This is an optimization exercise on Yosys and OpenROAD, whose aim is small area, a short achievable clock period and few clock cycles per item, not a production implementation. At most, simulation tests tie the RTL to the original design; equivalence was not proved. Some runs may be left out. An edit can pass the tests and still lose a function that they never use. Only the layout flow was run in runs 5 to 8; the RTL was not checked for function there.

<file path="flow/run.sh">
#!/bin/bash
# synth_recipe.tcl (not shown) runs the flow's synth.tcl, then flattens the netlist and writes it again
# the make line also repeats each setting of config.mk as NAME=value (left out here)
make -C /OpenROAD-flow-scripts/flow DESIGN_CONFIG=/design/flow/config.mk WORK_HOME=/design/flow/orfs CLKGATE_MAP_FILE= SYNTH_SCRIPT=/design/flow/synth_recipe.tcl finish
</file>
<file path="flow/config.mk">
export PLATFORM = sky130hd
export DESIGN_NAME = MyDesign
export DESIGN_NICKNAME = MyDesign
export VERILOG_FILES = /design/flow/design.v
export SDC_FILE = /design/flow/constraint.sdc
export NUM_CORES = 4
export LEC_CHECK = 0
export CAP_MARGIN = 20
export CORE_MARGIN = 2
export CORE_UTILIZATION = 40
export SLEW_MARGIN = 20
</file>
<file path="flow/constraint.sdc">
create_clock -name core_clock -period 11.0 [get_ports {clk}]
set_input_delay 2.2000 -clock core_clock [delete_from_list [all_inputs] [get_ports {clk}]]
set_output_delay 2.2000 -clock core_clock [all_outputs]
set_load 0.01 [all_outputs]
</file>
<file path="flow/design.v">
module MyDesign(
    input logic reset_n,
    input logic clk,
    input logic dut_valid,
    output logic dut_ready,
    output logic dut__tb__sram_input_write_enable,
    output logic [16-1 : 0] dut__tb__sram_input_write_address,
    output logic [32-1 : 0] dut__tb__sram_input_write_data,
    output logic [16-1 : 0] dut__tb__sram_input_read_address,
    input logic [32-1 : 0] tb__dut__sram_input_read_data,     
    output logic dut__tb__sram_weight_write_enable,
    output logic [16-1 : 0] dut__tb__sram_weight_write_address,
    output logic [32-1 : 0] dut__tb__sram_weight_write_data,
    output logic [16-1 : 0] dut__tb__sram_weight_read_address,
    input logic [32-1 : 0] tb__dut__sram_weight_read_data,     
    output logic dut__tb__sram_result_write_enable,
    output logic [16-1 : 0] dut__tb__sram_result_write_address,
    output logic [32-1 : 0] dut__tb__sram_result_write_data,
    output logic [16-1 : 0] dut__tb__sram_result_read_address,
    input logic [32-1 : 0] tb__dut__sram_result_read_data,
    output logic dut__tb__sram_scratchpad_write_enable,
    output logic [16-1 : 0] dut__tb__sram_scratchpad_write_address,
    output logic [32-1 : 0] dut__tb__sram_scratchpad_write_data,
    output logic [16-1 : 0] dut__tb__sram_scratchpad_read_address,
    input logic [32-1 : 0] tb__dut__sram_scratchpad_read_data
);
typedef enum logic [2:0] {
    IDLE,
    READ_DIM,
    READ_INPUT,
    ACCUMULATE,
    WRITE_DATA,
    DONE
} state_t;
state_t current_state, next_state;
logic [31:0]  accum_result;
logic [31:0]  temp_result;
logic [31:0]  input_data;
logic [14:0] input_address;			 
logic [31:0]  weight_data;
logic [15:0] weight_address;
logic [13:0] matrix_a_rows;			 
logic [15:0] matrix_a_cols;
logic [13:0] matrix_b_cols;
logic [14:0] total_elements_b;			 
logic [13:0] total_writes;
logic [13:0] row_counter;
logic [15:0] a_column_counter;
logic [13:0] b_element_counter;
logic [13:0] b_column_counter;			 
logic [13:0] write_count;			 
logic [15:0] result_addr;
logic [13:0] scratchpad_addr;			 
logic first_write;				 
logic [15:0] col_dims;
logic set_dut_ready;
logic compute_complete;
logic read_addr_sel ;
logic write_enable_sel;
logic [2:0]done_count;
always @(posedge clk) begin : proc_current_state_fsm
  if(!reset_n) begin  
    current_state <= IDLE;
  end else begin
    current_state <= next_state;
  end
end
always @(posedge clk) begin : proc_compute_complete
  if(!reset_n) begin
    compute_complete <= 0;
  end else begin
    compute_complete <= (set_dut_ready) ? 1'b1 : 1'b0;
  end
end
assign dut_ready = compute_complete;
always @(posedge clk) begin : proc_matrix_size
  if(!reset_n) begin
    matrix_a_rows <= 0;
    matrix_a_cols <= 0;
    matrix_b_cols <= 0;
    dut__tb__sram_input_write_enable <= 0;
    dut__tb__sram_weight_write_enable <= 0;
  end else begin
   if (current_state==READ_DIM) begin
    matrix_a_rows <= tb__dut__sram_input_read_data[31:16];
    matrix_a_cols <= tb__dut__sram_input_read_data[15:0];
    matrix_b_cols <= tb__dut__sram_weight_read_data[15:0];
    total_elements_b <= tb__dut__sram_input_read_data[15:0] * tb__dut__sram_weight_read_data[15:0];
    total_writes <=tb__dut__sram_input_read_data[31:16]*tb__dut__sram_weight_read_data[15:0]; 
   end
  end
end
always @(posedge clk) begin
  if (!reset_n || current_state == IDLE) begin
    done_count <= 3'b000;
  end else if (current_state == DONE ) begin 
    done_count <= done_count + 1;
  end
end
assign col_dims = (done_count<3) ? matrix_a_cols : 
                  (done_count==3) ? matrix_b_cols : 
                  (done_count==4)  ? matrix_a_rows : 
                   0;
always @(posedge clk) begin  
  if(!reset_n) begin  
    first_write <= 0;
  end else begin
    if (current_state==DONE)
    	first_write <= 0;
    else if (current_state==WRITE_DATA)
    	first_write <= 1;
  end
end
always @(posedge clk) begin
    if (!reset_n|| current_state == IDLE) begin
      input_address  <= 1'b0;
      weight_address <= 1'b0;
      row_counter <= 1'b0;
      a_column_counter <= 1'b0;
      b_element_counter <= 1'b0;
      b_column_counter <= 1'b1;
      write_count <= 1'b0;
    end
    else begin
     if (done_count<3) begin
      if (read_addr_sel == 1'b0) begin
        input_address <= 1'b0;
	weight_address <= 1'b0;
        a_column_counter <= 1'b0;
        row_counter <= 1'b0;
        b_element_counter <= 1'b0;
      end
      else if (read_addr_sel == 1'b1) begin
      	input_address <= 12'h001  + (row_counter * matrix_a_cols) + a_column_counter;
        weight_address <= 12'h001 + b_element_counter + done_count * total_elements_b;
	if (a_column_counter == matrix_a_cols -1 && b_element_counter != total_elements_b -1) begin
                    a_column_counter <= 0;  
	            b_element_counter <= b_element_counter + 1;
        end else if (b_element_counter == total_elements_b-1) begin
	        row_counter <= row_counter + 1;  		 
	        a_column_counter <= 0;
		b_element_counter <= 0;
	    end 
            else if (a_column_counter < matrix_a_cols-1 && b_element_counter != total_elements_b -1 ) begin
	        a_column_counter <= a_column_counter + 1;
	        b_element_counter <= b_element_counter + 1; 
	    end 
     end	
    end
	else if (done_count==3) begin
      if (read_addr_sel == 1'b0) begin
        input_address <= 1'b0;
	weight_address <= 1'b0;
        a_column_counter <= 1'b0;
        row_counter <= 1'b0;
        b_element_counter <= 1'b0;
      end
      else if (read_addr_sel == 1'b1) begin
      	input_address <=  (row_counter * matrix_b_cols) + a_column_counter;
        weight_address <=  b_element_counter;
	if (a_column_counter == matrix_b_cols -1 && b_element_counter != total_writes -1) begin
                    a_column_counter <= 0;  
	            b_element_counter <= b_element_counter + 1;
        end else if (b_element_counter == total_writes-1) begin
	        row_counter <= row_counter + 1;  		 
	        a_column_counter <= 0;
		b_element_counter <= 0;
	    end 
            else if (a_column_counter < matrix_b_cols-1 && b_element_counter != total_writes -1 ) begin
	        a_column_counter <= a_column_counter + 1;
	        b_element_counter <= b_element_counter + 1; 
	    end 
     end	
    end
	else if (done_count ==4) begin
      if (read_addr_sel == 1'b0) begin
        input_address <= 1'b0;
	weight_address <= 1'b0;
        a_column_counter <= 1'b0;
        row_counter <= 1'b0;
        b_element_counter <= 1'b0;
	b_column_counter <= 1'b1;
      end
      else if (read_addr_sel == 1'b1) begin
      	input_address <=  (row_counter * matrix_a_rows) + a_column_counter + total_writes + total_writes +total_writes; 	 
        weight_address <=  b_element_counter + total_writes;
	if (a_column_counter == matrix_a_rows -1 && b_element_counter != total_writes -1) begin
                    a_column_counter <= 0;  
	            b_element_counter <= b_column_counter;
		    b_column_counter <= b_column_counter +1;
		    write_count <= write_count +1;
        end else if (b_element_counter == total_writes-1) begin
	        row_counter <= row_counter + 1;  		 
	        a_column_counter <= 0;
		b_element_counter <= 0;
		b_column_counter <= 1;
	    end 
            else if (a_column_counter < matrix_a_rows-1 && b_element_counter != total_writes -1 ) begin
	        a_column_counter <= a_column_counter + 1;
	        b_element_counter <= b_element_counter + matrix_b_cols; 
	    end 
     end	
end
    end
 end
assign dut__tb__sram_input_write_address = 0;
assign dut__tb__sram_input_write_data = 0;
assign dut__tb__sram_weight_write_address = 0;
assign dut__tb__sram_weight_write_data = 0;
assign dut__tb__sram_input_read_address = (done_count<3)? input_address : 0;
assign dut__tb__sram_weight_read_address = (done_count<3)? weight_address : 0;
assign dut__tb__sram_result_read_address = (done_count>2)? input_address : 0;
assign dut__tb__sram_scratchpad_read_address = (done_count>2)? weight_address : 0;
always @(posedge clk) begin : proc_accumulation
  if(!reset_n|| current_state == IDLE) begin
    input_data   <= 1'b0;
    weight_data  <= 1'b0;
    accum_result <= 1'b0;
  end else begin
    accum_result <= accum_result;
    if (done_count <3) begin
    	input_data <= tb__dut__sram_input_read_data;
    	weight_data <= tb__dut__sram_weight_read_data;
    end else if(done_count >2) begin
    	input_data <= tb__dut__sram_result_read_data;
    	weight_data <= tb__dut__sram_scratchpad_read_data;
    end
	if (current_state == WRITE_DATA) 
		accum_result <= 0;
	else 
		accum_result <= accum_result + temp_result;
   end
end
assign temp_result = input_data*weight_data;
always @(posedge clk) begin : proc_sram_write_address_r
  if(!reset_n || current_state == IDLE) begin
    result_addr <= 0;
    scratchpad_addr <= 0;
  end else begin
    result_addr <= write_enable_sel ? result_addr + 1 : result_addr; 
    if (done_count)	
	scratchpad_addr <= write_enable_sel ? scratchpad_addr + 1 : scratchpad_addr;
  end
end
 assign dut__tb__sram_result_write_enable = write_enable_sel;
 assign dut__tb__sram_result_write_address = result_addr;
 assign dut__tb__sram_result_write_data = write_enable_sel ? (accum_result + temp_result) : 0;
 assign dut__tb__sram_scratchpad_write_enable = write_enable_sel && (done_count==2 ||done_count ==1);
 assign dut__tb__sram_scratchpad_write_address = scratchpad_addr;
 assign	dut__tb__sram_scratchpad_write_data = write_enable_sel ? (accum_result + temp_result) : 0;
always @(*) begin : proc_next_state_fsm
  next_state          = IDLE;
  case (current_state)
    IDLE                    : begin
	if (dut_valid) begin
		set_dut_ready       = 1'b0;
        	read_addr_sel       = 1'b0;
        	write_enable_sel    = 1'b0;
        	next_state          = READ_DIM;
      	end
      	else begin
        	set_dut_ready       = 1'b1;
        	read_addr_sel       = 1'b0;
        	write_enable_sel    = 1'b0;
        	next_state          = IDLE;
      	end
    end
    READ_DIM  : begin
      set_dut_ready         = 1'b0;
      read_addr_sel         = 1'b0;  
      write_enable_sel      = 1'b0;
      next_state            = READ_INPUT;
    end 
    READ_INPUT: begin
      set_dut_ready         = 1'b0;
      read_addr_sel         = 1'b1;   
      write_enable_sel      = 1'b0;
      next_state            = ACCUMULATE;    
    end
    ACCUMULATE: begin
      set_dut_ready         = 1'b0;
      read_addr_sel         = 1'b1;   
      write_enable_sel      = 1'b0;
      if (a_column_counter !=1 && col_dims>1 )
      	next_state            = ACCUMULATE; 
      else 
	next_state = WRITE_DATA;   
    end
    WRITE_DATA: begin
      set_dut_ready         = 1'b0;
      read_addr_sel         = 1'b1;  
      write_enable_sel      = first_write? 1'b1: 1'b0;
      if (col_dims<2 ) begin
	if (write_count<total_writes+1)
		next_state = WRITE_DATA;
	else 
		next_state = DONE;
      end
      else begin
	if (done_count !=4) begin
      if (row_counter == matrix_a_rows && b_element_counter==2)			 
      	next_state = DONE;
      else 
		next_state = ACCUMULATE; 
      end
      else if (done_count ==4) begin
	if (write_count > total_writes)			 
      	next_state = DONE;
      else 
		next_state = ACCUMULATE; 
      end
	end
    end
    DONE: begin
      set_dut_ready         = 1'b0;
      read_addr_sel         = 1'b0;  
      write_enable_sel      = 1'b0;
      if (done_count ==4)
	next_state = IDLE;
      else   
	next_state = READ_INPUT;   
    end
    default                 :  begin
      set_dut_ready         = 1'b1;
      read_addr_sel         = 1'b0;  
      write_enable_sel      = 1'b0;
      next_state = IDLE;    
    end
endcase
end
endmodule
</file>
==> run_1/final_worst_path.png <==
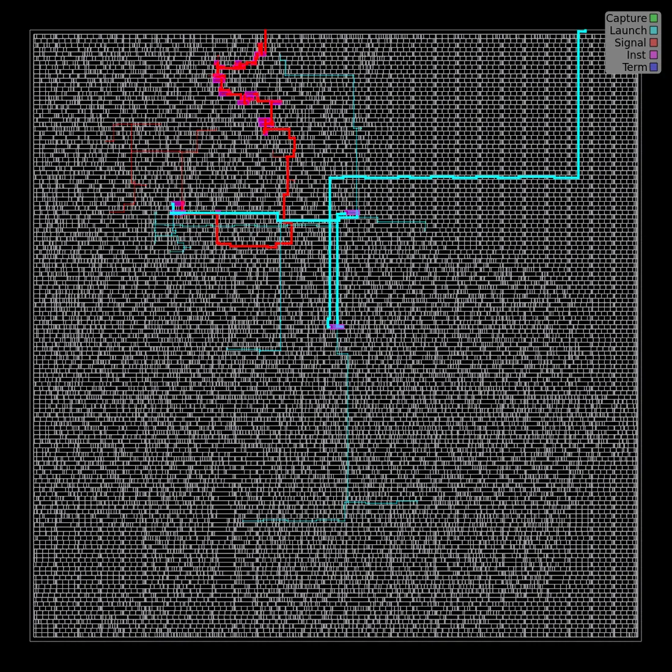
setup ws final: 0.386 ns
setup total negative slack: 0 ns
core utilization of the finished layout: 0.444

==> run_1/cell_classes.png <==
Fill, decap, tap and diode cells in gray.
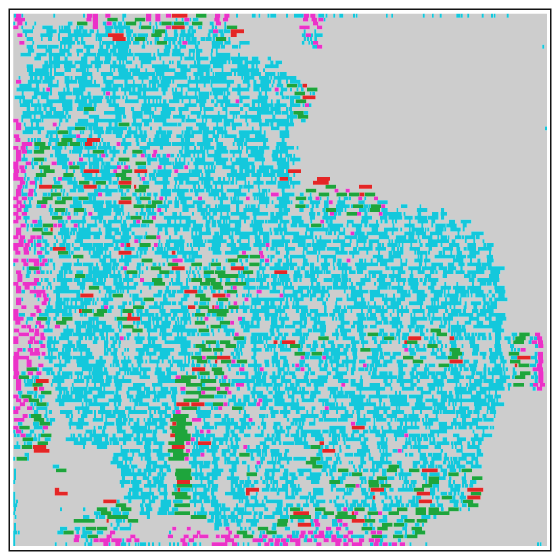
class	color	cells	share of their area
other buffers and delay cells	magenta	419	6.5%
all other logic	cyan	6000	80%
clock drivers and dummy loads	red	82	2.7%
flops	green	310	11%

==> impl_metrics.yaml, run 1 <==
finish:
  proportion_of_layout_cells_with_a_drive_suffix_above_1: 0.0402
  final_nets: 8254
route:
  route.vias.total: 45500
  antenna_left: 0
  drt_iter0_drc: 3597
  top_layer: "met5"
  amount_of_wire_on_met2_after_detailed_routing_um: 82300
  detailedRoute.firstPassIterationCount: 7
  vias_per_cell: 5.23
worst_setup_path:
  cp-start-kind: "flip-flop"
  endpoint: "dut__tb__sram_result_write_data[30]"
  reg2reg_from: "input_data[11]"
  crit-reg2reg-capture: "accum_result[30]"
  endpoint_kind: "output pin"
  cp_max_fo: 13
sta:
  setup_viol_count_final: 0
  slew_headroom: 0.271
  holdWs_ns: 0.461
  timing.final.crit_period_ns: 10.61
synthesis:
  yosys_top_cell_by_area: "sky130_fd_sc_hd__fa_1"
  edff_count_synth: 29
  post_synth_fa_ha_maj_area_fraction: 0.417
  synth.distinct_cells: 92
  synth-async-reset-ratio: 0
  combinational_family_with_the_most_area_after_synthesis: "adder cells"
  synth_top_area_share: 0.308
  synth-seq-cells: 310
cts:
  cts_tree: "yes"
  number_of_setup_buffers_added_after_cts: 0
worst_hold_path:
  holdPathStages: 2
  end_point_of_the_most_critical_hold_path: "weight_address[1]"
  hp-start: "weight_address[1]"
placement:
  gp_routability_congestion: 0.936
  dpl-instance-area_sq_um: 60200
  pre_cts_setup_slack_ns: 0.834
  hpwlAfterDp_um: 142000
floorplanning:
  initial_utilization: 0.402
  floorplan.io_pins: 392
  core-area_sq_um: 139000
  fp.dieW_um: 378
run_status:
  run_status: "timing/DRC/antenna clean"
global_route:
  grt_util_met1: 0.348
  grt_antenna_before_repair: 8
  largest_net_degree_at_the_start_of_global_routing: 70
  gr-max-usage-layer: "met2"
run:
  maxCapViolations: 0
Testbench counts for the RTL of run 1, summed over its fixed seeds: cycles 312,606, items 48.
==> run_1/cts_layout.png <==
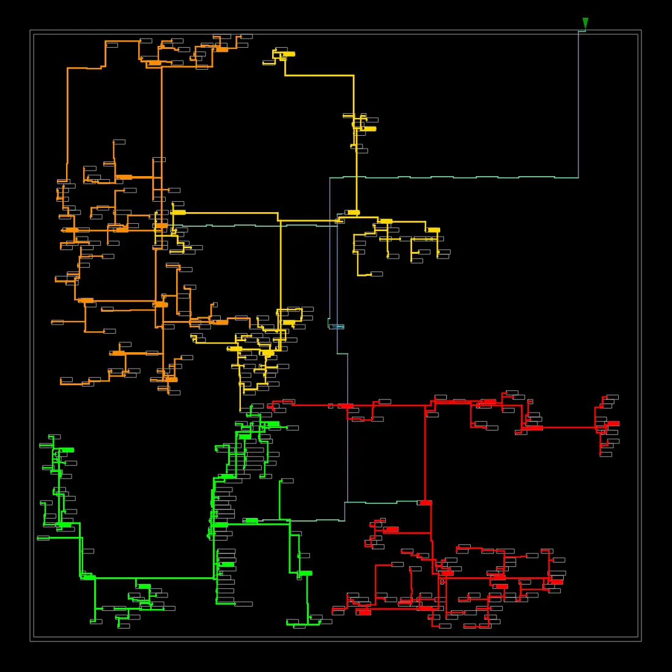
TritonCTS Buffers: 44
Root Buffer Master: sky130_fd_sc_hd__clkbuf_16
FF+latch count: 310
count of H-tree levels built during CTS: 2

==> run_1/clock_map.png <==
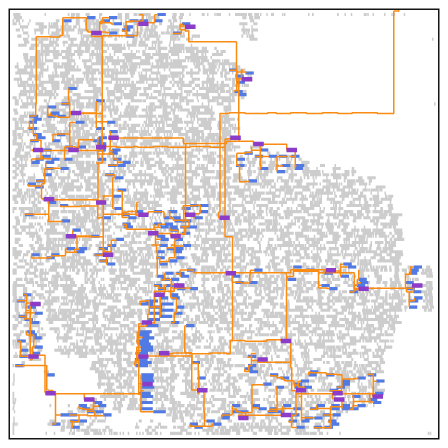
[flip-flops] blue | count: 310
[cells driving clock nets] purple | count: 44
[clock wires] orange | length: 5930 um
flops lie	spread over the die
routed clock nets	45
worst clock skew on the final layout: 0.0406 ns

run 1: timing repair:
item | 4_1_cts | 5_1_grt
setup endpoints to repair | 0 | 12
resized for setup | 0 | 20
hold endpoints to repair | 0 | 0
run 1: registers in the layout, summed over array words and instances, names as in the netlist:
register	flops
accum_result	32
input_data	32
weight_data	32
a_column_counter	16
matrix_a_cols	16
result_addr	16
weight_address	16
input_address	15
total_elements_b	15
b_column_counter	14
b_element_counter	14
matrix_a_rows	14
matrix_b_cols	14
row_counter	14
scratchpad_addr	14
total_writes	14
write_count	14
current_state	3
done_count	3
compute_complete	1
first_write	1
run 1: critical path, cell delays in order (launching register included):
cell and delay, ns:
sky130_fd_sc_hd__dfxtp_1 0.72, sky130_fd_sc_hd__buf_4 0.31, sky130_fd_sc_hd__and2_1 0.18, sky130_fd_sc_hd__fa_1 0.39
sky130_fd_sc_hd__inv_1 0.07, sky130_fd_sc_hd__fa_1 0.44, sky130_fd_sc_hd__fa_1 0.56, sky130_fd_sc_hd__inv_1 0.06
sky130_fd_sc_hd__fa_1 0.40, sky130_fd_sc_hd__fa_1 0.47, sky130_fd_sc_hd__fa_1 0.52, sky130_fd_sc_hd__fa_1 0.50
sky130_fd_sc_hd__inv_1 0.05, sky130_fd_sc_hd__fa_1 0.47, sky130_fd_sc_hd__inv_1 0.04, sky130_fd_sc_hd__ha_1 0.33
sky130_fd_sc_hd__a21o_1 0.19, sky130_fd_sc_hd__a21o_1 0.18, sky130_fd_sc_hd__a21o_1 0.19, sky130_fd_sc_hd__a21oi_1 0.14
sky130_fd_sc_hd__nor2b_1 0.06, sky130_fd_sc_hd__a311o_1 0.35, sky130_fd_sc_hd__a21o_1 0.19, sky130_fd_sc_hd__a21oi_1 0.17
sky130_fd_sc_hd__xor2_1 0.10, sky130_fd_sc_hd__nor2_1 0.13, sky130_fd_sc_hd__clkdlybuf4s50_1 0.56
run 1: area by class of cell:
cell class | count | area [sq um]
tap | 1876 | 2350
multi-input combinational | 4918 | 43400
fill | 13800 | 77300
antenna | 1 | 2.50
clock inverter | 30 | 407
sequential | 310 | 6530
timing repair buffer | 419 | 3880
clock buffer | 52 | 1190
inverter | 1082 | 4060
==> run_1/port_nets.png <==
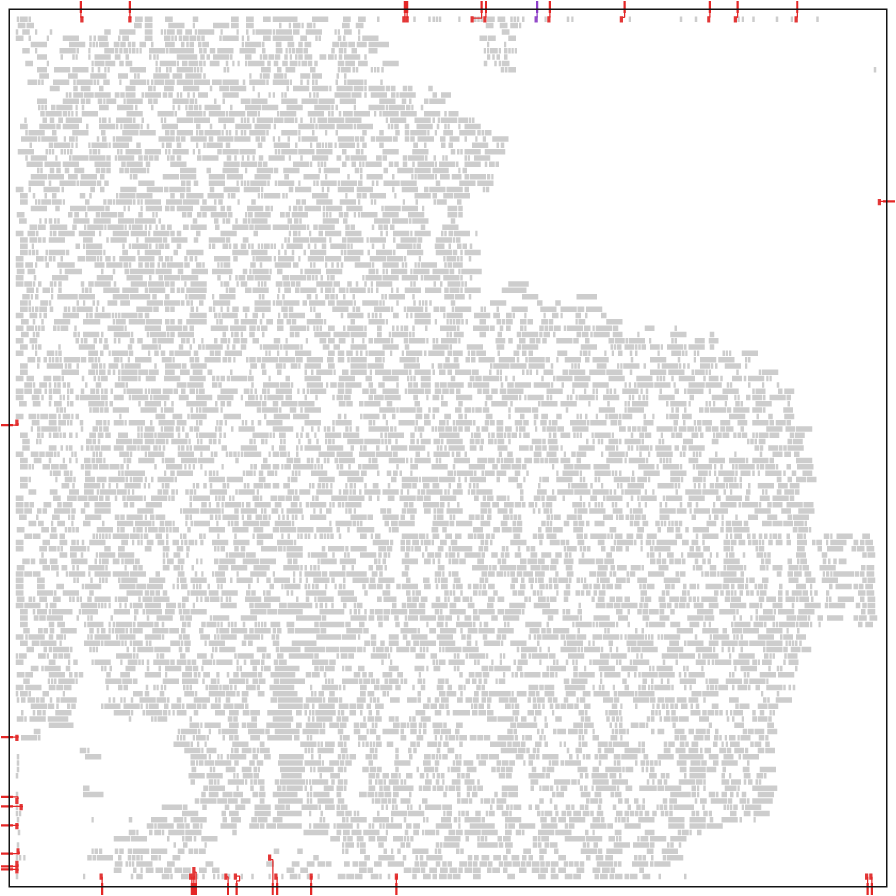

==> run 2: a larger rewrite; changed files in full <==
==> flow/design.v <==
module MyDesign(
    input logic reset_n,
    input logic clk,
    input logic dut_valid,
    output logic dut_ready,
    output logic dut__tb__sram_input_write_enable,
    output logic [16-1 : 0] dut__tb__sram_input_write_address,
    output logic [32-1 : 0] dut__tb__sram_input_write_data,
    output logic [16-1 : 0] dut__tb__sram_input_read_address,
    input logic [32-1 : 0] tb__dut__sram_input_read_data,
    output logic dut__tb__sram_weight_write_enable,
    output logic [16-1 : 0] dut__tb__sram_weight_write_address,
    output logic [32-1 : 0] dut__tb__sram_weight_write_data,
    output logic [16-1 : 0] dut__tb__sram_weight_read_address,
    input logic [32-1 : 0] tb__dut__sram_weight_read_data,
    output logic dut__tb__sram_result_write_enable,
    output logic [16-1 : 0] dut__tb__sram_result_write_address,
    output logic [32-1 : 0] dut__tb__sram_result_write_data,
    output logic [16-1 : 0] dut__tb__sram_result_read_address,
    input logic [32-1 : 0] tb__dut__sram_result_read_data,
    output logic dut__tb__sram_scratchpad_write_enable,
    output logic [16-1 : 0] dut__tb__sram_scratchpad_write_address,
    output logic [32-1 : 0] dut__tb__sram_scratchpad_write_data,
    output logic [16-1 : 0] dut__tb__sram_scratchpad_read_address,
    input logic [32-1 : 0] tb__dut__sram_scratchpad_read_data
);
  logic        res_we, sp_we, w_spv, w_rowend, w_final;
  logic [11:0] res_wa;
  logic [9:0]  sp_wa, vt_row;
  logic        ready_r;
  logic        st_wait;       
  logic        st_dims;       
  logic        issuing;       
  logic [2:0]  ph;            
  logic [4:0]  k, c;
  logic [3:0]  r;
  logic [4:0]  kmax, cmax;
  logic [4:0]  dm1, em1;
  logic [3:0]  nm1;
  logic [10:0] a_addr, a_row;
  logic [11:0] b_addr, b_base;
  wire end_k  = (k == kmax);
  wire end_c  = (c == cmax);
  wire end_r  = (r == nm1);
  wire end_ph = end_k & end_c & end_r;
  wire [10:0] a_inc = a_addr + 11'd1;
  wire [11:0] b_inc = b_addr + 12'd1;
  always_ff @(posedge clk) begin
    if (!reset_n) begin
      ready_r <= 1'b1;
      st_wait <= 1'b0;
      st_dims <= 1'b0;
      issuing <= 1'b0;
    end else begin
      st_wait <= 1'b0;
      st_dims <= st_wait;
      if (ready_r && dut_valid) begin
        ready_r <= 1'b0;
        st_wait <= 1'b1;
      end
      if (st_dims)
        issuing <= 1'b1;
      else if (issuing && end_ph && ph == 3'd4)
        issuing <= 1'b0;
      if (w_final)
        ready_r <= 1'b1;
    end
  end
  always_ff @(posedge clk) begin
    if (ready_r) begin
      a_addr <= '0;
      b_addr <= '0;
    end else if (st_dims) begin
      nm1    <= tb__dut__sram_input_read_data[19:16] - 4'd1;
      dm1    <= tb__dut__sram_input_read_data[4:0] - 5'd1;
      em1    <= tb__dut__sram_weight_read_data[4:0] - 5'd1;
      kmax   <= tb__dut__sram_input_read_data[4:0] - 5'd1;
      cmax   <= tb__dut__sram_weight_read_data[4:0] - 5'd1;
      ph     <= 3'd0;
      k      <= '0;
      c      <= '0;
      r      <= '0;
      a_addr <= 11'd1;
      a_row  <= 11'd1;
      b_addr <= 12'd1;
      b_base <= 12'd1;
    end else if (issuing) begin
      if (!end_k) begin
        k      <= k + 5'd1;
        a_addr <= a_inc;
        b_addr <= b_inc;
      end else begin
        k <= '0;
        if (!end_c) begin
          c      <= c + 5'd1;
          a_addr <= a_row;
          b_addr <= b_inc;
        end else begin
          c <= '0;
          if (!end_r) begin
            r      <= r + 4'd1;
            a_addr <= a_inc;
            a_row  <= a_inc;
            b_addr <= b_base;
          end else begin
            r  <= '0;
            ph <= ph + 3'd1;
            case (ph)
              3'd0, 3'd1: begin             
                a_addr <= 11'd1;
                a_row  <= 11'd1;
                b_addr <= b_inc;
                b_base <= b_inc;
              end
              3'd2: begin                   
                a_addr <= '0;
                a_row  <= '0;
                b_addr <= '0;
                b_base <= '0;
                kmax   <= em1;
                cmax   <= {1'b0, nm1};
              end
              default: begin                
                a_addr <= a_inc + {a_inc[9:0], 1'b0};
                a_row  <= a_inc + {a_inc[9:0], 1'b0};
                b_addr <= b_inc;
                b_base <= b_inc;
                kmax   <= {1'b0, nm1};
                cmax   <= em1;
              end
            endcase
          end
        end
      end
    end
  end
  logic       t1_v, t2_v, t3_v;
  logic       t1_src;
  logic       t1_first, t2_first, t3_first;
  logic       t1_last, t2_last, t3_last;
  logic       t1_rowend, t2_rowend, t3_rowend;
  logic       t1_spk, t2_spk, t3_spk;        
  logic       t1_spv, t2_spv, t3_spv;        
  logic       t1_fin, t2_fin, t3_fin;
  always_ff @(posedge clk) begin
    if (!reset_n) begin
      t1_v <= 1'b0; t2_v <= 1'b0; t3_v <= 1'b0;
    end else begin
      t1_v <= issuing; t2_v <= t1_v; t3_v <= t2_v;
    end
  end
  always_ff @(posedge clk) begin
    t1_src    <= (ph == 3'd3) || (ph == 3'd4);
    t1_first  <= (k == 5'd0);
    t1_last   <= end_k;
    t1_rowend <= end_c;
    t1_spk    <= (ph == 3'd1);
    t1_spv    <= (ph == 3'd2);
    t1_fin    <= end_ph && (ph == 3'd4);
    t2_first  <= t1_first;  t3_first  <= t2_first;
    t2_last   <= t1_last;   t3_last   <= t2_last;
    t2_rowend <= t1_rowend; t3_rowend <= t2_rowend;
    t2_spk    <= t1_spk;    t3_spk    <= t2_spk;
    t2_spv    <= t1_spv;    t3_spv    <= t2_spv;
    t2_fin    <= t1_fin;    t3_fin    <= t2_fin;
  end
  logic [31:0] op_a, op_b;
  always_ff @(posedge clk) begin
    op_a <= t1_src ? tb__dut__sram_result_read_data     : tb__dut__sram_input_read_data;
    op_b <= t1_src ? tb__dut__sram_scratchpad_read_data : tb__dut__sram_weight_read_data;
  end
  logic [31:0] pp [0:16];
  logic [15:0] neg;
  always_comb begin
    logic [2:0]  bits;
    logic        one, two;
    logic [31:0] m;
    for (int i = 0; i < 16; i++) begin
      bits   = {op_b[2*i+1], op_b[2*i], (i == 0) ? 1'b0 : op_b[2*i-1]};
      one    = bits[1] ^ bits[0];
      two    = (bits == 3'b100) || (bits == 3'b011);
      neg[i] = bits[2];
      m      = ({32{one}} & op_a) | ({32{two}} & {op_a[30:0], 1'b0});
      if (bits[2]) m = ~m;
      pp[i]  = m << (2*i);
      if (i > 0) pp[i][2*i-2] = neg[i-1];
    end
    pp[16] = {1'b0, neg[15], 30'b0};
  end
  function automatic logic [63:0] csa(input logic [31:0] x, input logic [31:0] y, input logic [31:0] z);
    logic [31:0] s, cy;
    s  = x ^ y ^ z;
    cy = (x & y) | (x & z) | (y & z);
    csa = {cy[30:0], 1'b0, s};
  endfunction
  logic [31:0] l1 [0:11];
  logic [31:0] l2 [0:7];
  logic [31:0] l3 [0:5];
  logic [31:0] l4 [0:3];
  logic [31:0] l5 [0:2];
  always_comb begin
    logic [63:0] t;
    for (int i = 0; i < 5; i++) begin t = csa(pp[3*i], pp[3*i+1], pp[3*i+2]); l1[2*i] = t[31:0]; l1[2*i+1] = t[63:32]; end
    l1[10] = pp[15];
    l1[11] = pp[16];
    for (int i = 0; i < 4; i++) begin t = csa(l1[3*i], l1[3*i+1], l1[3*i+2]); l2[2*i] = t[31:0]; l2[2*i+1] = t[63:32]; end
    for (int i = 0; i < 2; i++) begin t = csa(l2[3*i], l2[3*i+1], l2[3*i+2]); l3[2*i] = t[31:0]; l3[2*i+1] = t[63:32]; end
    l3[4] = l2[6];
    l3[5] = l2[7];
    for (int i = 0; i < 2; i++) begin t = csa(l3[3*i], l3[3*i+1], l3[3*i+2]); l4[2*i] = t[31:0]; l4[2*i+1] = t[63:32]; end
    begin t = csa(l4[0], l4[1], l4[2]); l5[0] = t[31:0]; l5[1] = t[63:32]; end
    l5[2] = l4[3];
  end
  logic [31:0] p0, p1, p2;
  always_ff @(posedge clk) begin
    p0 <= l5[0];
    p1 <= l5[1];
    p2 <= l5[2];
  end
  logic [31:0] acc;
  always_ff @(posedge clk)
    acc <= (t3_first ? 32'd0 : acc) + p0 + p1 + p2;
  always_ff @(posedge clk) begin
    if (!reset_n) begin
      res_we  <= 1'b0;
      sp_we   <= 1'b0;
      w_final <= 1'b0;
    end else begin
      res_we  <= t3_v & t3_last;
      sp_we   <= t3_v & t3_last & (t3_spk | t3_spv);
      w_final <= t3_v & t3_last & t3_fin;
    end
  end
  always_ff @(posedge clk) begin
    w_spv    <= t3_spv;
    w_rowend <= t3_rowend;
  end
  always_ff @(posedge clk) begin
    if (st_dims) begin
      res_wa <= '0;
      sp_wa  <= '0;
    end else if (res_we) begin
      res_wa <= res_wa + 12'd1;
      if (sp_we) begin
        if (!w_spv) begin
          sp_wa  <= sp_wa + 10'd1;
          vt_row <= sp_wa + 10'd1;
        end else if (w_rowend) begin
          sp_wa  <= vt_row + 10'd1;
          vt_row <= vt_row + 10'd1;
        end else begin
          sp_wa  <= sp_wa + {6'd0, nm1} + 10'd1;
        end
      end
    end
  end
  assign dut_ready = ready_r;
  assign dut__tb__sram_input_write_enable   = 1'b0;
  assign dut__tb__sram_input_write_address  = '0;
  assign dut__tb__sram_input_write_data     = '0;
  assign dut__tb__sram_weight_write_enable  = 1'b0;
  assign dut__tb__sram_weight_write_address = '0;
  assign dut__tb__sram_weight_write_data    = '0;
  assign dut__tb__sram_input_read_address      = {5'd0, a_addr};
  assign dut__tb__sram_result_read_address     = {5'd0, a_addr};
  assign dut__tb__sram_weight_read_address     = {4'd0, b_addr};
  assign dut__tb__sram_scratchpad_read_address = {4'd0, b_addr};
  assign dut__tb__sram_result_write_enable      = res_we;
  assign dut__tb__sram_result_write_address     = {4'd0, res_wa};
  assign dut__tb__sram_result_write_data        = acc;
  assign dut__tb__sram_scratchpad_write_enable  = sp_we;
  assign dut__tb__sram_scratchpad_write_address = {6'd0, sp_wa};
  assign dut__tb__sram_scratchpad_write_data    = acc;
endmodule
==> run_2/port_nets.png <==
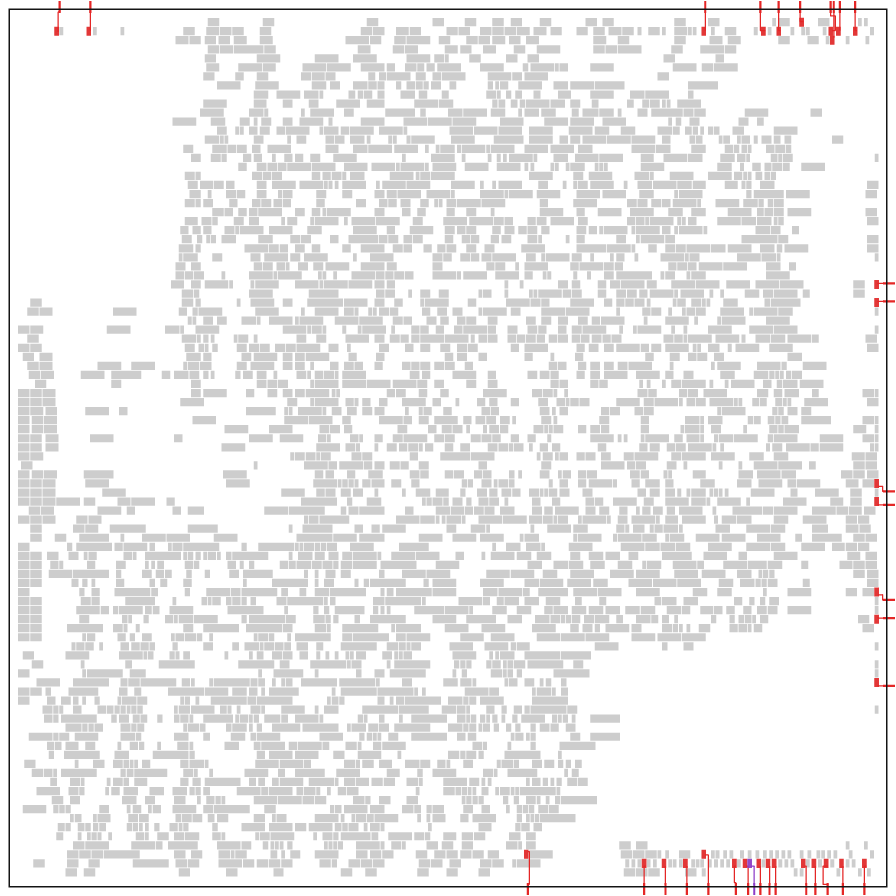
port	color	bits	direction	edge	end cells	buffers	wire
dut__tb__sram_weight_write_enable	purple	1	output	bottom	1	0	6.50 um
dut__tb__sram_weight_write_data	red	32	output	15 bottom, 10 top, 7 right	32	0	180 um
# port buffers: 265
top-level port count: 392

==> run_2/clock_map.png <==
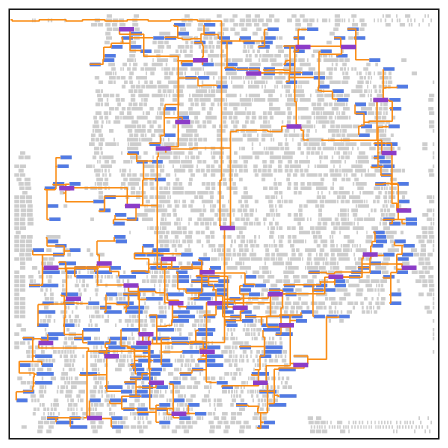
[cells driving clock nets] purple | count: 38
[flip-flops] blue | count: 304
[clock wires] orange | length: 4810 um
routed clock nets	39
Clk Latency, worst-skew pair: 0.59 ns

==> run_2/met3.png <==
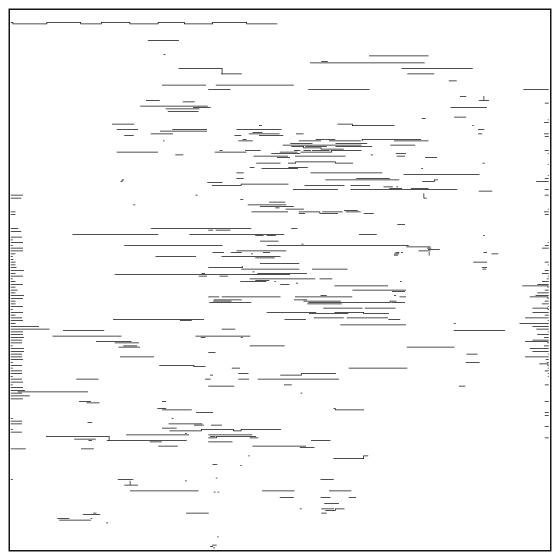
wire length on this layer	4340 um
nets with wire on the layer	283
overall routed net length: 72100 um
global-route track usage on met3: 0.0289

==> run 2 against run 1 <==
Sequential share of layout area rose by 12 points. Non-clock buffer count shrank 129. Cell count is 56% lower. Count of clock-buffer cells in the layout is the same. Clock skew fell by 0.0041 ns. Core utilization up 1.3 points. Cell area down 51%. Routed wire length decreased by 60%.
==> impl_metrics.yaml, run 2 <==
synthesis:
  synth-seq-cells: 304
  synth.yosys.seq_area_share: 0.252
  synth.distinct_cells: 72
  synth_top_area_share: 0.175
  syn_avg_cell_area_sq_um: 9.61
  most_common_cell_in_the_netlist: "sky130_fd_sc_hd__xnor2_1"
  synth-warning-count: 7
  synth-async-reset-ratio: 0
  synthTopCellsByCount: "sky130_fd_sc_hd__xnor2_1 (316), sky130_fd_sc_hd__inv_1 (240), sky130_fd_sc_hd__dfxtp_1 (235)"
  ys_dominant_reg_cell: "sky130_fd_sc_hd__dfxtp_1"
  synthesis.area_sq_um: 26900
  postSynthCellCount: 2800
  yosys_top_cell_by_area: "sky130_fd_sc_hd__dfxtp_1"
  synth.top_cells.by_area: "sky130_fd_sc_hd__dfxtp_1 (17%), sky130_fd_sc_hd__fa_1 (17%), sky130_fd_sc_hd__xnor2_1 (10%)"
  edff_count_synth: 69
finish:
  multi_input_gates: 2001
  area.sequential_sq_um: 6780
  seq-cell-share: 0.222
  layout.cell_area.non_filler_sq_um: 30600
  nFillCells: 6311
  footprint_of_the_multi_input_gates_sq_um: 17600
  layout_common_cells: "sky130_fd_sc_hd__xnor2_1 (316), sky130_fd_sc_hd__clkdlybuf4s50_1 (265), sky130_fd_sc_hd__inv_1 (240), sky130_fd_sc_hd__a22oi_1 (234), sky130_fd_sc_hd__dfxtp_1 (231)"
  layout.clock_buffers: 52
  core_utilization_of_the_finished_layout: 0.457
  insertedDiodeCount: 0
  proportion_of_layout_cells_with_a_drive_suffix_above_1: 0.0665
  layout.cells.largest_class: "multi-input gates"
  area.growth.synth_to_final_pct: 13.6
  layout_commonest_cell: "sky130_fd_sc_hd__xnor2_1"
  num-nonclk-inverters: 252
  multi_input_area_share: 0.575
  clock_tree_area_fraction: 0.0434
  area_share_nonclk_buffers: 0.0929
  final_nets: 3415
  n_all_buffers: 290
  design.seq.count: 304
  final_cell_count_no_fill: 3790
sta:
  rsz0062_at_grt: "false"
  timing.final.crit_period_ns: 6.67
  slew_viol_final: 0
  setup_total_negative_slack_ns: 0
  timing.fmax_mhz: 150
  final_critical_path_setup_slack_ns: 4.33
  final.setup_skew_ns: 0.0365
  setup_viol_count_final: 0
  tightest_slew_ns: 1.14
  hold_viol_final: 0
  slew_headroom: 0.242
  finalCritPeriodShare: 0.606
  holdWs_ns: 0.302
cts:
  post_cts_resized: 0
  ctsRootBufferMaster: "sky130_fd_sc_hd__clkbuf_16"
  ctsHoldBuffers: 0
  cts_tree: "yes"
  clock_tree.htree_level_count: 2
  cts_num_sinks: 304
  number_of_setup_buffers_added_after_cts: 0
  tritoncts.num_buffers: 38
  cts_buffer_depth: 3
  clkTransAtPathRegs_ns: 0.06
worst_hold_path:
  path_type_of_the_worst_min_delay_path: "flip-flop to flip-flop"
route:
  post-route-drc-count: 0
  detailedRoute.firstPassIterationCount: 7
  avgRoutedWirePerCell_um: 19.0
  antenna_left: 0
  drt_iter0_drc: 1606
  route.vias.total: 19900
  vias_per_cell: 5.26
floorplanning:
  core-area_sq_um: 66900
  placement_rows: 95
  floorplan.tapcells: 873
  die_height_um: 263
  initial_utilization: 0.402
  fp.dieW_um: 263
  fp.dieArea_sq_um: 69400
worst_setup_path:
  endpoint_kind: "flip-flop"
  cp-start-kind: "flip-flop"
  worstPathRequired_ns: 11.52
  cp_max_fo: 36
  crit_arrival_ns: 7.19
  setup.worst_path.class: "flip-flop to flip-flop"
global_route:
  number_of_global_route_vias_before_repair: 20300
  largest_net_degree_at_the_start_of_global_routing: 71
  grt_antenna_before_repair: 0
  groute.usage.overall: 0.204
  grt_first_pass_wirelength_um: 114000
  grt-ovfl-total: 0
run_status:
  run_status: "timing/DRC/antenna clean"
placement:
  pre_cts_setup_slack_ns: 4.34
  dp.cells: 3720
  hpwlAfterDp_um: 52800
  gp_routability_congestion: 0.845
  dpl-instance-area_sq_um: 29300
run:
  maxCapViolations: 0
Testbench counts for the RTL of run 2, summed over its fixed seeds: cycles 307,764, items 48.
## run 2: changes by cell type after synthesis, sizes merged, moves of 201 or more
cell   change
inv      -835
nand2    -820
fa       -637
and2     -588
ha       -314
a22oi    +221
nor2     -201
## run 2: worst max-delay path, cell delays in order (launching register included)
cell	delay, ns
sky130_fd_sc_hd__dfxtp_2	0.97
sky130_fd_sc_hd__inv_1	0.75
sky130_fd_sc_hd__ha_1	1.24
sky130_fd_sc_hd__a22oi_1	0.24
sky130_fd_sc_hd__xnor2_1	0.25
sky130_fd_sc_hd__fa_1	0.47
sky130_fd_sc_hd__fa_1	0.50
sky130_fd_sc_hd__inv_1	0.05
sky130_fd_sc_hd__fa_1	0.45
sky130_fd_sc_hd__fa_1	0.39
sky130_fd_sc_hd__xnor2_1	0.19
sky130_fd_sc_hd__xnor2_1	0.16
sky130_fd_sc_hd__xnor2_1	0.16
sky130_fd_sc_hd__xnor2_1	0.15
sky130_fd_sc_hd__xnor2_1	0.16
sky130_fd_sc_hd__xnor2_1	0.16
sky130_fd_sc_hd__xnor2_1	0.16
sky130_fd_sc_hd__xnor2_1	0.14
## run 2: path summary, 6_finish.rpt
check | from | cells after the start | slack [ns] | endpoint
setup / recovery | op_b[1] | 17 | 4.33 | p0[31]
hold / removal | t2_rowend | 0 | 0.30 | t3_rowend
setup reg to reg | op_b[1] | 17 | 4.33 | p0[31]
hold reg to reg | t2_rowend | 0 | 0.30 | t3_rowend
## run 2: kinds of logic after synthesis
kind of cell	after synthesis	synth area share
AND/OR/NAND/NOR	450	0.0811
XOR/XNOR	401	0.130
AO/OA/AOI/OAI	533	0.139
other	1	0.000139
flip-flops	304	0.252
adder cells (fa/ha/maj)	397	0.247
buffers and inverters	620	0.112
multiplexers	94	0.0385
## run 2: routing by layer
| layer | vias to the layer above | GRT usage | part of all wire | routed length (um) |
|---|---|---|---|---|
| met3 | 109 | 0.0289 | 0.060 | 4340 |
| met2 | 707 | 0.348 | 0.48 | 34800 |
| met5 | - | 0 | 0 | 0 |
| met4 | 0 | 0.0590 | 0.024 | 1710 |
| li1 | 9318 | - | - | - |
| met1 | 9811 | 0.270 | 0.43 | 31300 |
==> run_2/cell_classes.png <==
Fill, decap, tap and diode cells in gray.
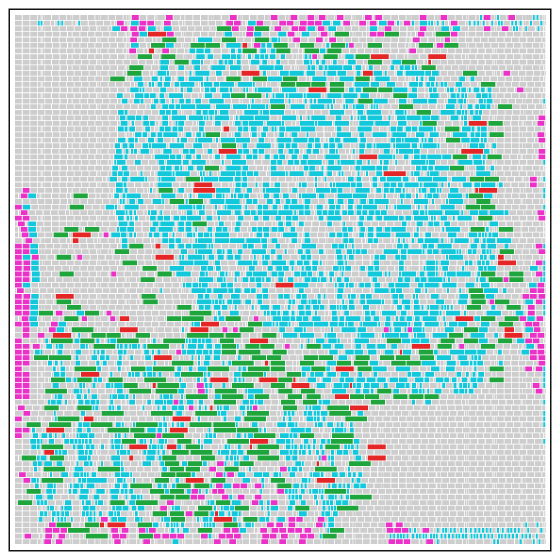

==> run 2 -> run 3 <==
--- a/flow/design.v
+++ b/flow/design.v
@@ -164,28 +164,29 @@
     t2_spv    <= t1_spv;    t3_spv    <= t2_spv;
     t2_fin    <= t1_fin;    t3_fin    <= t2_fin;
   end
-  logic [31:0] op_a, op_b;
-  always_ff @(posedge clk) begin
-    op_a <= t1_src ? tb__dut__sram_result_read_data     : tb__dut__sram_input_read_data;
-    op_b <= t1_src ? tb__dut__sram_scratchpad_read_data : tb__dut__sram_weight_read_data;
+  logic [31:0] op_a;
+  logic [15:0] bt_one, bt_two, bt_neg;
+  wire  [31:0] in_b = t1_src ? tb__dut__sram_scratchpad_read_data : tb__dut__sram_weight_read_data;
+  always_ff @(posedge clk) begin
+    op_a <= t1_src ? tb__dut__sram_result_read_data : tb__dut__sram_input_read_data;
+    for (int i = 0; i < 16; i++) begin
+      logic [2:0] bits;
+      bits      = {in_b[2*i+1], in_b[2*i], (i == 0) ? 1'b0 : in_b[2*i-1]};
+      bt_one[i] <= bits[1] ^ bits[0];
+      bt_two[i] <= (bits == 3'b100) || (bits == 3'b011);
+      bt_neg[i] <= bits[2];
+    end
   end
   logic [31:0] pp [0:16];
-  logic [15:0] neg;
   always_comb begin
-    logic [2:0]  bits;
-    logic        one, two;
     logic [31:0] m;
     for (int i = 0; i < 16; i++) begin
-      bits   = {op_b[2*i+1], op_b[2*i], (i == 0) ? 1'b0 : op_b[2*i-1]};
-      one    = bits[1] ^ bits[0];
-      two    = (bits == 3'b100) || (bits == 3'b011);
-      neg[i] = bits[2];
-      m      = ({32{one}} & op_a) | ({32{two}} & {op_a[30:0], 1'b0});
-      if (bits[2]) m = ~m;
+      m      = ({32{bt_one[i]}} & op_a) | ({32{bt_two[i]}} & {op_a[30:0], 1'b0});
+      if (bt_neg[i]) m = ~m;
       pp[i]  = m << (2*i);
-      if (i > 0) pp[i][2*i-2] = neg[i-1];
-    end
-    pp[16] = {1'b0, neg[15], 30'b0};
+      if (i > 0) pp[i][2*i-2] = bt_neg[i-1];
+    end
+    pp[16] = {1'b0, bt_neg[15], 30'b0};
   end
   function automatic logic [63:0] csa(input logic [31:0] x, input logic [31:0] y, input logic [31:0] z);
     logic [31:0] s, cy;
@@ -197,7 +198,6 @@
   logic [31:0] l2 [0:7];
   logic [31:0] l3 [0:5];
   logic [31:0] l4 [0:3];
-  logic [31:0] l5 [0:2];
   always_comb begin
     logic [63:0] t;
     for (int i = 0; i < 5; i++) begin t = csa(pp[3*i], pp[3*i+1], pp[3*i+2]); l1[2*i] = t[31:0]; l1[2*i+1] = t[63:32]; end
@@ -208,18 +208,17 @@
     l3[4] = l2[6];
     l3[5] = l2[7];
     for (int i = 0; i < 2; i++) begin t = csa(l3[3*i], l3[3*i+1], l3[3*i+2]); l4[2*i] = t[31:0]; l4[2*i+1] = t[63:32]; end
-    begin t = csa(l4[0], l4[1], l4[2]); l5[0] = t[31:0]; l5[1] = t[63:32]; end
-    l5[2] = l4[3];
-  end
-  logic [31:0] p0, p1, p2;
-  always_ff @(posedge clk) begin
-    p0 <= l5[0];
-    p1 <= l5[1];
-    p2 <= l5[2];
+  end
+  logic [31:0] p0, p1, p2, p3;
+  always_ff @(posedge clk) begin
+    p0 <= l4[0];
+    p1 <= l4[1];
+    p2 <= l4[2];
+    p3 <= l4[3];
   end
   logic [31:0] acc;
   always_ff @(posedge clk)
-    acc <= (t3_first ? 32'd0 : acc) + p0 + p1 + p2;
+    acc <= (t3_first ? 32'd0 : acc) + p0 + p1 + p2 + p3;
   always_ff @(posedge clk) begin
     if (!reset_n) begin
       res_we  <= 1'b0;
==> flow/flow/run.sh (new file) <==
#!/bin/bash
bash standard.sh SETUP_SLACK_MARGIN=7.5 ABC_CLOCK_PERIOD_IN_PS=3500 finish > standard.log 2>&1
==> flow/standard.sh (new file) <==
#!/bin/bash
# synth_recipe.tcl (not shown) runs the flow's synth.tcl, then flattens the netlist and writes it again
# the make line also repeats each setting of config.mk as NAME=value (left out here)
make -C /OpenROAD-flow-scripts/flow DESIGN_CONFIG=/design/flow/config.mk WORK_HOME=/design/flow/orfs CLKGATE_MAP_FILE= SYNTH_SCRIPT=/design/flow/synth_recipe.tcl "${@:-finish}"
removed: flow/run.sh
==> run_3/cell_classes.png <==
Fill, decap, tap and diode cells in gray.
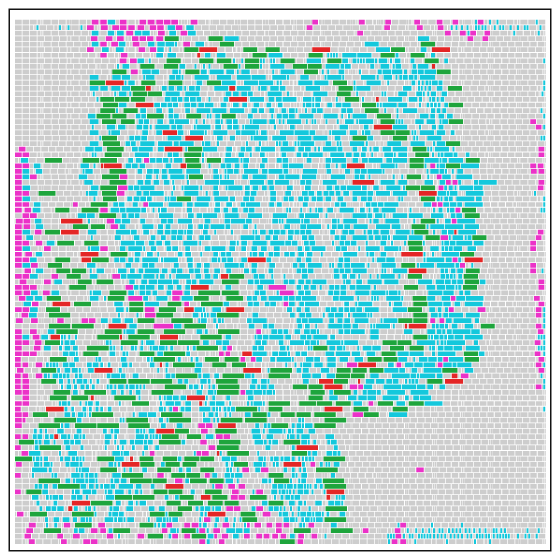
class	color	cells	share of their area
all other logic	cyan	2238	61%
clock drivers and dummy loads	red	71	4.3%
other buffers and delay cells	magenta	324	10%
flops	green	335	25%
Post-Layout Inst Area: 32300 sq um
fraction of standard cell area that is sequential: 0.238
core utilization of the finished layout: 0.478
row count: 95
Core ar.: 67500 sq um

==> run_3/cts_layout.png <==
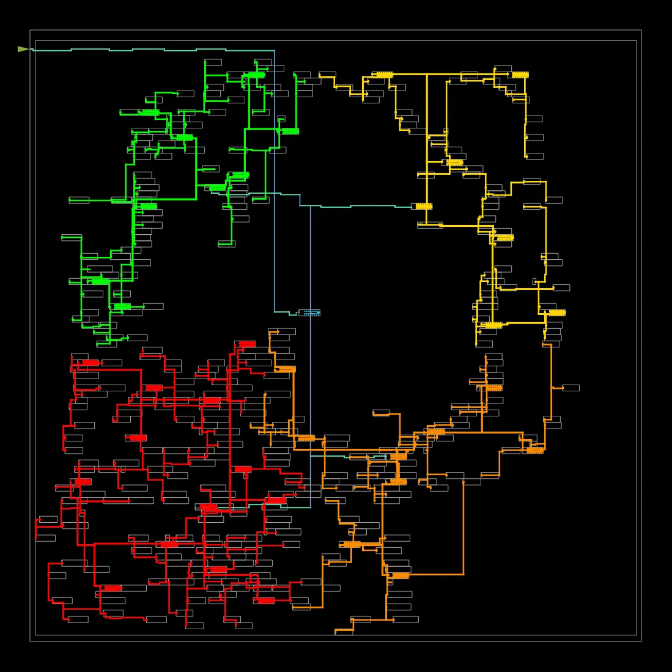
# clock sinks: 335
FF+latch count: 335
TritonCTS Buffers: 39

==> run 3 against run 2 <==
Still clean on timing, DRC and antenna. Synthesized cell count grew 0.43%. Count of clock-buffer cells in the layout fell by 2.
==> impl_metrics.yaml, run 3 <==
global_route:
  grt-ovfl-total: 0
  grt_first_pass_wirelength_um: 112000
  groute.usage.overall: 0.196
  gr-max-usage-layer: "met2"
  number_of_global_route_vias_before_repair: 20200
  grt_util_met2: 0.326
placement:
  hpwlAfterDp_um: 51900
  dp.cells: 3732
  gp_routability_congestion: 0.849
finish:
  final_nets: 3469
  layout_commonest_cell: "sky130_fd_sc_hd__inv_1"
  layout_common_cells: "sky130_fd_sc_hd__inv_1 (307), sky130_fd_sc_hd__a22oi_1 (264), sky130_fd_sc_hd__xnor2_1 (254), sky130_fd_sc_hd__fa_1 (221), sky130_fd_sc_hd__dfxtp_1 (168)"
  final_cell_count_no_fill: 3842
  area.growth.synth_to_final_pct: 17.7
cts:
  clock_tree.htree_level_count: 2
  ctsRootBufferMaster: "sky130_fd_sc_hd__clkbuf_16"
synthesis:
  synth-async-reset-ratio: 0
  syn_avg_cell_area_sq_um: 9.74
  synthTopCellsByCount: "sky130_fd_sc_hd__inv_1 (308), sky130_fd_sc_hd__a22oi_1 (270), sky130_fd_sc_hd__dfxtp_1 (266)"
  synth-seq-cells: 335
  most_common_cell_in_the_netlist: "sky130_fd_sc_hd__inv_1"
  synth.yosys.seq_area_share: 0.270
worst_setup_path:
  cp_num_buf_inv: 2
  critical_path_cell_by_cell: "buf_6, nor2b_2, fa_2, fa_1, ha_4, ha_4, and3_4, a221o_1, o211ai_1, o21ai_2, a211oi_2, buf_4, o31ai_4, a311oi_2, xnor2_1"
  cpMaxStageDelayCell: "sky130_fd_sc_hd__fa_1"
  setup.worst_path.class: "flip-flop to flip-flop"
  worstPathRequired_ns: 11.49
  endpoint_kind: "flip-flop"
  crit_path_max_incr_delay_ns: 0.51
  cp_max_fo: 6
route:
  drt_iter0_drc: 1350
  antenna_left: 0
  route.vias.total: 20100
  detailedRoute.firstPassIterationCount: 6
sta:
  rsz0062_at_grt: "true"
  timing.fmax_mhz: 266
  slew_headroom: 0.308
worst_hold_path:
  path_type_of_the_worst_min_delay_path: "flip-flop to flip-flop"
floorplanning:
  die_height_um: 266
  fp.dieW_um: 266
run_status:
  run_status: "timing/DRC/antenna clean"
Testbench counts for the RTL of run 3, summed over its fixed seeds: cycles 307,764, items 48.
==> run_3/met3.png <==
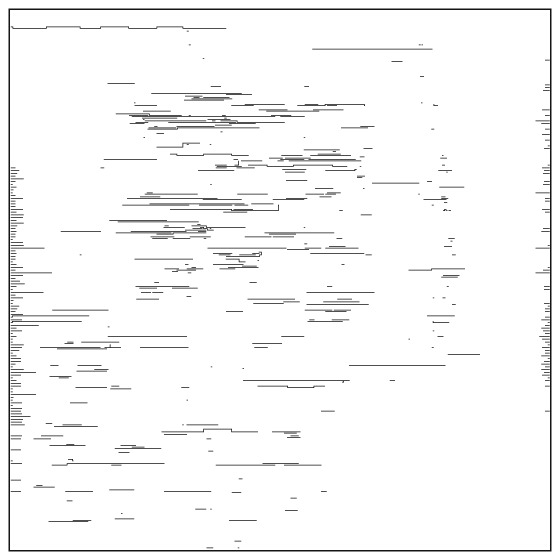
nets with wire on the layer	330
share of all routed wire	6.1%
main direction	horizontal
longest straight run	70.4 um
wire length on this layer	4330 um

[run 3: per-stage QoR]
| stage | cell area (sq um) | hold slack, ns | setup slack, ns | utilization |
|---|---|---|---|---|
| 3_3_place_gp | 29800 | 0.311 | 6.89 | 0.441 |
| 4_1_cts | 31700 | 0.327 | 7.24 | 0.469 |
| 3_5_place_dp | 29800 | 0.312 | 6.74 | 0.441 |
| 6_report | 32300 | 0.326 | 7.24 | 0.478 |
| 2_1_floorplan | 27900 | 0.310 | 7.48 | - |
| 5_1_grt | 32300 | 0.332 | 7.00 | 0.478 |
[run 3: cell families after synthesis]
logic type | share of synthesized area
buffers and inverters | 0.117
XOR/XNOR | 0.133
flip-flops | 0.270
AND/OR/NAND/NOR | 0.0706
other | 0.000137
multiplexers | 0.0378
AO/OA/AOI/OAI | 0.127
adder cells (fa/ha/maj) | 0.244
[run 3: layout make-up]
type,count,area (sq um)
fillers,6233,35300
multi-input cells,1928,17900
flip-flops and latches,335,7660
repair buffers,324,3120
inverters,310,1160
well taps,873,1090
clock buffers,50,1070
clock inverters,21,258
diodes,1,2.50
[run 3: final timing paths]
check / slack [ns] / to / depth (start not counted) / startpoint
setup reg to reg: 7.24 / acc[30] / 15 / t3_first
hold reg to reg: 0.33 / t3_last / 0 / t2_last
hold / removal: 0.33 / t3_last / 0 / t2_last
setup / recovery: 7.24 / acc[30] / 15 / t3_first
[run 3: repair_timing]
item	in CTS	in global routing
pin swaps	22	26
gates resized for setup	360	98
cloned	0	1
setup buffers	18	19
endpoints found under the hold margin	0	0
endpoints found under the setup margin	203	43
[run 3: per-layer routing]
metal | share of wire | vias to the layer above
met5 | 0 | -
met4 | 0.021 | 0
li1 | - | 9318
met3 | 0.061 | 118
met2 | 0.48 | 778
met1 | 0.44 | 9875
==> run_3/clock_map.png <==
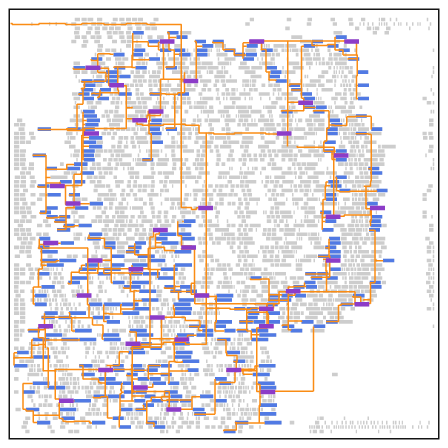

==> run 3 -> run 4 <==
==> flow/run.sh (new file) <==
#!/bin/bash
# synth_recipe.tcl (not shown) runs the flow's synth.tcl, then flattens the netlist and writes it again
# the make line also repeats each setting of config.mk as NAME=value (left out here)
make -C /OpenROAD-flow-scripts/flow DESIGN_CONFIG=/design/flow/config.mk WORK_HOME=/design/flow/orfs CLKGATE_MAP_FILE= SYNTH_SCRIPT=/design/flow/synth_recipe.tcl finish
removed: flow/flow/run.sh
removed: flow/standard.sh
==> run_4/clock_map.png <==
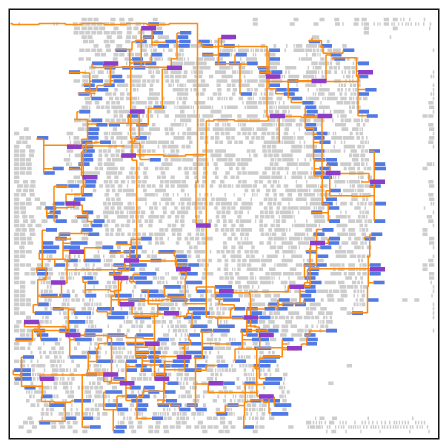
[flip-flops] blue | count: 335
[cells driving clock nets] purple | count: 41
[clock wires] orange | length: 4880 um
routed clock nets	42

==> run_4/port_nets.png <==
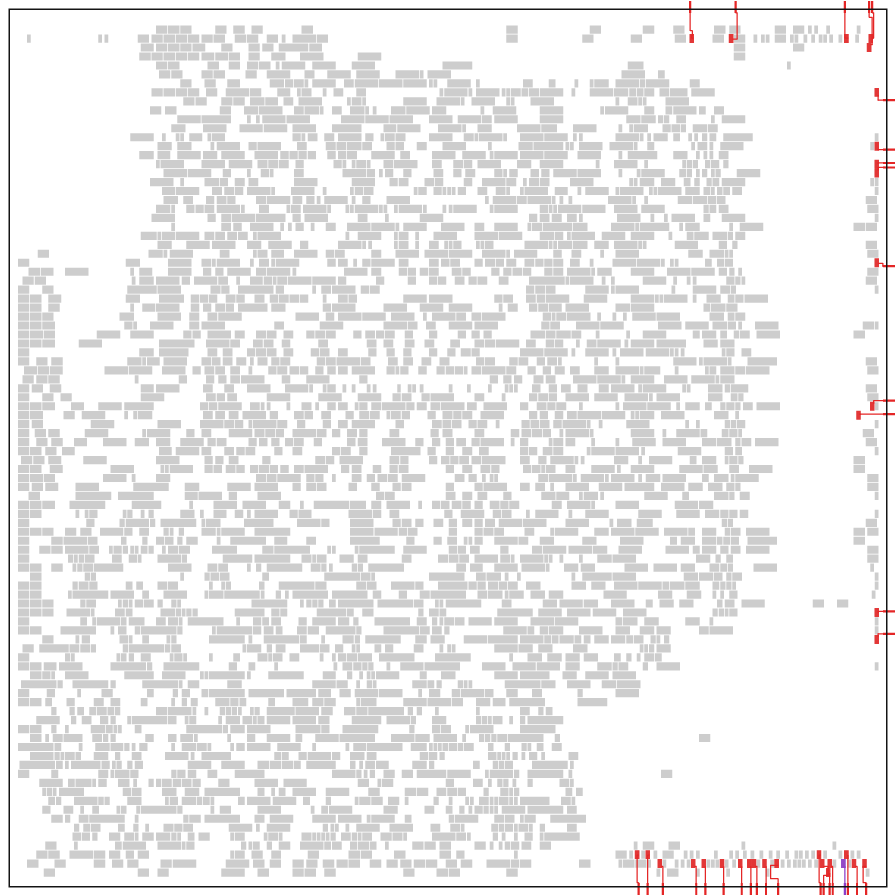
port	color	bits	direction	edge	end cells	buffers	wire
dut__tb__sram_weight_write_data	red	32	output	18 bottom, 9 right, 5 top	32	0	209 um
dut__tb__sram_weight_write_enable	purple	1	output	bottom	1	0	5.60 um

==> run 4 against run 3 <==
Via count shrank 1.9%. Sequential share of layout area is essentially flat. Routed wire length decreased by 3.5%.
==> impl_metrics.yaml, run 4 <==
sta:
  slew_headroom: 0.250
  hold_viol_final: 0
  slew_viol_final: 0
  holdWs_ns: 0.322
cts:
  clock_tree.htree_level_count: 2
  cts_buffer_depth: 3
  clock_insertion_delay_worst_skew_ns: 0.59
  post_cts_resized: 0
  cts_num_sinks: 335
  ctsHoldBuffers: 0
route:
  detailedRoute.firstPassIterationCount: 6
  finalWirelength_um: 68500
  route.vias.total: 19700
  post-route-drc-count: 0
  drt_iter0_drc: 1415
worst_setup_path:
  critical_path_cell_by_cell: "buf_4, nor2b_1, fa_1, ha_1, ha_1, ha_1, nand3_1, or3_1, o22ai_1, a211oi_2, o311ai_0, a21oi_1, xnor2_1"
  crit_arrival_ns: 4.60
  endpoint_kind: "flip-flop"
  endpoint: "acc[28]"
  reg2reg_depth: 13
  cpMaxStageDelayCell: "sky130_fd_sc_hd__o22ai_1"
  regToRegSetupSlack_ns: 6.85
  crit_top_cell: "sky130_fd_sc_hd__ha_1"
run_status:
  run_status: "timing/DRC/antenna clean"
global_route:
  groute.usage.overall: 0.193
  number_of_global_route_vias_before_repair: 20200
synthesis:
  synth.distinct_cells: 67
  postSynthCellCount: 2812
  synthesis.area_sq_um: 27400
  most_common_cell_in_the_netlist: "sky130_fd_sc_hd__inv_1"
placement:
  io_buffer_count: 265
  gp_routability_congestion: 0.838
finish:
  nFillCells: 6291
  layout_commonest_cell: "sky130_fd_sc_hd__inv_1"
  layout_top_registers: "acc: 32 flops, op_a: 32 flops, p0: 32 flops"
  area.growth.synth_to_final_pct: 13.8
floorplanning:
  floorplan.io_pins: 392
  initial_utilization: 0.406
  core-area_sq_um: 67500
  fp.dieW_um: 266
==> run_4/final_worst_path.png <==
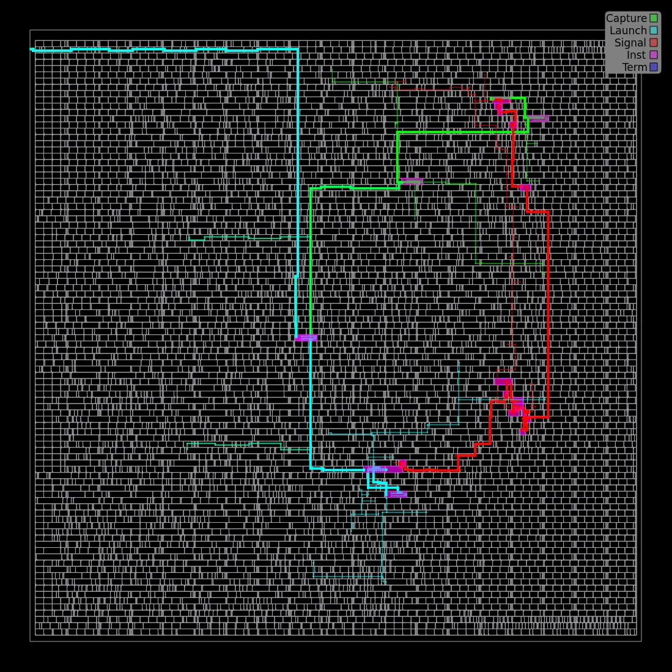
setup ws final: 6.85 ns
shortest clock period the worst path allows after layout: 4.15 ns
final standard cell count with taps included and fillers excluded: 3812
core utilization of the finished layout: 0.462

==> run 4: cell counts after synthesis <==
Identical to the previous run, type by type.
==> run 4: cells by family after synthesis <==
family	share of synthesized area
buffers and inverters	0.117
AO/OA/AOI/OAI	0.127
XOR/XNOR	0.133
adder cells (fa/ha/maj)	0.244
AND/OR/NAND/NOR	0.0706
flip-flops	0.270
multiplexers	0.0378
other	0.000137
==> run 4: worst min-delay path by stage <==
stage	startpoint	to
after floorplan	t1_fin	t2_fin
after detailed placement	t1_spv	t2_spv
final	t1_first	t2_first
after global placement	t2_rowend	t3_rowend
after global routing	t1_first	t2_first
after CTS	t1_first	t2_first
==> run 4: critical path: cells and delay by family (launching register included) <==
kind,cells,cell delay [ns]
AND/OR/NAND/NOR,3,0.63
XOR/XNOR,1,0.13
AO/OA/AOI/OAI,4,1.22
flip-flops,1,0.31
adder cells (fa/ha/maj),4,1.40
buffers and inverters,1,0.31
==> run 4: stage by stage <==
step                      cells  instance area [sq um]  setup WS (ns)
after floorplan            2937                  27900           7.26
after global placement     3735                  29800           6.95
after detailed placement   3735                  29800           6.86
after CTS                  3810                  31200           6.83
after global routing       3811                  31200           6.60
final                      3812                  31200           6.85
==> run 4: area by class of cell <==
cell class	count	area (sq um)	share of cell area
multi-input combinational	1928	17300	0.554
sequential	335	7400	0.237
timing repair buffer	289	2830	0.0908
clock buffer	60	1230	0.0394
inverter	310	1160	0.0373
tap	873	1090	0.0350
clock inverter	15	195	0.00626
antenna	2	5.00	0.000160
==> run 4: layer usage <==
layer | vias to the layer above | GRT usage | wire length (um) | share of wire
met4 | 2 | 0.0469 | 1110 | 0.016
met1 | 9698 | 0.263 | 30600 | 0.45
met3 | 70 | 0.0252 | 3800 | 0.055
met5 | - | 0 | 13 | 0.00019
met2 | 699 | 0.325 | 33000 | 0.48
li1 | 9234 | - | - | -
==> run_4/cts_layout.png <==
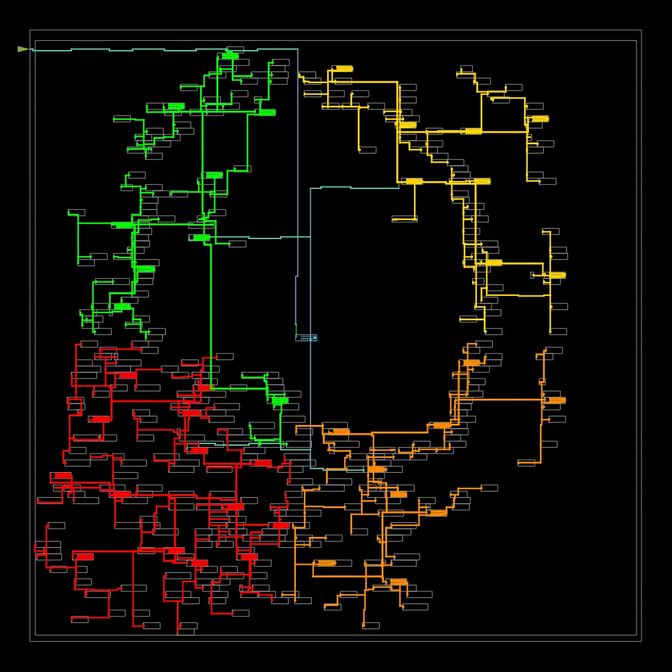

--- run 5: outline of the changes from run 4 ---
flow/design.v: 273 -> 1075 lines; modules unchanged: 0
  MyDesign: edited, 273 -> 249 lines
  booth_tree: new, 689 lines
  csa_tree: new, 137 lines
==> module csa_tree as of run 5 <==
module csa_tree (
  input  logic [31:0] x0,
  input  logic [31:0] x1,
  input  logic [31:0] x2,
  input  logic [31:0] x3,
  output logic [31:0] y0,
  output logic [31:0] y1
);
  wire s0 = x0[0] ^ x1[0];
  wire c0 = x0[0] & x1[0];
  wire s1 = x0[1] ^ x1[1] ^ x2[1];
  wire c1 = (x0[1] & x1[1]) | (x0[1] & x2[1]) | (x1[1] & x2[1]);
  wire s2 = x0[2] ^ x1[2] ^ x2[2];
  wire c2 = (x0[2] & x1[2]) | (x0[2] & x2[2]) | (x1[2] & x2[2]);
  wire s3 = x0[3] ^ x1[3] ^ x2[3];
  wire c3 = (x0[3] & x1[3]) | (x0[3] & x2[3]) | (x1[3] & x2[3]);
  wire s4 = x0[4] ^ x1[4] ^ x2[4];
  wire c4 = (x0[4] & x1[4]) | (x0[4] & x2[4]) | (x1[4] & x2[4]);
  wire s5 = x0[5] ^ x1[5] ^ x2[5];
  wire c5 = (x0[5] & x1[5]) | (x0[5] & x2[5]) | (x1[5] & x2[5]);
  wire s6 = x0[6] ^ x1[6] ^ x2[6];
  wire c6 = (x0[6] & x1[6]) | (x0[6] & x2[6]) | (x1[6] & x2[6]);
  wire s7 = x0[7] ^ x1[7] ^ x2[7];
  wire c7 = (x0[7] & x1[7]) | (x0[7] & x2[7]) | (x1[7] & x2[7]);
  wire s8 = x0[8] ^ x1[8] ^ x2[8];
  wire c8 = (x0[8] & x1[8]) | (x0[8] & x2[8]) | (x1[8] & x2[8]);
  wire s9 = x0[9] ^ x1[9] ^ x2[9];
  wire c9 = (x0[9] & x1[9]) | (x0[9] & x2[9]) | (x1[9] & x2[9]);
  wire s10 = x0[10] ^ x1[10] ^ x2[10];
  wire c10 = (x0[10] & x1[10]) | (x0[10] & x2[10]) | (x1[10] & x2[10]);
  wire s11 = x0[11] ^ x1[11] ^ x2[11];
  wire c11 = (x0[11] & x1[11]) | (x0[11] & x2[11]) | (x1[11] & x2[11]);
  wire s12 = x0[12] ^ x1[12] ^ x2[12];
  wire c12 = (x0[12] & x1[12]) | (x0[12] & x2[12]) | (x1[12] & x2[12]);
  wire s13 = x0[13] ^ x1[13] ^ x2[13];
  wire c13 = (x0[13] & x1[13]) | (x0[13] & x2[13]) | (x1[13] & x2[13]);
  wire s14 = x0[14] ^ x1[14] ^ x2[14];
  wire c14 = (x0[14] & x1[14]) | (x0[14] & x2[14]) | (x1[14] & x2[14]);
  wire s15 = x0[15] ^ x1[15] ^ x2[15];
  wire c15 = (x0[15] & x1[15]) | (x0[15] & x2[15]) | (x1[15] & x2[15]);
  wire s16 = x0[16] ^ x1[16] ^ x2[16];
  wire c16 = (x0[16] & x1[16]) | (x0[16] & x2[16]) | (x1[16] & x2[16]);
  wire s17 = x0[17] ^ x1[17] ^ x2[17];
  wire c17 = (x0[17] & x1[17]) | (x0[17] & x2[17]) | (x1[17] & x2[17]);
  wire s18 = x0[18] ^ x1[18] ^ x2[18];
  wire c18 = (x0[18] & x1[18]) | (x0[18] & x2[18]) | (x1[18] & x2[18]);
  wire s19 = x0[19] ^ x1[19] ^ x2[19];
  wire c19 = (x0[19] & x1[19]) | (x0[19] & x2[19]) | (x1[19] & x2[19]);
  wire s20 = x0[20] ^ x1[20] ^ x2[20];
  wire c20 = (x0[20] & x1[20]) | (x0[20] & x2[20]) | (x1[20] & x2[20]);
  wire s21 = x0[21] ^ x1[21] ^ x2[21];
  wire c21 = (x0[21] & x1[21]) | (x0[21] & x2[21]) | (x1[21] & x2[21]);
  wire s22 = x0[22] ^ x1[22] ^ x2[22];
  wire c22 = (x0[22] & x1[22]) | (x0[22] & x2[22]) | (x1[22] & x2[22]);
  wire s23 = x0[23] ^ x1[23] ^ x2[23];
  wire c23 = (x0[23] & x1[23]) | (x0[23] & x2[23]) | (x1[23] & x2[23]);
  wire s24 = x0[24] ^ x1[24] ^ x2[24];
  wire c24 = (x0[24] & x1[24]) | (x0[24] & x2[24]) | (x1[24] & x2[24]);
  wire s25 = x0[25] ^ x1[25] ^ x2[25];
  wire c25 = (x0[25] & x1[25]) | (x0[25] & x2[25]) | (x1[25] & x2[25]);
  wire s26 = x0[26] ^ x1[26] ^ x2[26];
  wire c26 = (x0[26] & x1[26]) | (x0[26] & x2[26]) | (x1[26] & x2[26]);
  wire s27 = x0[27] ^ x1[27] ^ x2[27];
  wire c27 = (x0[27] & x1[27]) | (x0[27] & x2[27]) | (x1[27] & x2[27]);
  wire s28 = x0[28] ^ x1[28] ^ x2[28];
  wire c28 = (x0[28] & x1[28]) | (x0[28] & x2[28]) | (x1[28] & x2[28]);
  wire s29 = x0[29] ^ x1[29] ^ x2[29];
  wire c29 = (x0[29] & x1[29]) | (x0[29] & x2[29]) | (x1[29] & x2[29]);
  wire s30 = x0[30] ^ x1[30] ^ x2[30];
  wire c30 = (x0[30] & x1[30]) | (x0[30] & x2[30]) | (x1[30] & x2[30]);
  wire s31 = x0[31] ^ x1[31] ^ x2[31];
  wire s32 = s0 ^ x2[0];
  wire c32 = s0 & x2[0];
  wire s33 = s1 ^ x3[1] ^ c0;
  wire c33 = (s1 & x3[1]) | (s1 & c0) | (x3[1] & c0);
  wire s34 = s2 ^ x3[2] ^ c1;
  wire c34 = (s2 & x3[2]) | (s2 & c1) | (x3[2] & c1);
  wire s35 = s3 ^ x3[3] ^ c2;
  wire c35 = (s3 & x3[3]) | (s3 & c2) | (x3[3] & c2);
  wire s36 = s4 ^ x3[4] ^ c3;
  wire c36 = (s4 & x3[4]) | (s4 & c3) | (x3[4] & c3);
  wire s37 = s5 ^ x3[5] ^ c4;
  wire c37 = (s5 & x3[5]) | (s5 & c4) | (x3[5] & c4);
  wire s38 = s6 ^ x3[6] ^ c5;
  wire c38 = (s6 & x3[6]) | (s6 & c5) | (x3[6] & c5);
  wire s39 = s7 ^ x3[7] ^ c6;
  wire c39 = (s7 & x3[7]) | (s7 & c6) | (x3[7] & c6);
  wire s40 = s8 ^ x3[8] ^ c7;
  wire c40 = (s8 & x3[8]) | (s8 & c7) | (x3[8] & c7);
  wire s41 = s9 ^ x3[9] ^ c8;
  wire c41 = (s9 & x3[9]) | (s9 & c8) | (x3[9] & c8);
  wire s42 = s10 ^ x3[10] ^ c9;
  wire c42 = (s10 & x3[10]) | (s10 & c9) | (x3[10] & c9);
  wire s43 = s11 ^ x3[11] ^ c10;
  wire c43 = (s11 & x3[11]) | (s11 & c10) | (x3[11] & c10);
  wire s44 = s12 ^ x3[12] ^ c11;
  wire c44 = (s12 & x3[12]) | (s12 & c11) | (x3[12] & c11);
  wire s45 = s13 ^ x3[13] ^ c12;
  wire c45 = (s13 & x3[13]) | (s13 & c12) | (x3[13] & c12);
  wire s46 = s14 ^ x3[14] ^ c13;
  wire c46 = (s14 & x3[14]) | (s14 & c13) | (x3[14] & c13);
  wire s47 = s15 ^ x3[15] ^ c14;
  wire c47 = (s15 & x3[15]) | (s15 & c14) | (x3[15] & c14);
  wire s48 = s16 ^ x3[16] ^ c15;
  wire c48 = (s16 & x3[16]) | (s16 & c15) | (x3[16] & c15);
  wire s49 = s17 ^ x3[17] ^ c16;
  wire c49 = (s17 & x3[17]) | (s17 & c16) | (x3[17] & c16);
  wire s50 = s18 ^ x3[18] ^ c17;
  wire c50 = (s18 & x3[18]) | (s18 & c17) | (x3[18] & c17);
  wire s51 = s19 ^ x3[19] ^ c18;
  wire c51 = (s19 & x3[19]) | (s19 & c18) | (x3[19] & c18);
  wire s52 = s20 ^ x3[20] ^ c19;
  wire c52 = (s20 & x3[20]) | (s20 & c19) | (x3[20] & c19);
  wire s53 = s21 ^ x3[21] ^ c20;
  wire c53 = (s21 & x3[21]) | (s21 & c20) | (x3[21] & c20);
  wire s54 = s22 ^ x3[22] ^ c21;
  wire c54 = (s22 & x3[22]) | (s22 & c21) | (x3[22] & c21);
  wire s55 = s23 ^ x3[23] ^ c22;
  wire c55 = (s23 & x3[23]) | (s23 & c22) | (x3[23] & c22);
  wire s56 = s24 ^ x3[24] ^ c23;
  wire c56 = (s24 & x3[24]) | (s24 & c23) | (x3[24] & c23);
  wire s57 = s25 ^ x3[25] ^ c24;
  wire c57 = (s25 & x3[25]) | (s25 & c24) | (x3[25] & c24);
  wire s58 = s26 ^ x3[26] ^ c25;
  wire c58 = (s26 & x3[26]) | (s26 & c25) | (x3[26] & c25);
  wire s59 = s27 ^ x3[27] ^ c26;
  wire c59 = (s27 & x3[27]) | (s27 & c26) | (x3[27] & c26);
  wire s60 = s28 ^ x3[28] ^ c27;
  wire c60 = (s28 & x3[28]) | (s28 & c27) | (x3[28] & c27);
  wire s61 = s29 ^ x3[29] ^ c28;
  wire c61 = (s29 & x3[29]) | (s29 & c28) | (x3[29] & c28);
  wire s62 = s30 ^ x3[30] ^ c29;
  wire c62 = (s30 & x3[30]) | (s30 & c29) | (x3[30] & c29);
  wire s63 = s31 ^ x3[31] ^ c30;
  assign y0 = {s63, s62, s61, s60, s59, s58, s57, s56, s55, s54, s53, s52, s51, s50, s49, s48, s47, s46, s45, s44, s43, s42, s41, s40, s39, s38, s37, s36, s35, s34, s33, s32};
  assign y1 = {c62, c61, c60, c59, c58, c57, c56, c55, c54, c53, c52, c51, c50, c49, c48, c47, c46, c45, c44, c43, c42, c41, c40, c39, c38, c37, c36, c35, c34, c33, c32, x3[0]};
endmodule
==> flow/flow/run.sh (new file) <==
#!/bin/bash
set -euo pipefail
bash standard.sh SETUP_SLACK_MARGIN=7.5 finish > standard.log 2>&1
==> flow/standard.sh (new file) <==
#!/bin/bash
# synth_recipe.tcl (not shown) runs the flow's synth.tcl, then flattens the netlist and writes it again
# the make line also repeats each setting of config.mk as NAME=value (left out here)
make -C /OpenROAD-flow-scripts/flow DESIGN_CONFIG=/design/flow/config.mk WORK_HOME=/design/flow/orfs CLKGATE_MAP_FILE= SYNTH_SCRIPT=/design/flow/synth_recipe.tcl "${@:-finish}"
--- a/flow/config.mk
+++ b/flow/config.mk
@@ -6,4 +6,5 @@
 export NUM_CORES = 4
 export LEC_CHECK = 0
+export ABC_CLOCK_PERIOD_IN_PS = 3500
 export CAP_MARGIN = 20
 export CORE_MARGIN = 2
removed: flow/run.sh
==> run_5/cts_layout.png <==
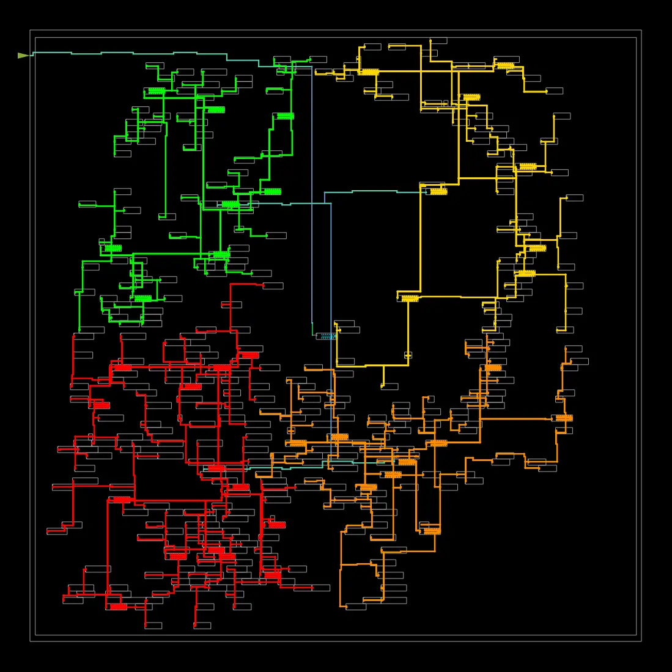
FF+latch count: 349
TritonCTS Buffers: 40
# clock sinks: 349

==> run_5/final_worst_path.png <==
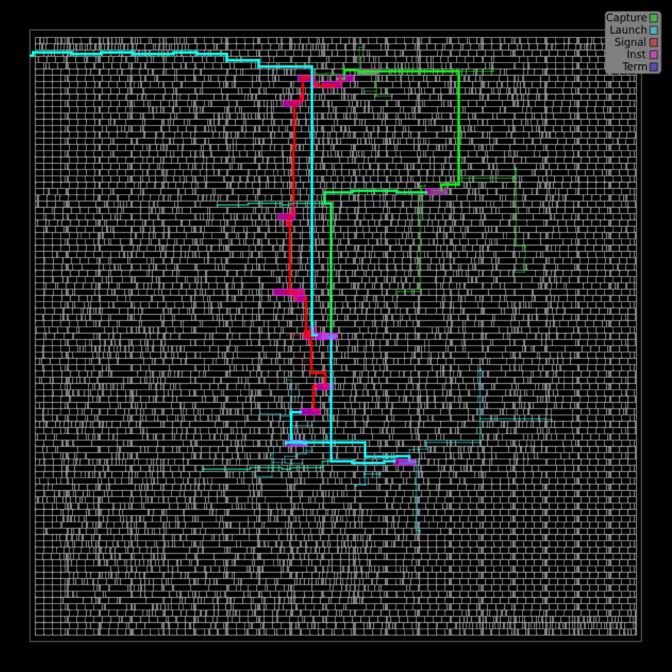
shortest clock period the worst path allows after layout: 3.81 ns
final standard cell count with taps included and fillers excluded: 3899
core utilization of the finished layout: 0.490

==> run_5/port_nets.png <==
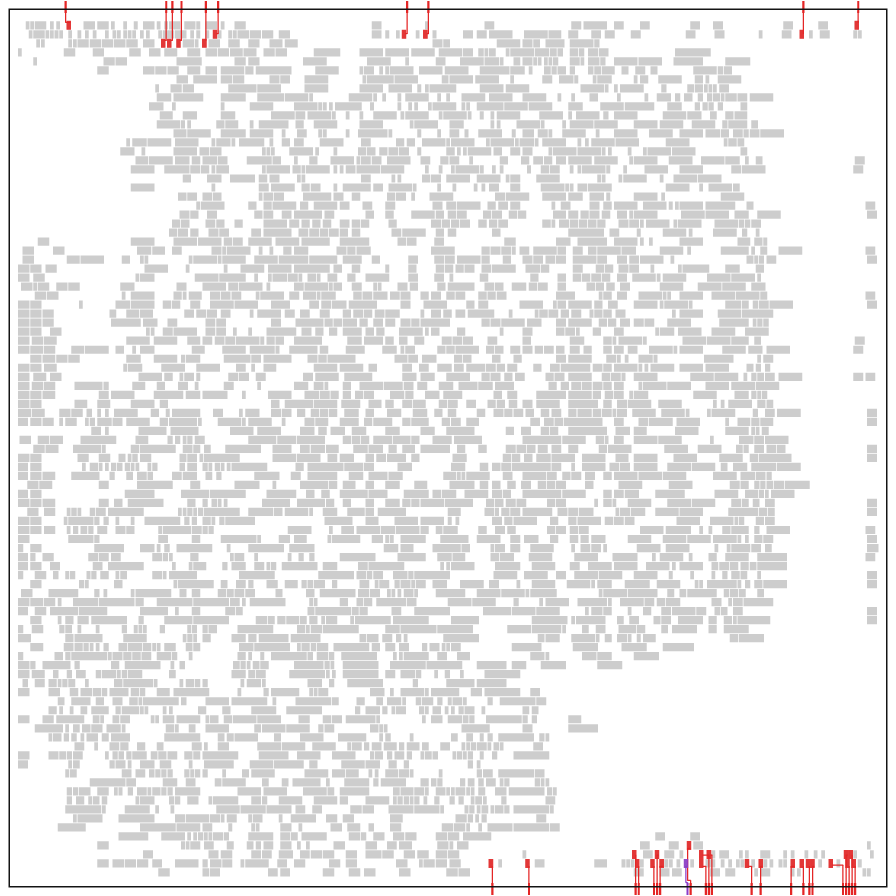
port	color	bits	direction	edge	end cells	buffers	wire
dut__tb__sram_weight_write_enable	purple	1	output	bottom	1	0	6.50 um
dut__tb__sram_weight_write_data	red	32	output	22 bottom, 10 top	32	0	238 um

==> run 5 against run 4 <==
Die area fell by 1.0%. Register-to-register slack improved by 0.34 ns. Non-clock buffer count rose by 94. Clock skew is 0.0028 ns higher. Area after synthesis fell by 1.0%. Highest routed layer unchanged. Core utilization increased by 2.8 points. Worst setup slack better by 0.34 ns.
==> impl_metrics.yaml, run 5 <==
finish:
  proportion_of_layout_cells_with_a_drive_suffix_above_1: 0.175
  nFillCells: 6144
  area.growth.synth_to_final_pct: 21.3
  layout_top_registers: "acc: 32 flops, op_a: 32 flops, p0: 32 flops"
  layout_common_cells: "sky130_fd_sc_hd__inv_1 (277), sky130_fd_sc_hd__xnor2_1 (236), sky130_fd_sc_hd__a22oi_1 (234), sky130_fd_sc_hd__fa_1 (209), sky130_fd_sc_hd__dfxtp_1 (173)"
  layout.cell_area.non_filler_sq_um: 32900
  layout_commonest_cell: "sky130_fd_sc_hd__inv_1"
  footprint_of_the_multi_input_gates_sq_um: 17400
  final_nets: 3463
  area.sequential_sq_um: 7960
cts:
  clock_insertion_delay_worst_skew_ns: 0.60
  clkTransAtPathRegs_ns: 0.07
  cts_tree: "yes"
  ctsRootBufferMaster: "sky130_fd_sc_hd__clkbuf_16"
  cts_buffer_depth: 3
  clock_tree.htree_level_count: 2
placement:
  gp_routability_congestion: 0.877
  hpwlAfterDp_um: 54700
  io_buffer_count: 265
  pre_cts_setup_slack_ns: 6.53
  dpl-instance-area_sq_um: 29600
synthesis:
  synth_top_area_share: 0.207
  synthesis.area_sq_um: 27100
  synth.yosys.seq_area_share: 0.283
  synth-async-reset-ratio: 0
  yosys_top_cell_by_area: "sky130_fd_sc_hd__dfxtp_1"
  synth.top_cells.by_area: "sky130_fd_sc_hd__dfxtp_1 (21%), sky130_fd_sc_hd__fa_1 (16%), sky130_fd_sc_hd__xnor2_1 (8.0%)"
  synth-seq-cells: 349
  edff_count_synth: 69
  most_common_cell_in_the_netlist: "sky130_fd_sc_hd__inv_1"
  synth.distinct_cells: 74
  ys_dominant_reg_cell: "sky130_fd_sc_hd__dfxtp_1"
  synthTopCellsByCount: "sky130_fd_sc_hd__inv_1 (306), sky130_fd_sc_hd__dfxtp_1 (280), sky130_fd_sc_hd__a22oi_1 (267)"
  syn_avg_cell_area_sq_um: 9.66
  synth-warning-count: 1
  postSynthCellCount: 2808
sta:
  final_critical_path_setup_slack_ns: 7.19
  timing.fmax_mhz: 263
  slew_headroom: 0.330
  rsz0062_at_grt: "true"
  setup_total_negative_slack_ns: 0
  finalCritPeriodShare: 0.346
  setup_viol_count_final: 0
  hold_viol_final: 0
  slew_viol_final: 0
  final.setup_skew_ns: 0.0312
  tightest_slew_ns: 0.996
  holdWs_ns: 0.324
route:
  avgRoutedWirePerCell_um: 19.4
  finalWirelength_um: 75700
  antenna_left: 0
  detailedRoute.firstPassIterationCount: 6
  post-route-drc-count: 0
  drt_iter0_drc: 1400
  vias_per_cell: 5.22
  route.vias.total: 20300
run:
  maxCapViolations: 0
worst_setup_path:
  timing.critical_path.max_delay_family: "adder cells"
  crit_path_max_incr_delay_ns: 0.56
  crit_arrival_ns: 4.32
  endpoint: "p0[26]"
  crit-reg2reg-capture: "p0[26]"
  cp_max_fo: 6
  reg2reg_depth: 14
  cp_num_buf_inv: 7
  endpoint_kind: "flip-flop"
  timing.critical_path.depth: 14
  worstPathRequired_ns: 11.51
  cp-start-kind: "flip-flop"
  reg2reg_from: "bt_two[2]"
  regToRegSetupSlack_ns: 7.19
  startpoint: "bt_two[2]"
  setup.worst_path.class: "flip-flop to flip-flop"
  cpMaxStageDelayCell: "sky130_fd_sc_hd__fa_1"
  critical_path_cell_by_cell: "buf_12, buf_4, buf_6, a22oi_2, xnor2_2, fa_1, inv_2, fa_1, inv_2, fa_1, inv_2, fa_1, inv_2, fa_2"
floorplanning:
  placement_rows: 95
  initial_utilization: 0.404
  fp.dieW_um: 264
  fp.dieArea_sq_um: 69900
  die_height_um: 264
  floorplan.io_pins: 392
  core-area_sq_um: 67200
global_route:
  grt-ovfl-total: 0
  grt_first_pass_wirelength_um: 117000
  largest_net_degree_at_the_start_of_global_routing: 59
  groute.usage.overall: 0.211
  number_of_global_route_vias_before_repair: 20500
  grt_antenna_before_repair: 4
worst_hold_path:
  path_type_of_the_worst_min_delay_path: "flip-flop to flip-flop"
run_status:
  run_status: "timing/DRC/antenna clean"
run 5: metrics by stage:
| stage | std cells |
|---|---|
| floorplan | 2933 |
| global placement | 3737 |
| detailed placement | 3737 |
| CTS | 3852 |
| global route | 3897 |
| finish | 3899 |
run 5: worst min path at each step:
| stage | from | endpoint | slack, ns | cells after the start |
|---|---|---|---|---|
| 2_1_floorplan | t1_fin | t2_fin | 0.31 | 0 |
| 3_3_place_gp | t2_rowend | t3_rowend | 0.31 | 0 |
| 3_5_place_dp | t2_fin | t3_fin | 0.31 | 0 |
| 4_1_cts | t1_first | t2_first | 0.32 | 0 |
| 5_1_grt | t1_first | t2_first | 0.33 | 0 |
| 6_report | t1_first | t2_first | 0.32 | 0 |
run 5: routing by layer:
layer | vias to the layer above | part of all wire | global-route usage
li1 | 9394 | - | -
met5 | - | 0.00017 | 0
met3 | 137 | 0.063 | 0.0337
met1 | 10000 | 0.43 | 0.285
met4 | 2 | 0.032 | 0.0768
met2 | 806 | 0.47 | 0.342
run 5: repair_timing:
| item | CTS | global route |
|---|---|---|
| resized for setup | 412 | 143 |
| endpoints found under the setup margin | 188 | 98 |
| pin swaps | 48 | 78 |
| endpoints found under the hold margin | 0 | 0 |
| buffers inserted | 37 | 40 |
| hold buffers | 0 | 0 |
| gates cloned | 5 | 4 |
run 5: area by class of cell:
type / instances / area share
Antenna cell: 3 / 0.000228
Tap cell: 873 / 0.0332
Clock buffer: 44 / 0.0325
Inverter: 309 / 0.0354
Clock inverter: 29 / 0.0123
Multi-Input combinational cell: 1909 / 0.529
Sequential cell: 349 / 0.242
Timing Repair Buffer: 383 / 0.116
run 5: cells by family after synthesis:
kind of cell,count (synthesis),synth area share
AO/OA/AOI/OAI,522,0.136
XOR/XNOR,411,0.133
adder cells (fa/ha/maj),340,0.218
buffers and inverters,675,0.119
flip-flops,349,0.283
multiplexers,97,0.0381
other,1,0.000138
AND/OR/NAND/NOR,413,0.0736
==> run_5/clock_map.png <==
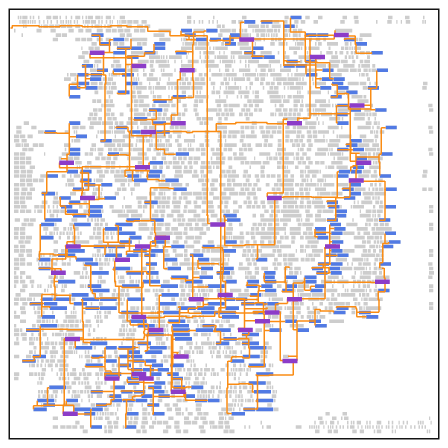

==> run 5 -> run 6 <==
==> flow/flow/run.sh (replaced) <==
#!/bin/bash
set -euo pipefail
bash standard.sh SETUP_SLACK_MARGIN=7.5 "BUFFER_PORTS_ARGS=-buffer_cell sky130_fd_sc_hd__buf_1" finish > standard.log 2>&1
==> run_6/clock_map.png <==
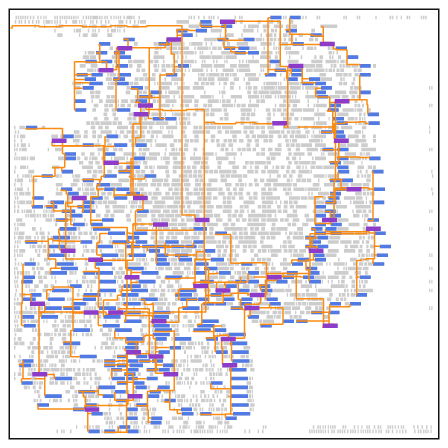
[clock wires] orange | length: 5070 um
[cells driving clock nets] purple | count: 42
[flip-flops] blue | count: 349
flops lie	spread over the die

==> run_6/port_nets.png <==
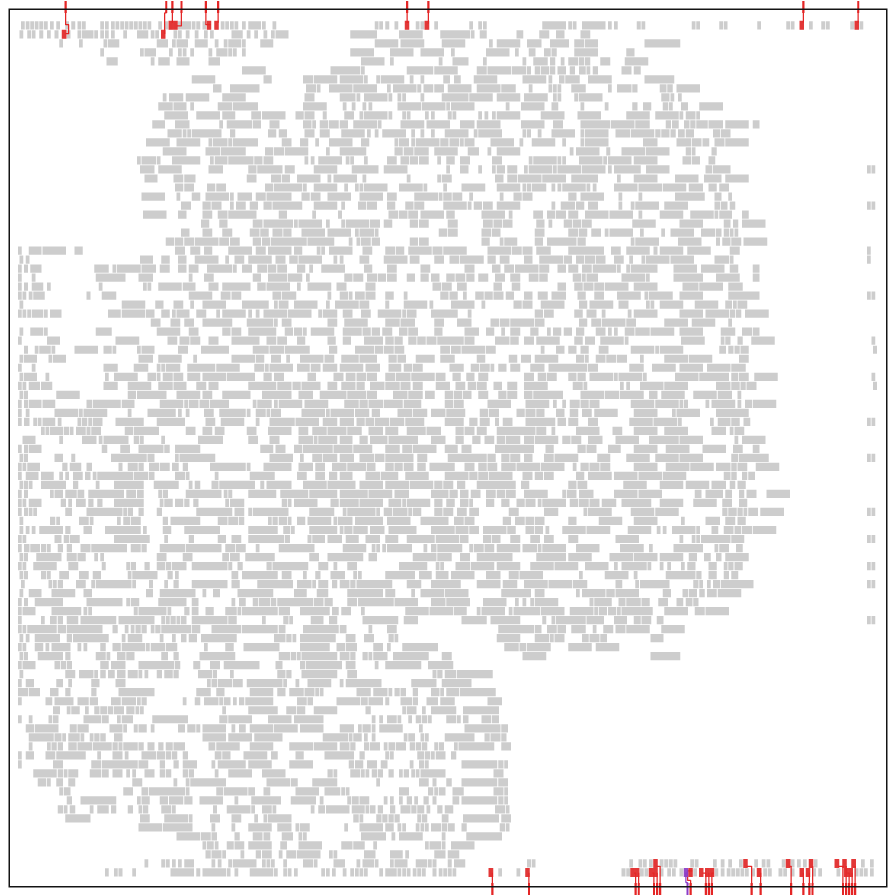
port	color	bits	direction	edge	end cells	buffers	wire
dut__tb__sram_weight_write_enable	purple	1	output	bottom	1	0	4.50 um
dut__tb__sram_weight_write_data	red	32	output	22 bottom, 10 top	32	0	153 um

==> run_6/cell_classes.png <==
Fill, decap, tap and diode cells in gray.
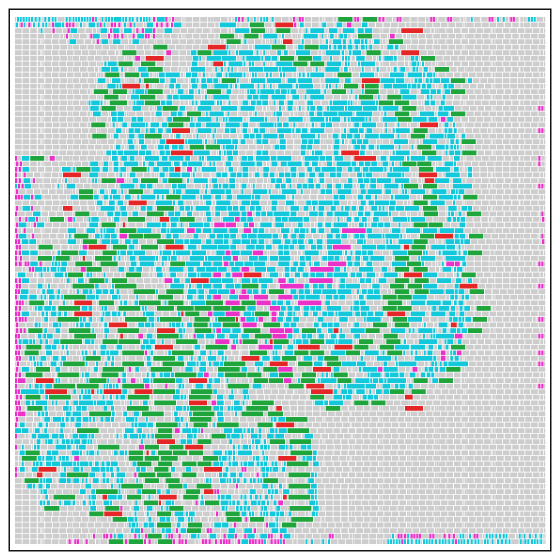
class	color	cells	share of their area
flops	green	349	26%
clock drivers and dummy loads	red	77	5.1%
all other logic	cyan	2218	62%
other buffers and delay cells	magenta	344	6.7%

==> run 6 against run 5 <==
First-iteration DRC count fell by 2.3%. Worst hold slack got worse by 0.0028 ns. Critical path depth did not move. Cell count fell by 0.90%. Still clean. Sequential cell count did not move. Core utilization fell by 2.9 points. Cell area fell by 6.0%. Register-to-register slack got worse by 0.11 ns. Die area did not move. Routed wire length fell by 6.1%.
==> impl_metrics.yaml, run 6 <==
worst_setup_path:
  critical_path_cell_by_cell: "buf_12, buf_12, buf_8, a22oi_2, xnor2_2, fa_1, inv_2, fa_1, inv_2, fa_1, inv_1, fa_1, inv_1, fa_2"
  crit_path_max_incr_delay_ns: 0.58
  cp-start-kind: "flip-flop"
  endpoint_kind: "flip-flop"
  worstPathRequired_ns: 11.51
  cp_max_fo: 5
  crit_top_cell: "sky130_fd_sc_hd__fa_1"
  cpMaxStageDelayCell: "sky130_fd_sc_hd__fa_1"
  crit_arrival_ns: 4.43
route:
  vias_per_cell: 5.07
  drt_iter0_drc: 1368
  route.vias.total: 19600
finish:
  layout_commonest_cell: "sky130_fd_sc_hd__inv_1"
  final_nets: 3426
  layout_top_registers: "acc: 32 flops, op_a: 32 flops, p0: 32 flops"
  nFillCells: 6326
  area.growth.synth_to_final_pct: 14.0
  proportion_of_layout_cells_with_a_drive_suffix_above_1: 0.144
cts:
  clkTransAtPathRegs_ns: 0.06
  cts_num_sinks: 349
  cts_tree: "yes"
global_route:
  groute.usage.overall: 0.201
placement:
  io_buffer_count: 265
  gp_routability_congestion: 0.859
  hpwlAfterDp_um: 51900
sta:
  slew_headroom: 0.315
  setup_viol_count_final: 0
  final.setup_skew_ns: 0.0565
  timing.final.crit_period_ns: 3.91
floorplanning:
  fp.dieArea_sq_um: 69900
  placement_rows: 95
  fp.dieW_um: 264
synthesis:
  synth.top_cells.by_area: "sky130_fd_sc_hd__dfxtp_1 (21%), sky130_fd_sc_hd__fa_1 (16%), sky130_fd_sc_hd__xnor2_1 (8.0%)"
  synthTopCellsByCount: "sky130_fd_sc_hd__inv_1 (306), sky130_fd_sc_hd__dfxtp_1 (280), sky130_fd_sc_hd__a22oi_1 (267)"
  postSynthCellCount: 2808
  synth_top_area_share: 0.207
  synth.distinct_cells: 74
  synth.yosys.seq_area_share: 0.283
  yosys_top_cell_by_area: "sky130_fd_sc_hd__dfxtp_1"
run_status:
  run_status: "timing/DRC/antenna clean"
worst_hold_path:
  path_type_of_the_worst_min_delay_path: "flip-flop to flip-flop"
run 6: cell counts after synthesis:
No cell type changed its count.
run 6: final timing paths:
path	startpoint	slack (ns)	end	cells past startpoint
setup / recovery	bt_one[1]	7.09	p0[26]	14
hold / removal	t2_spk	0.32	t3_spk	0
setup reg to reg	bt_one[1]	7.09	p0[26]	14
hold reg to reg	t2_spk	0.32	t3_spk	0
run 6: cells by family after synthesis:
family                     count (synthesis)  synth area share
AOI/OAI and AO/OA                        522             0.136
xor gates and xnor gates                 411             0.133
adders and majority gates                340             0.218
buffers and inverters                    675             0.119
DFF                                      349             0.283
muxes                                     97            0.0381
other                                      1          0.000138
and+or+nand+nor                          413            0.0736
run 6: final cells by class:
| cell class | count | area (sq um) | area share |
|---|---|---|---|
| Multi-Input combinational cell | 1909 | 17300 | 0.559 |
| Timing Repair Buffer | 344 | 1990 | 0.0643 |
| Clock inverter | 21 | 283 | 0.00915 |
| Inverter | 309 | 1160 | 0.0376 |
| Tap cell | 873 | 1090 | 0.0353 |
| Antenna cell | 3 | 7.51 | 0.000243 |
| Sequential cell | 349 | 7860 | 0.254 |
| Clock buffer | 56 | 1230 | 0.0397 |
run 6: critical path: cells and delay by family, from the launching register on:
family,cells,cell delay [ns]
buf+inv,7,0.56
flops,1,0.35
xor+xnor,1,0.10
fa+ha+maj,5,2.60
compound gates,1,0.20
run 6: stage by stage:
stage	worst slack [ns]	instance area (sq um)	instances	utilization
6_report	7.09	30900	3864	0.460
3_5_place_dp	6.55	28000	3736	0.417
5_1_grt	6.92	30900	3862	0.460
2_1_floorplan	7.23	28000	2933	-
4_1_cts	7.17	30300	3839	0.451
3_3_place_gp	6.57	28000	3736	0.417
run 6: repair_timing:
item                       CTS  global route
cloned                       5             2
hold buffers                 0             0
buffers inserted            21            20
pin swaps                   42            58
setup endpoints to repair   98            68
resized for setup          170           111
run 6: metal layers:
metal / wire length (um) / GRT usage
met5: 28 / 0
met2: 33100 / 0.326
met3: 4130 / 0.0281
met4: 1890 / 0.0599
met1: 32000 / 0.280
==> run_6/final_worst_path.png <==
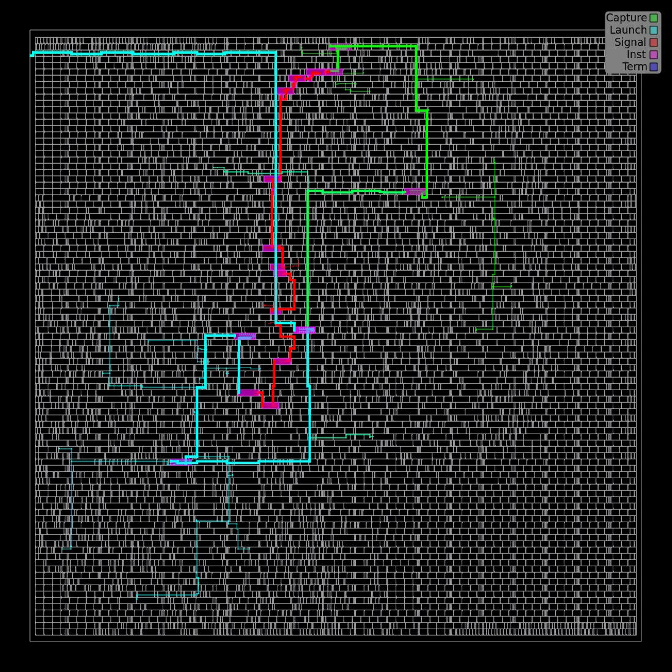

## Run 7: large edit since run 6, in outline
flow/design.v: 1075 -> 1087 lines; modules unchanged: 0
  MyDesign: edited, 249 -> 250 lines
  booth_tree: edited, 689 -> 636 lines
  csa_tree: edited, 137 -> 201 lines
--- a/flow/config.mk
+++ b/flow/config.mk
@@ -10,3 +10,4 @@
 export CORE_MARGIN = 2
 export CORE_UTILIZATION = 40
+export CTS_BUF_LIST = sky130_fd_sc_hd__clkbuf_4 sky130_fd_sc_hd__clkbuf_8
 export SLEW_MARGIN = 20
==> run_7/final_worst_path.png <==
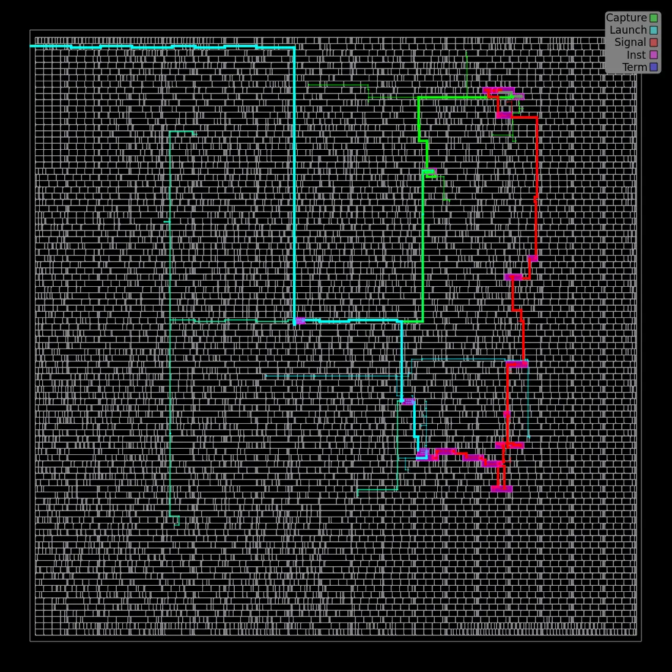
setup ws final: 7.07 ns
core utilization of the finished layout: 0.449

==> run_7/met3.png <==
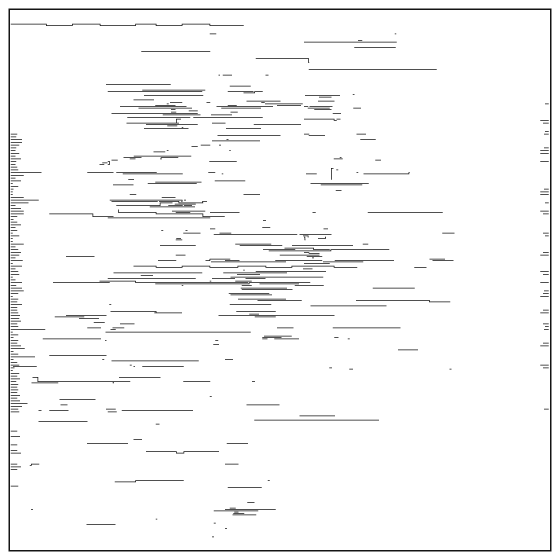
wire length on this layer	4710 um
longest straight run	71.5 um
share of all routed wire	6.6%

==> run_7/cts_layout.png <==
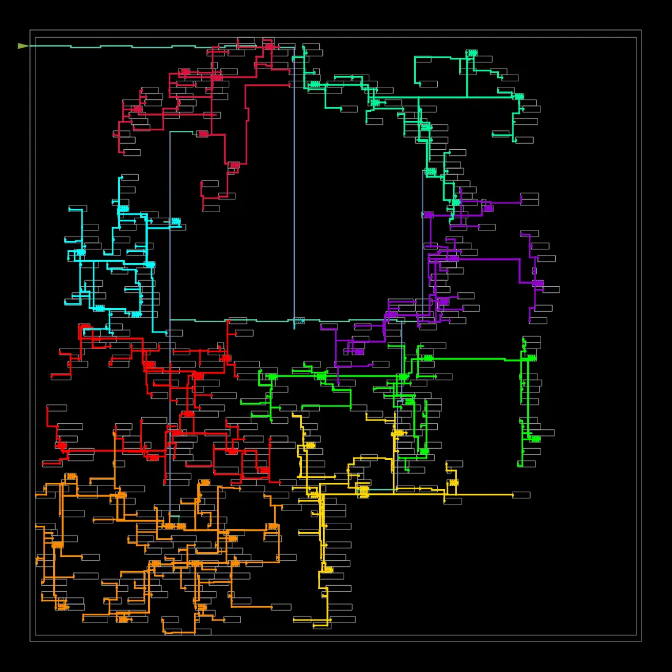
# clock sinks: 376
FF+latch count: 376

==> run 7 against run 6 <==
Die area up 2.1%. Cell count up 2.5%. Routed wire length up 1.0%.
==> impl_metrics.yaml, run 7 <==
worst_setup_path:
  regToRegSetupSlack_ns: 7.07
  crit_arrival_ns: 4.47
  cp-start-kind: "flip-flop"
  crit-reg2reg-capture: "acc[28]"
  crit_path_max_incr_delay_ns: 0.54
  cp_max_fo: 3
  cp_num_buf_inv: 5
  setup.worst_path.class: "flip-flop to flip-flop"
  cpMaxStageDelayCell: "sky130_fd_sc_hd__fa_1"
  timing.critical_path.max_delay_family: "adder cells"
  critical_path_cell_by_cell: "inv_2, fa_1, inv_2, fa_1, inv_1, fa_1, inv_2, ha_4, nand2_4, nor3_4, o21a_1, o311ai_4, a211oi_4, buf_6, o21bai_4, and3_4, or3_1"
floorplanning:
  floorplan.io_pins: 392
  fp.dieW_um: 267
  placement_rows: 96
  fp.dieArea_sq_um: 71300
synthesis:
  synthTopCellsByCount: "sky130_fd_sc_hd__dfxtp_1 (307), sky130_fd_sc_hd__inv_1 (297), sky130_fd_sc_hd__a22oi_1 (273)"
  synth-warning-count: 1
  yosys.area_share.xor_xnor: 0.131
  postSynthCellCount: 2825
  ys_dominant_reg_cell: "sky130_fd_sc_hd__dfxtp_1"
  post_synth_fa_ha_maj_area_fraction: 0.215
  synth_top_area_share: 0.222
  synth.yosys.seq_area_share: 0.297
  edff_count_synth: 69
  synthesis.area_sq_um: 27700
  yosys_top_cell_by_area: "sky130_fd_sc_hd__dfxtp_1"
  synth-seq-cells: 376
  synth_compound_area_frac: 0.131
  combinational_family_with_the_most_area_after_synthesis: "adder cells"
  synth.distinct_cells: 77
cts:
  cts_tree: "yes"
  clock_insertion_delay_worst_skew_ns: 0.70
  clkTransAtPathRegs_ns: 0.06
  cts_buffer_depth: 3
worst_hold_path:
  hp-start: "t1_fin"
  holdPathStages: 0
  end_point_of_the_most_critical_hold_path: "t2_fin"
sta:
  slew_headroom: 0.358
  setup_viol_count_final: 0
  slew_viol_final: 0
  setup_total_negative_slack_ns: 0
  timing.fmax_mhz: 255
  final.setup_skew_ns: 0.0560
  hold_viol_final: 0
  rsz0062_at_grt: "true"
run_status:
  run_status: "timing/DRC/antenna clean"
placement:
  pre_cts_setup_slack_ns: 6.49
finish:
  layout_top_registers: "acc: 32 flops, op_a: 32 flops, p0: 32 flops"
  final_nets: 3453
  proportion_of_layout_cells_with_a_drive_suffix_above_1: 0.146
  area.growth.synth_to_final_pct: 11.3
  layout_commonest_cell: "sky130_fd_sc_hd__inv_1"
global_route:
  grt_util_met1: 0.282
  groute.usage.overall: 0.201
  grt_util_met2: 0.316
  grt_antenna_before_repair: 1
  grt-ovfl-total: 0
  grt.met3_usage: 0.0320
  number_of_global_route_vias_before_repair: 19400
route:
  route.vias.total: 19800
  top_layer: "met4"
  post-route-drc-count: 0
  routedLengthMet1_um: 32500
  amount_of_wire_on_met2_after_detailed_routing_um: 32800
  detailedRoute.firstPassIterationCount: 6
run 7: cell count changes after synthesis, sizes merged, moves of 9 or more:
cell    delta
o21ai     -18
a211oi     +9
dfxtp     +27
nor2b     -13
inv        -9
clkbuf    -12
nand2     +17
a21o      +12
nand2b    +16
buf       +13
run 7: cells by family (layout without fill, tap and decap cells):
| group | Yosys count | in the layout |
|---|---|---|
| flip-flops | 376 | 376 |
| AND/OR/NAND/NOR | 416 | 416 |
| adder cells (fa/ha/maj) | 344 | 344 |
| multiplexers | 97 | 97 |
| XOR/XNOR | 413 | 413 |
| other | 1 | 127 |
| AO/OA/AOI/OAI | 513 | 513 |
| buffers and inverters | 665 | 743 |
run 7: metrics by stage:
stage | utilization | cells
floorplan | - | 2950
global placement | 0.418 | 3814
detailed placement | 0.418 | 3814
CTS | 0.448 | 3954
global route | 0.449 | 3960
finish | 0.449 | 3960
run 7: repair_timing:
action	4_1_cts	5_1_grt
resized for setup	169	43
hold buffers	0	0
endpoints found under the setup margin	144	51
setup buffers	22	5
pin swaps	45	16
cloned	0	0
run 7: worst max path at each step:
stage          startpoint  cells past startpoint  slack, ns      end
6_report            p2[4]                     17       7.07  acc[28]
5_1_grt            p0[19]                     13       6.92  acc[28]
2_1_floorplan       p0[4]                     16       7.28  acc[28]
3_3_place_gp     t3_first                     12       6.57  acc[28]
4_1_cts             p0[4]                     16       6.92  acc[28]
3_5_place_dp     t3_first                     12       6.49  acc[28]
run 7: cell type report:
type / count / area share
Antenna cell: 1 / 0.0000812
Tap cell: 931 / 0.0378
Inverter: 298 / 0.0363
Clock inverter: 26 / 0.0110
Sequential cell: 376 / 0.272
Timing Repair Buffer: 327 / 0.0508
Multi-Input combinational cell: 1909 / 0.554
Clock buffer: 92 / 0.0374
run 7: worst reg2reg max path: cells and delay by family (launching register included):
family                     cells  cell delay [ns]
adders and majority gates      4             1.82
and+or+nand+nor                4             0.70
AOI/OAI and AO/OA              4             0.66
DFF                            1             0.32
buffers and inverters          5             0.32
==> run_7/clock_map.png <==
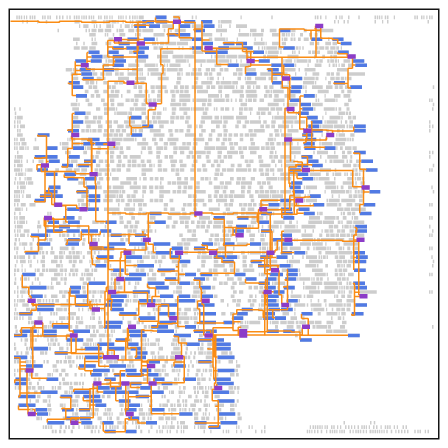

==> run 7 -> run 8 <==
--- a/flow/config.mk
+++ b/flow/config.mk
@@ -9,5 +9,4 @@
 export CAP_MARGIN = 20
 export CORE_MARGIN = 2
 export CORE_UTILIZATION = 40
-export CTS_BUF_LIST = sky130_fd_sc_hd__clkbuf_4 sky130_fd_sc_hd__clkbuf_8
 export SLEW_MARGIN = 20
==> run_8/clock_map.png <==
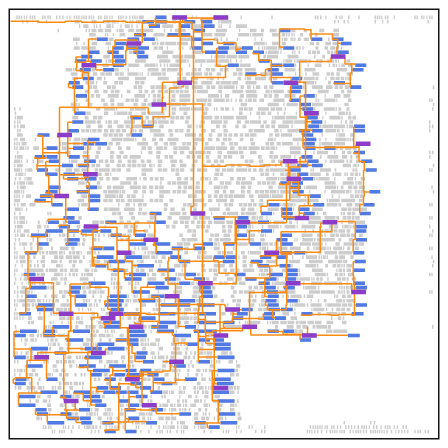
[clock wires] orange | length: 5320 um
[cells driving clock nets] purple | count: 43
[flip-flops] blue | count: 376
routed clock nets	44

==> run_8/met3.png <==
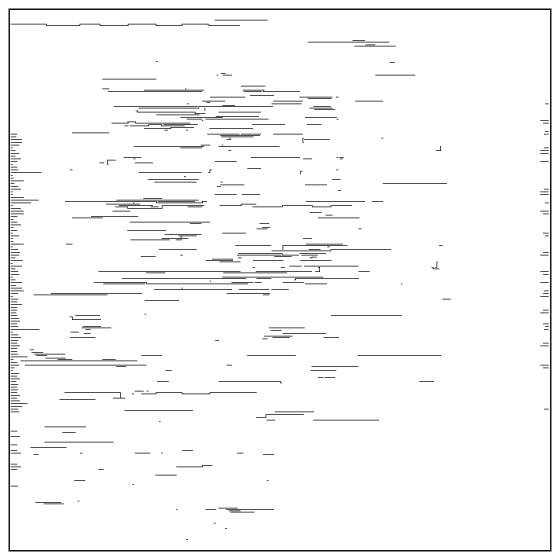
longest straight run	69.9 um
main direction	horizontal
nets with wire on the layer	284
share of all routed wire	6.2%
wire length on this layer	4450 um

==> run_8/cell_classes.png <==
Fill, decap, tap and diode cells in gray.
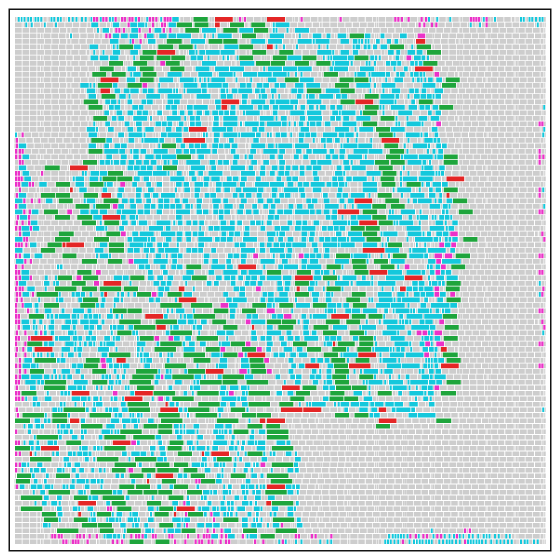
class	color	cells	share of their area
clock drivers and dummy loads	red	78	5.1%
flops	green	376	28%
all other logic	cyan	2207	62%
other buffers and delay cells	magenta	324	5.0%

==> run 8 against run 7 <==
Still clean. Register-to-register slack better by 0.02 ns. Synthesized cell count stayed put. Sequential cell count stayed put. Clock skew is 0.032 ns lower. Count of clock-buffer cells in the layout is 38 lower. First-iteration DRC count is 2.0% lower. Cell area is 0.52% lower. Worst hold slack worse by 0.00073 ns. Via count is 0.63% lower.
==> impl_metrics.yaml, run 8 <==
synthesis:
  most_common_cell_in_the_netlist: "sky130_fd_sc_hd__dfxtp_1"
  syn_avg_cell_area_sq_um: 9.80
  postSynthCellCount: 2825
  synth-warning-count: 1
  edff_count_synth: 69
  synth-seq-cells: 376
  synth_top_area_share: 0.222
  synthesis.area_sq_um: 27700
  synth.distinct_cells: 77
  synth-async-reset-ratio: 0
worst_setup_path:
  critical_path_cell_by_cell: "inv_2, fa_1, inv_2, fa_1, inv_1, fa_1, inv_2, ha_4, nand2_4, nor3_4, o21a_1, o311ai_4, a211oi_4, buf_6, o21bai_4, and3_1, or3_1"
  setup.worst_path.class: "flip-flop to flip-flop"
  reg2reg_from: "p2[4]"
  regToRegSetupSlack_ns: 7.10
  cpMaxStageDelayCell: "sky130_fd_sc_hd__fa_1"
  cp_num_buf_inv: 5
  timing.critical_path.max_delay_family: "adder cells"
  cp_max_fo: 3
  crit_arrival_ns: 4.37
  cp-start-kind: "flip-flop"
  crit-reg2reg-capture: "acc[28]"
  worstPathRequired_ns: 11.47
  endpoint_kind: "flip-flop"
run:
  maxCapViolations: 0
global_route:
  grt_first_pass_wirelength_um: 111000
  grt_antenna_before_repair: 0
  grt-ovfl-total: 0
  groute.usage.overall: 0.200
  largest_net_degree_at_the_start_of_global_routing: 62
sta:
  finalCritPeriodShare: 0.355
  tightest_slew_ns: 0.993
  rsz0062_at_grt: "true"
  timing.final.crit_period_ns: 3.90
  setup_viol_count_final: 0
  hold_viol_final: 0
  final.setup_skew_ns: 0.0243
  setup_total_negative_slack_ns: 0
  slew_headroom: 0.338
route:
  finalWirelength_um: 71600
  route.vias.total: 19600
  avgRoutedWirePerCell_um: 18.3
  drt_iter0_drc: 1307
  antenna_left: 0
  vias_per_cell: 5.01
  detailedRoute.firstPassIterationCount: 7
finish:
  final_nets: 3427
  area.growth.synth_to_final_pct: 10.8
  final_cell_count_no_fill: 3916
  layout_common_cells: "sky130_fd_sc_hd__inv_1 (287), sky130_fd_sc_hd__a22oi_1 (273), sky130_fd_sc_hd__buf_1 (265), sky130_fd_sc_hd__dfxtp_1 (249), sky130_fd_sc_hd__xnor2_1 (241)"
  proportion_of_layout_cells_with_a_drive_suffix_above_1: 0.109
  layout_commonest_cell: "sky130_fd_sc_hd__inv_1"
  nFillCells: 6632
  layout_top_registers: "acc: 32 flops, op_a: 32 flops, p0: 32 flops"
  insertedDiodeCount: 0
worst_hold_path:
  end_point_of_the_most_critical_hold_path: "t3_rowend"
  holdPathStages: 0
  path_type_of_the_worst_min_delay_path: "flip-flop to flip-flop"
floorplanning:
  fp.dieArea_sq_um: 71300
  placement_rows: 96
  initial_utilization: 0.404
  fp.dieW_um: 267
  core-area_sq_um: 68600
  floorplan.io_pins: 392
placement:
  hpwlAfterDp_um: 52200
  gp_routability_congestion: 0.866
  pre_cts_setup_slack_ns: 6.49
cts:
  clkTransAtPathRegs_ns: 0.06
  clock_insertion_delay_worst_skew_ns: 0.60
  cts_tree: "yes"
  ctsRootBufferMaster: "sky130_fd_sc_hd__clkbuf_16"
  cts_num_sinks: 376
run_status:
  run_status: "timing/DRC/antenna clean"
run 8: how the worst max path moves through the flow:
stage,to,depth (start not counted),slack [ns],from
after floorplan,acc[28],16,7.28,p0[4]
after global placement,acc[28],12,6.57,t3_first
after detailed placement,acc[28],12,6.49,t3_first
after CTS,acc[28],16,6.92,p0[4]
after global routing,acc[28],13,6.95,p0[19]
final,acc[28],17,7.10,p2[4]
run 8: cells by family (layout without fill, tap and decap cells):
| logic type | count (synthesis) | in the layout | synth area share |
|---|---|---|---|
| mux | 97 | 97 | 0.0374 |
| fa+ha+maj | 344 | 344 | 0.215 |
| buf+inv | 665 | 700 | 0.116 |
| flops | 376 | 376 | 0.297 |
| xor+xnor | 413 | 413 | 0.131 |
| simple gates | 416 | 416 | 0.0733 |
| compound gates | 513 | 513 | 0.131 |
| other cells | 1 | 126 | 0.000135 |
run 8: what timing repair did:
| item | in CTS | in global routing |
|---|---|---|
| buffers inserted | 14 | 10 |
| hold endpoints to repair | 0 | 0 |
| endpoints found under the setup margin | 65 | 46 |
| resized for setup | 68 | 51 |
| pin swaps | 39 | 31 |
run 8: metal layers:
layer	global-route usage	vias to the layer above	wire length, um
met3	0.0320	108	4450
met1	0.280	9537	32600
met4	0.0560	0	1790
met2	0.318	670	32700
li1	-	9315	-
met5	0	-	0
run 8: area by class of cell:
| type | instances | area, sq um | share of cell area |
|---|---|---|---|
| clock buffers | 54 | 1180 | 0.0384 |
| clock inverters | 24 | 317 | 0.0103 |
| inverters | 298 | 1120 | 0.0365 |
| multi-input cells | 1909 | 17100 | 0.558 |
| flip-flops and latches | 376 | 8300 | 0.271 |
| well taps | 931 | 1160 | 0.0380 |
| repair buffers | 324 | 1480 | 0.0481 |
run 8: stage by stage:
step	cell area, sq um	hold slack, ns	utilization
global route	30700	0.330	0.447
finish	30700	0.325	0.447
detailed placement	28700	0.312	0.418
global placement	28700	0.310	0.418
CTS	30500	0.326	0.444
floorplan	28300	0.310	-
==> run_8/port_nets.png <==
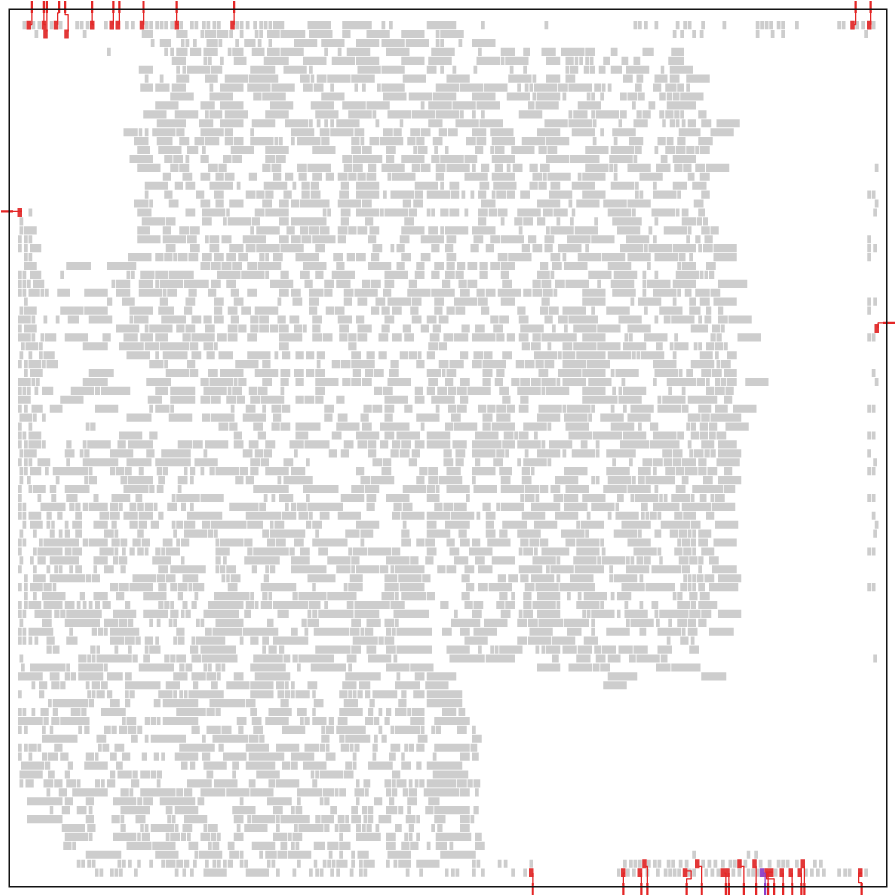

## Run 9: large edit since run 8, in outline
flow/design.v: 1087 -> 1164 lines; modules unchanged: 1
  MyDesign: edited, 250 -> 265 lines
  csa_tree: edited, 201 -> 263 lines
==> run_9/port_nets.png <==
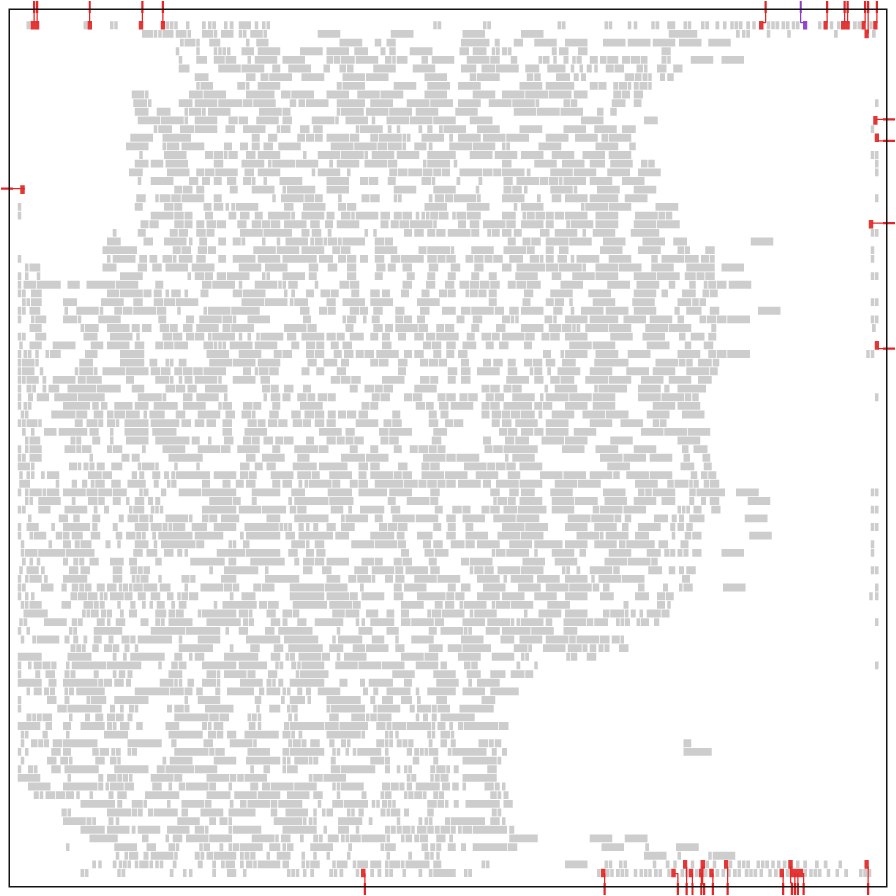
port	color	bits	direction	edge	end cells	buffers	wire
dut__tb__sram_weight_write_enable	purple	1	output	top	1	0	5.40 um
dut__tb__sram_weight_write_data	red	32	output	15 bottom, 12 top, 4 right, 1 left	32	0	132 um

==> run_9/clock_map.png <==
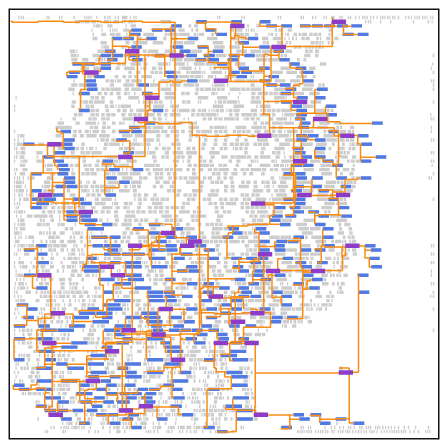
[clock wires] orange | length: 6160 um
[flip-flops] blue | count: 444
[cells driving clock nets] purple | count: 50
routed clock nets	51

==> run_9/cell_classes.png <==
Fill, decap, tap and diode cells in gray.
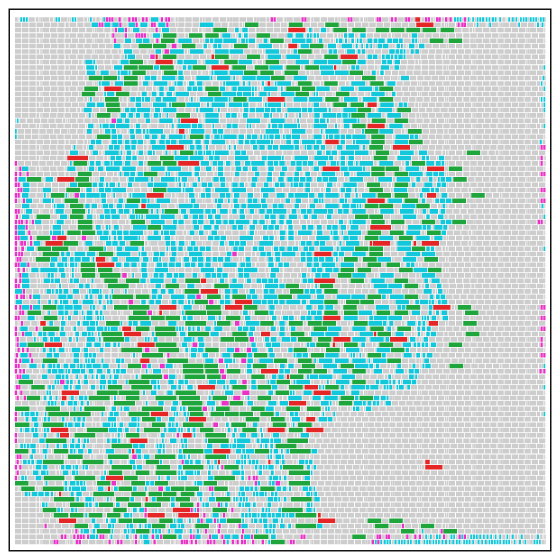
class	color	cells	share of their area
all other logic	cyan	2185	59%
clock drivers and dummy loads	red	93	5.6%
flops	green	444	31%
other buffers and delay cells	magenta	302	4.2%

==> run 9 against run 8 <==
Die area is 6.3% higher. Non-clock buffer count is 22 lower. Worst setup slack better by 0.44 ns. First-iteration DRC count is 7.7% higher. Cell area is 5.0% higher. Cell count is 1.8% higher. Core utilization is 0.58 points lower.
==> impl_metrics.yaml, run 9 <==
worst_setup_path:
  timing.critical_path.max_delay_family: "flip-flops"
  cp_max_fo: 16
  cp_num_buf_inv: 1
  critical_path_cell_by_cell: "buf_2"
  cp-start-kind: "flip-flop"
  setup.worst_path.class: "flip-flop to output pin"
  cpMaxStageDelayCell: "sky130_fd_sc_hd__dfxtp_4"
  crit_arrival_ns: 1.26
  endpoint_kind: "output pin"
finish:
  area.growth.synth_to_final_pct: 9.26
  proportion_of_layout_cells_with_a_drive_suffix_above_1: 0.0820
  final_nets: 3485
  layout_commonest_cell: "sky130_fd_sc_hd__dfxtp_1"
run:
  maxCapViolations: 0
run_status:
  run_status: "timing/DRC/antenna clean"
sta:
  finalCritPeriodShare: 0.315
  final_critical_path_setup_slack_ns: 7.54
  holdWs_ns: 0.320
  slew_viol_final: 0
  setup_viol_count_final: 0
cts:
  clock_tree.htree_level_count: 2
  cts_tree: "yes"
  cts_buffer_depth: 3
  ctsRootBufferMaster: "sky130_fd_sc_hd__clkbuf_16"
floorplanning:
  initial_utilization: 0.404
  die_height_um: 275
  core-area_sq_um: 73000
global_route:
  grt.met3_usage: 0.0285
  grt_util_met1: 0.260
  grt_antenna_before_repair: 2
  grt_first_pass_wirelength_um: 113000
  grt-ovfl-total: 0
route:
  post-route-drc-count: 0
  finalWirelength_um: 71600
  drt_iter0_drc: 1408
  route.vias.total: 20100
placement:
  pre_cts_setup_slack_ns: 7.04
  dpl-instance-area_sq_um: 30300
  gp_routability_congestion: 0.874
  hpwlAfterDp_um: 52400
  io_buffer_count: 265
synthesis:
  synth-warning-count: 1
  synth_top_area_share: 0.255
  syn_avg_cell_area_sq_um: 10.2
  synth-seq-cells: 444
  synth-async-reset-ratio: 0
worst_hold_path:
  path_type_of_the_worst_min_delay_path: "flip-flop to flip-flop"
Testbench counts for the RTL of run 9, summed over its fixed seeds: cycles 307,812, items 48.
[run 9: how the worst min path moves through the flow]
stage	start	end	cells past startpoint
floorplan	t1_fin	t2_fin	0
global placement	w4_spv	w_spv	0
detailed placement	t2_rowend	t3_rowend	0
CTS	t2_fin	t3_fin	0
global route	t2_fin	t3_fin	0
finish	t2_fin	t3_fin	0
[run 9: timing repair]
item | CTS | global route
pin swaps | 1 | 0
hold buffers | 0 | 0
gates resized for setup | 34 | 28
hold endpoints to repair | 0 | 0
endpoints found under the setup margin | 63 | 34
setup buffers | 2 | 0
[run 9: per-stage QoR]
step	instances	util
2_1_floorplan	3004	-
3_3_place_gp	3888	0.416
3_5_place_dp	3888	0.416
4_1_cts	3983	0.440
5_1_grt	3984	0.441
6_report	3985	0.441
[run 9: cell families after synthesis]
kind of cell,share of synthesized area
XOR/XNOR,0.122
buffers and inverters,0.0977
AO/OA/AOI/OAI,0.122
flip-flops,0.325
multiplexers,0.0341
other,0.000127
adder cells (fa/ha/maj),0.222
AND/OR/NAND/NOR,0.0769
[run 9: per-layer routing]
metal  vias to the layer above  wire (um)
met5                         -          0
met3                       124       4470
met2                       711      33000
li1                       9575          -
met1                      9685      31600
met4                         0       2420
[run 9: worst register-to-register path: stages, from the launching register on]
cell                      delay [ns]
sky130_fd_sc_hd__dfxtp_1        0.90
sky130_fd_sc_hd__a22oi_1        0.19
sky130_fd_sc_hd__xor2_1         0.25
sky130_fd_sc_hd__fa_1           0.46
sky130_fd_sc_hd__fa_1           0.49
sky130_fd_sc_hd__inv_1          0.06
sky130_fd_sc_hd__fa_1           0.50
sky130_fd_sc_hd__fa_1           0.47
[run 9: final cells by class]
class | instances | area [sq um]
repair buffers | 302 | 1290
clock inverters | 23 | 287
inverters | 206 | 777
fillers | 6896 | 40800
clock buffers | 70 | 1450
diodes | 2 | 5.00
flip-flops and latches | 444 | 9660
well taps | 959 | 1200
multi-input cells | 1979 | 17500

[re-timing with driven ports]
Ports are ideal in the flow. The routed layouts listed here were re-timed in OpenROAD. Step 1 sets driving cells, clkbuf_16 on the clock port and buf_2 on the other inputs (assumed; they add their load-dependent delay and slew). Step 2, shift: input delay + t, output delay - t, t = (earliest + latest rising clock arrival at the registers) / 2. This alone moves slack from input paths to output paths. Slacks: no drivers / after step 1 / after step 2; pairs: no drivers / after step 1.
| run | shift t [ns] | slack for setup (ns) | worst slew at a driven data input, ns | pins driven straight from the clock port |
|---|---|---|---|---|
| run 1 | 0.703 | 0.386 / 0.313 / 1.015 | 0.24 | 1 |
| run 2 | 0.639 | 4.330 / 4.330 / 4.330 | 0.08 | 1 |
| run 3 | 0.635 | 7.243 / 7.243 / 7.094 | 0.07 | 1 |
| run 4 | 0.641 | 6.851 / 6.851 / 6.851 | 0.09 | 1 |
| run 5 | 0.647 | 7.195 / 7.195 / 7.039 | 0.10 | 1 |
| run 6 | 0.653 | 7.087 / 7.087 / 7.087 | 0.10 | 1 |
| run 7 | 0.733 | 7.075 / 7.075 / 7.075 | 0.08 | 1 |
| run 8 | 0.651 | 7.096 / 7.096 / 7.096 | 0.08 | 1 |
| run 9 | 0.667 | 7.538 / 7.472 / 7.452 | 0.09 | 1 |
After both steps setup and hold are still met in every run listed. For run 5, which loses most, drivers alone change the setup slack by 0.000 ns; drivers and shift together by -0.156 ns.
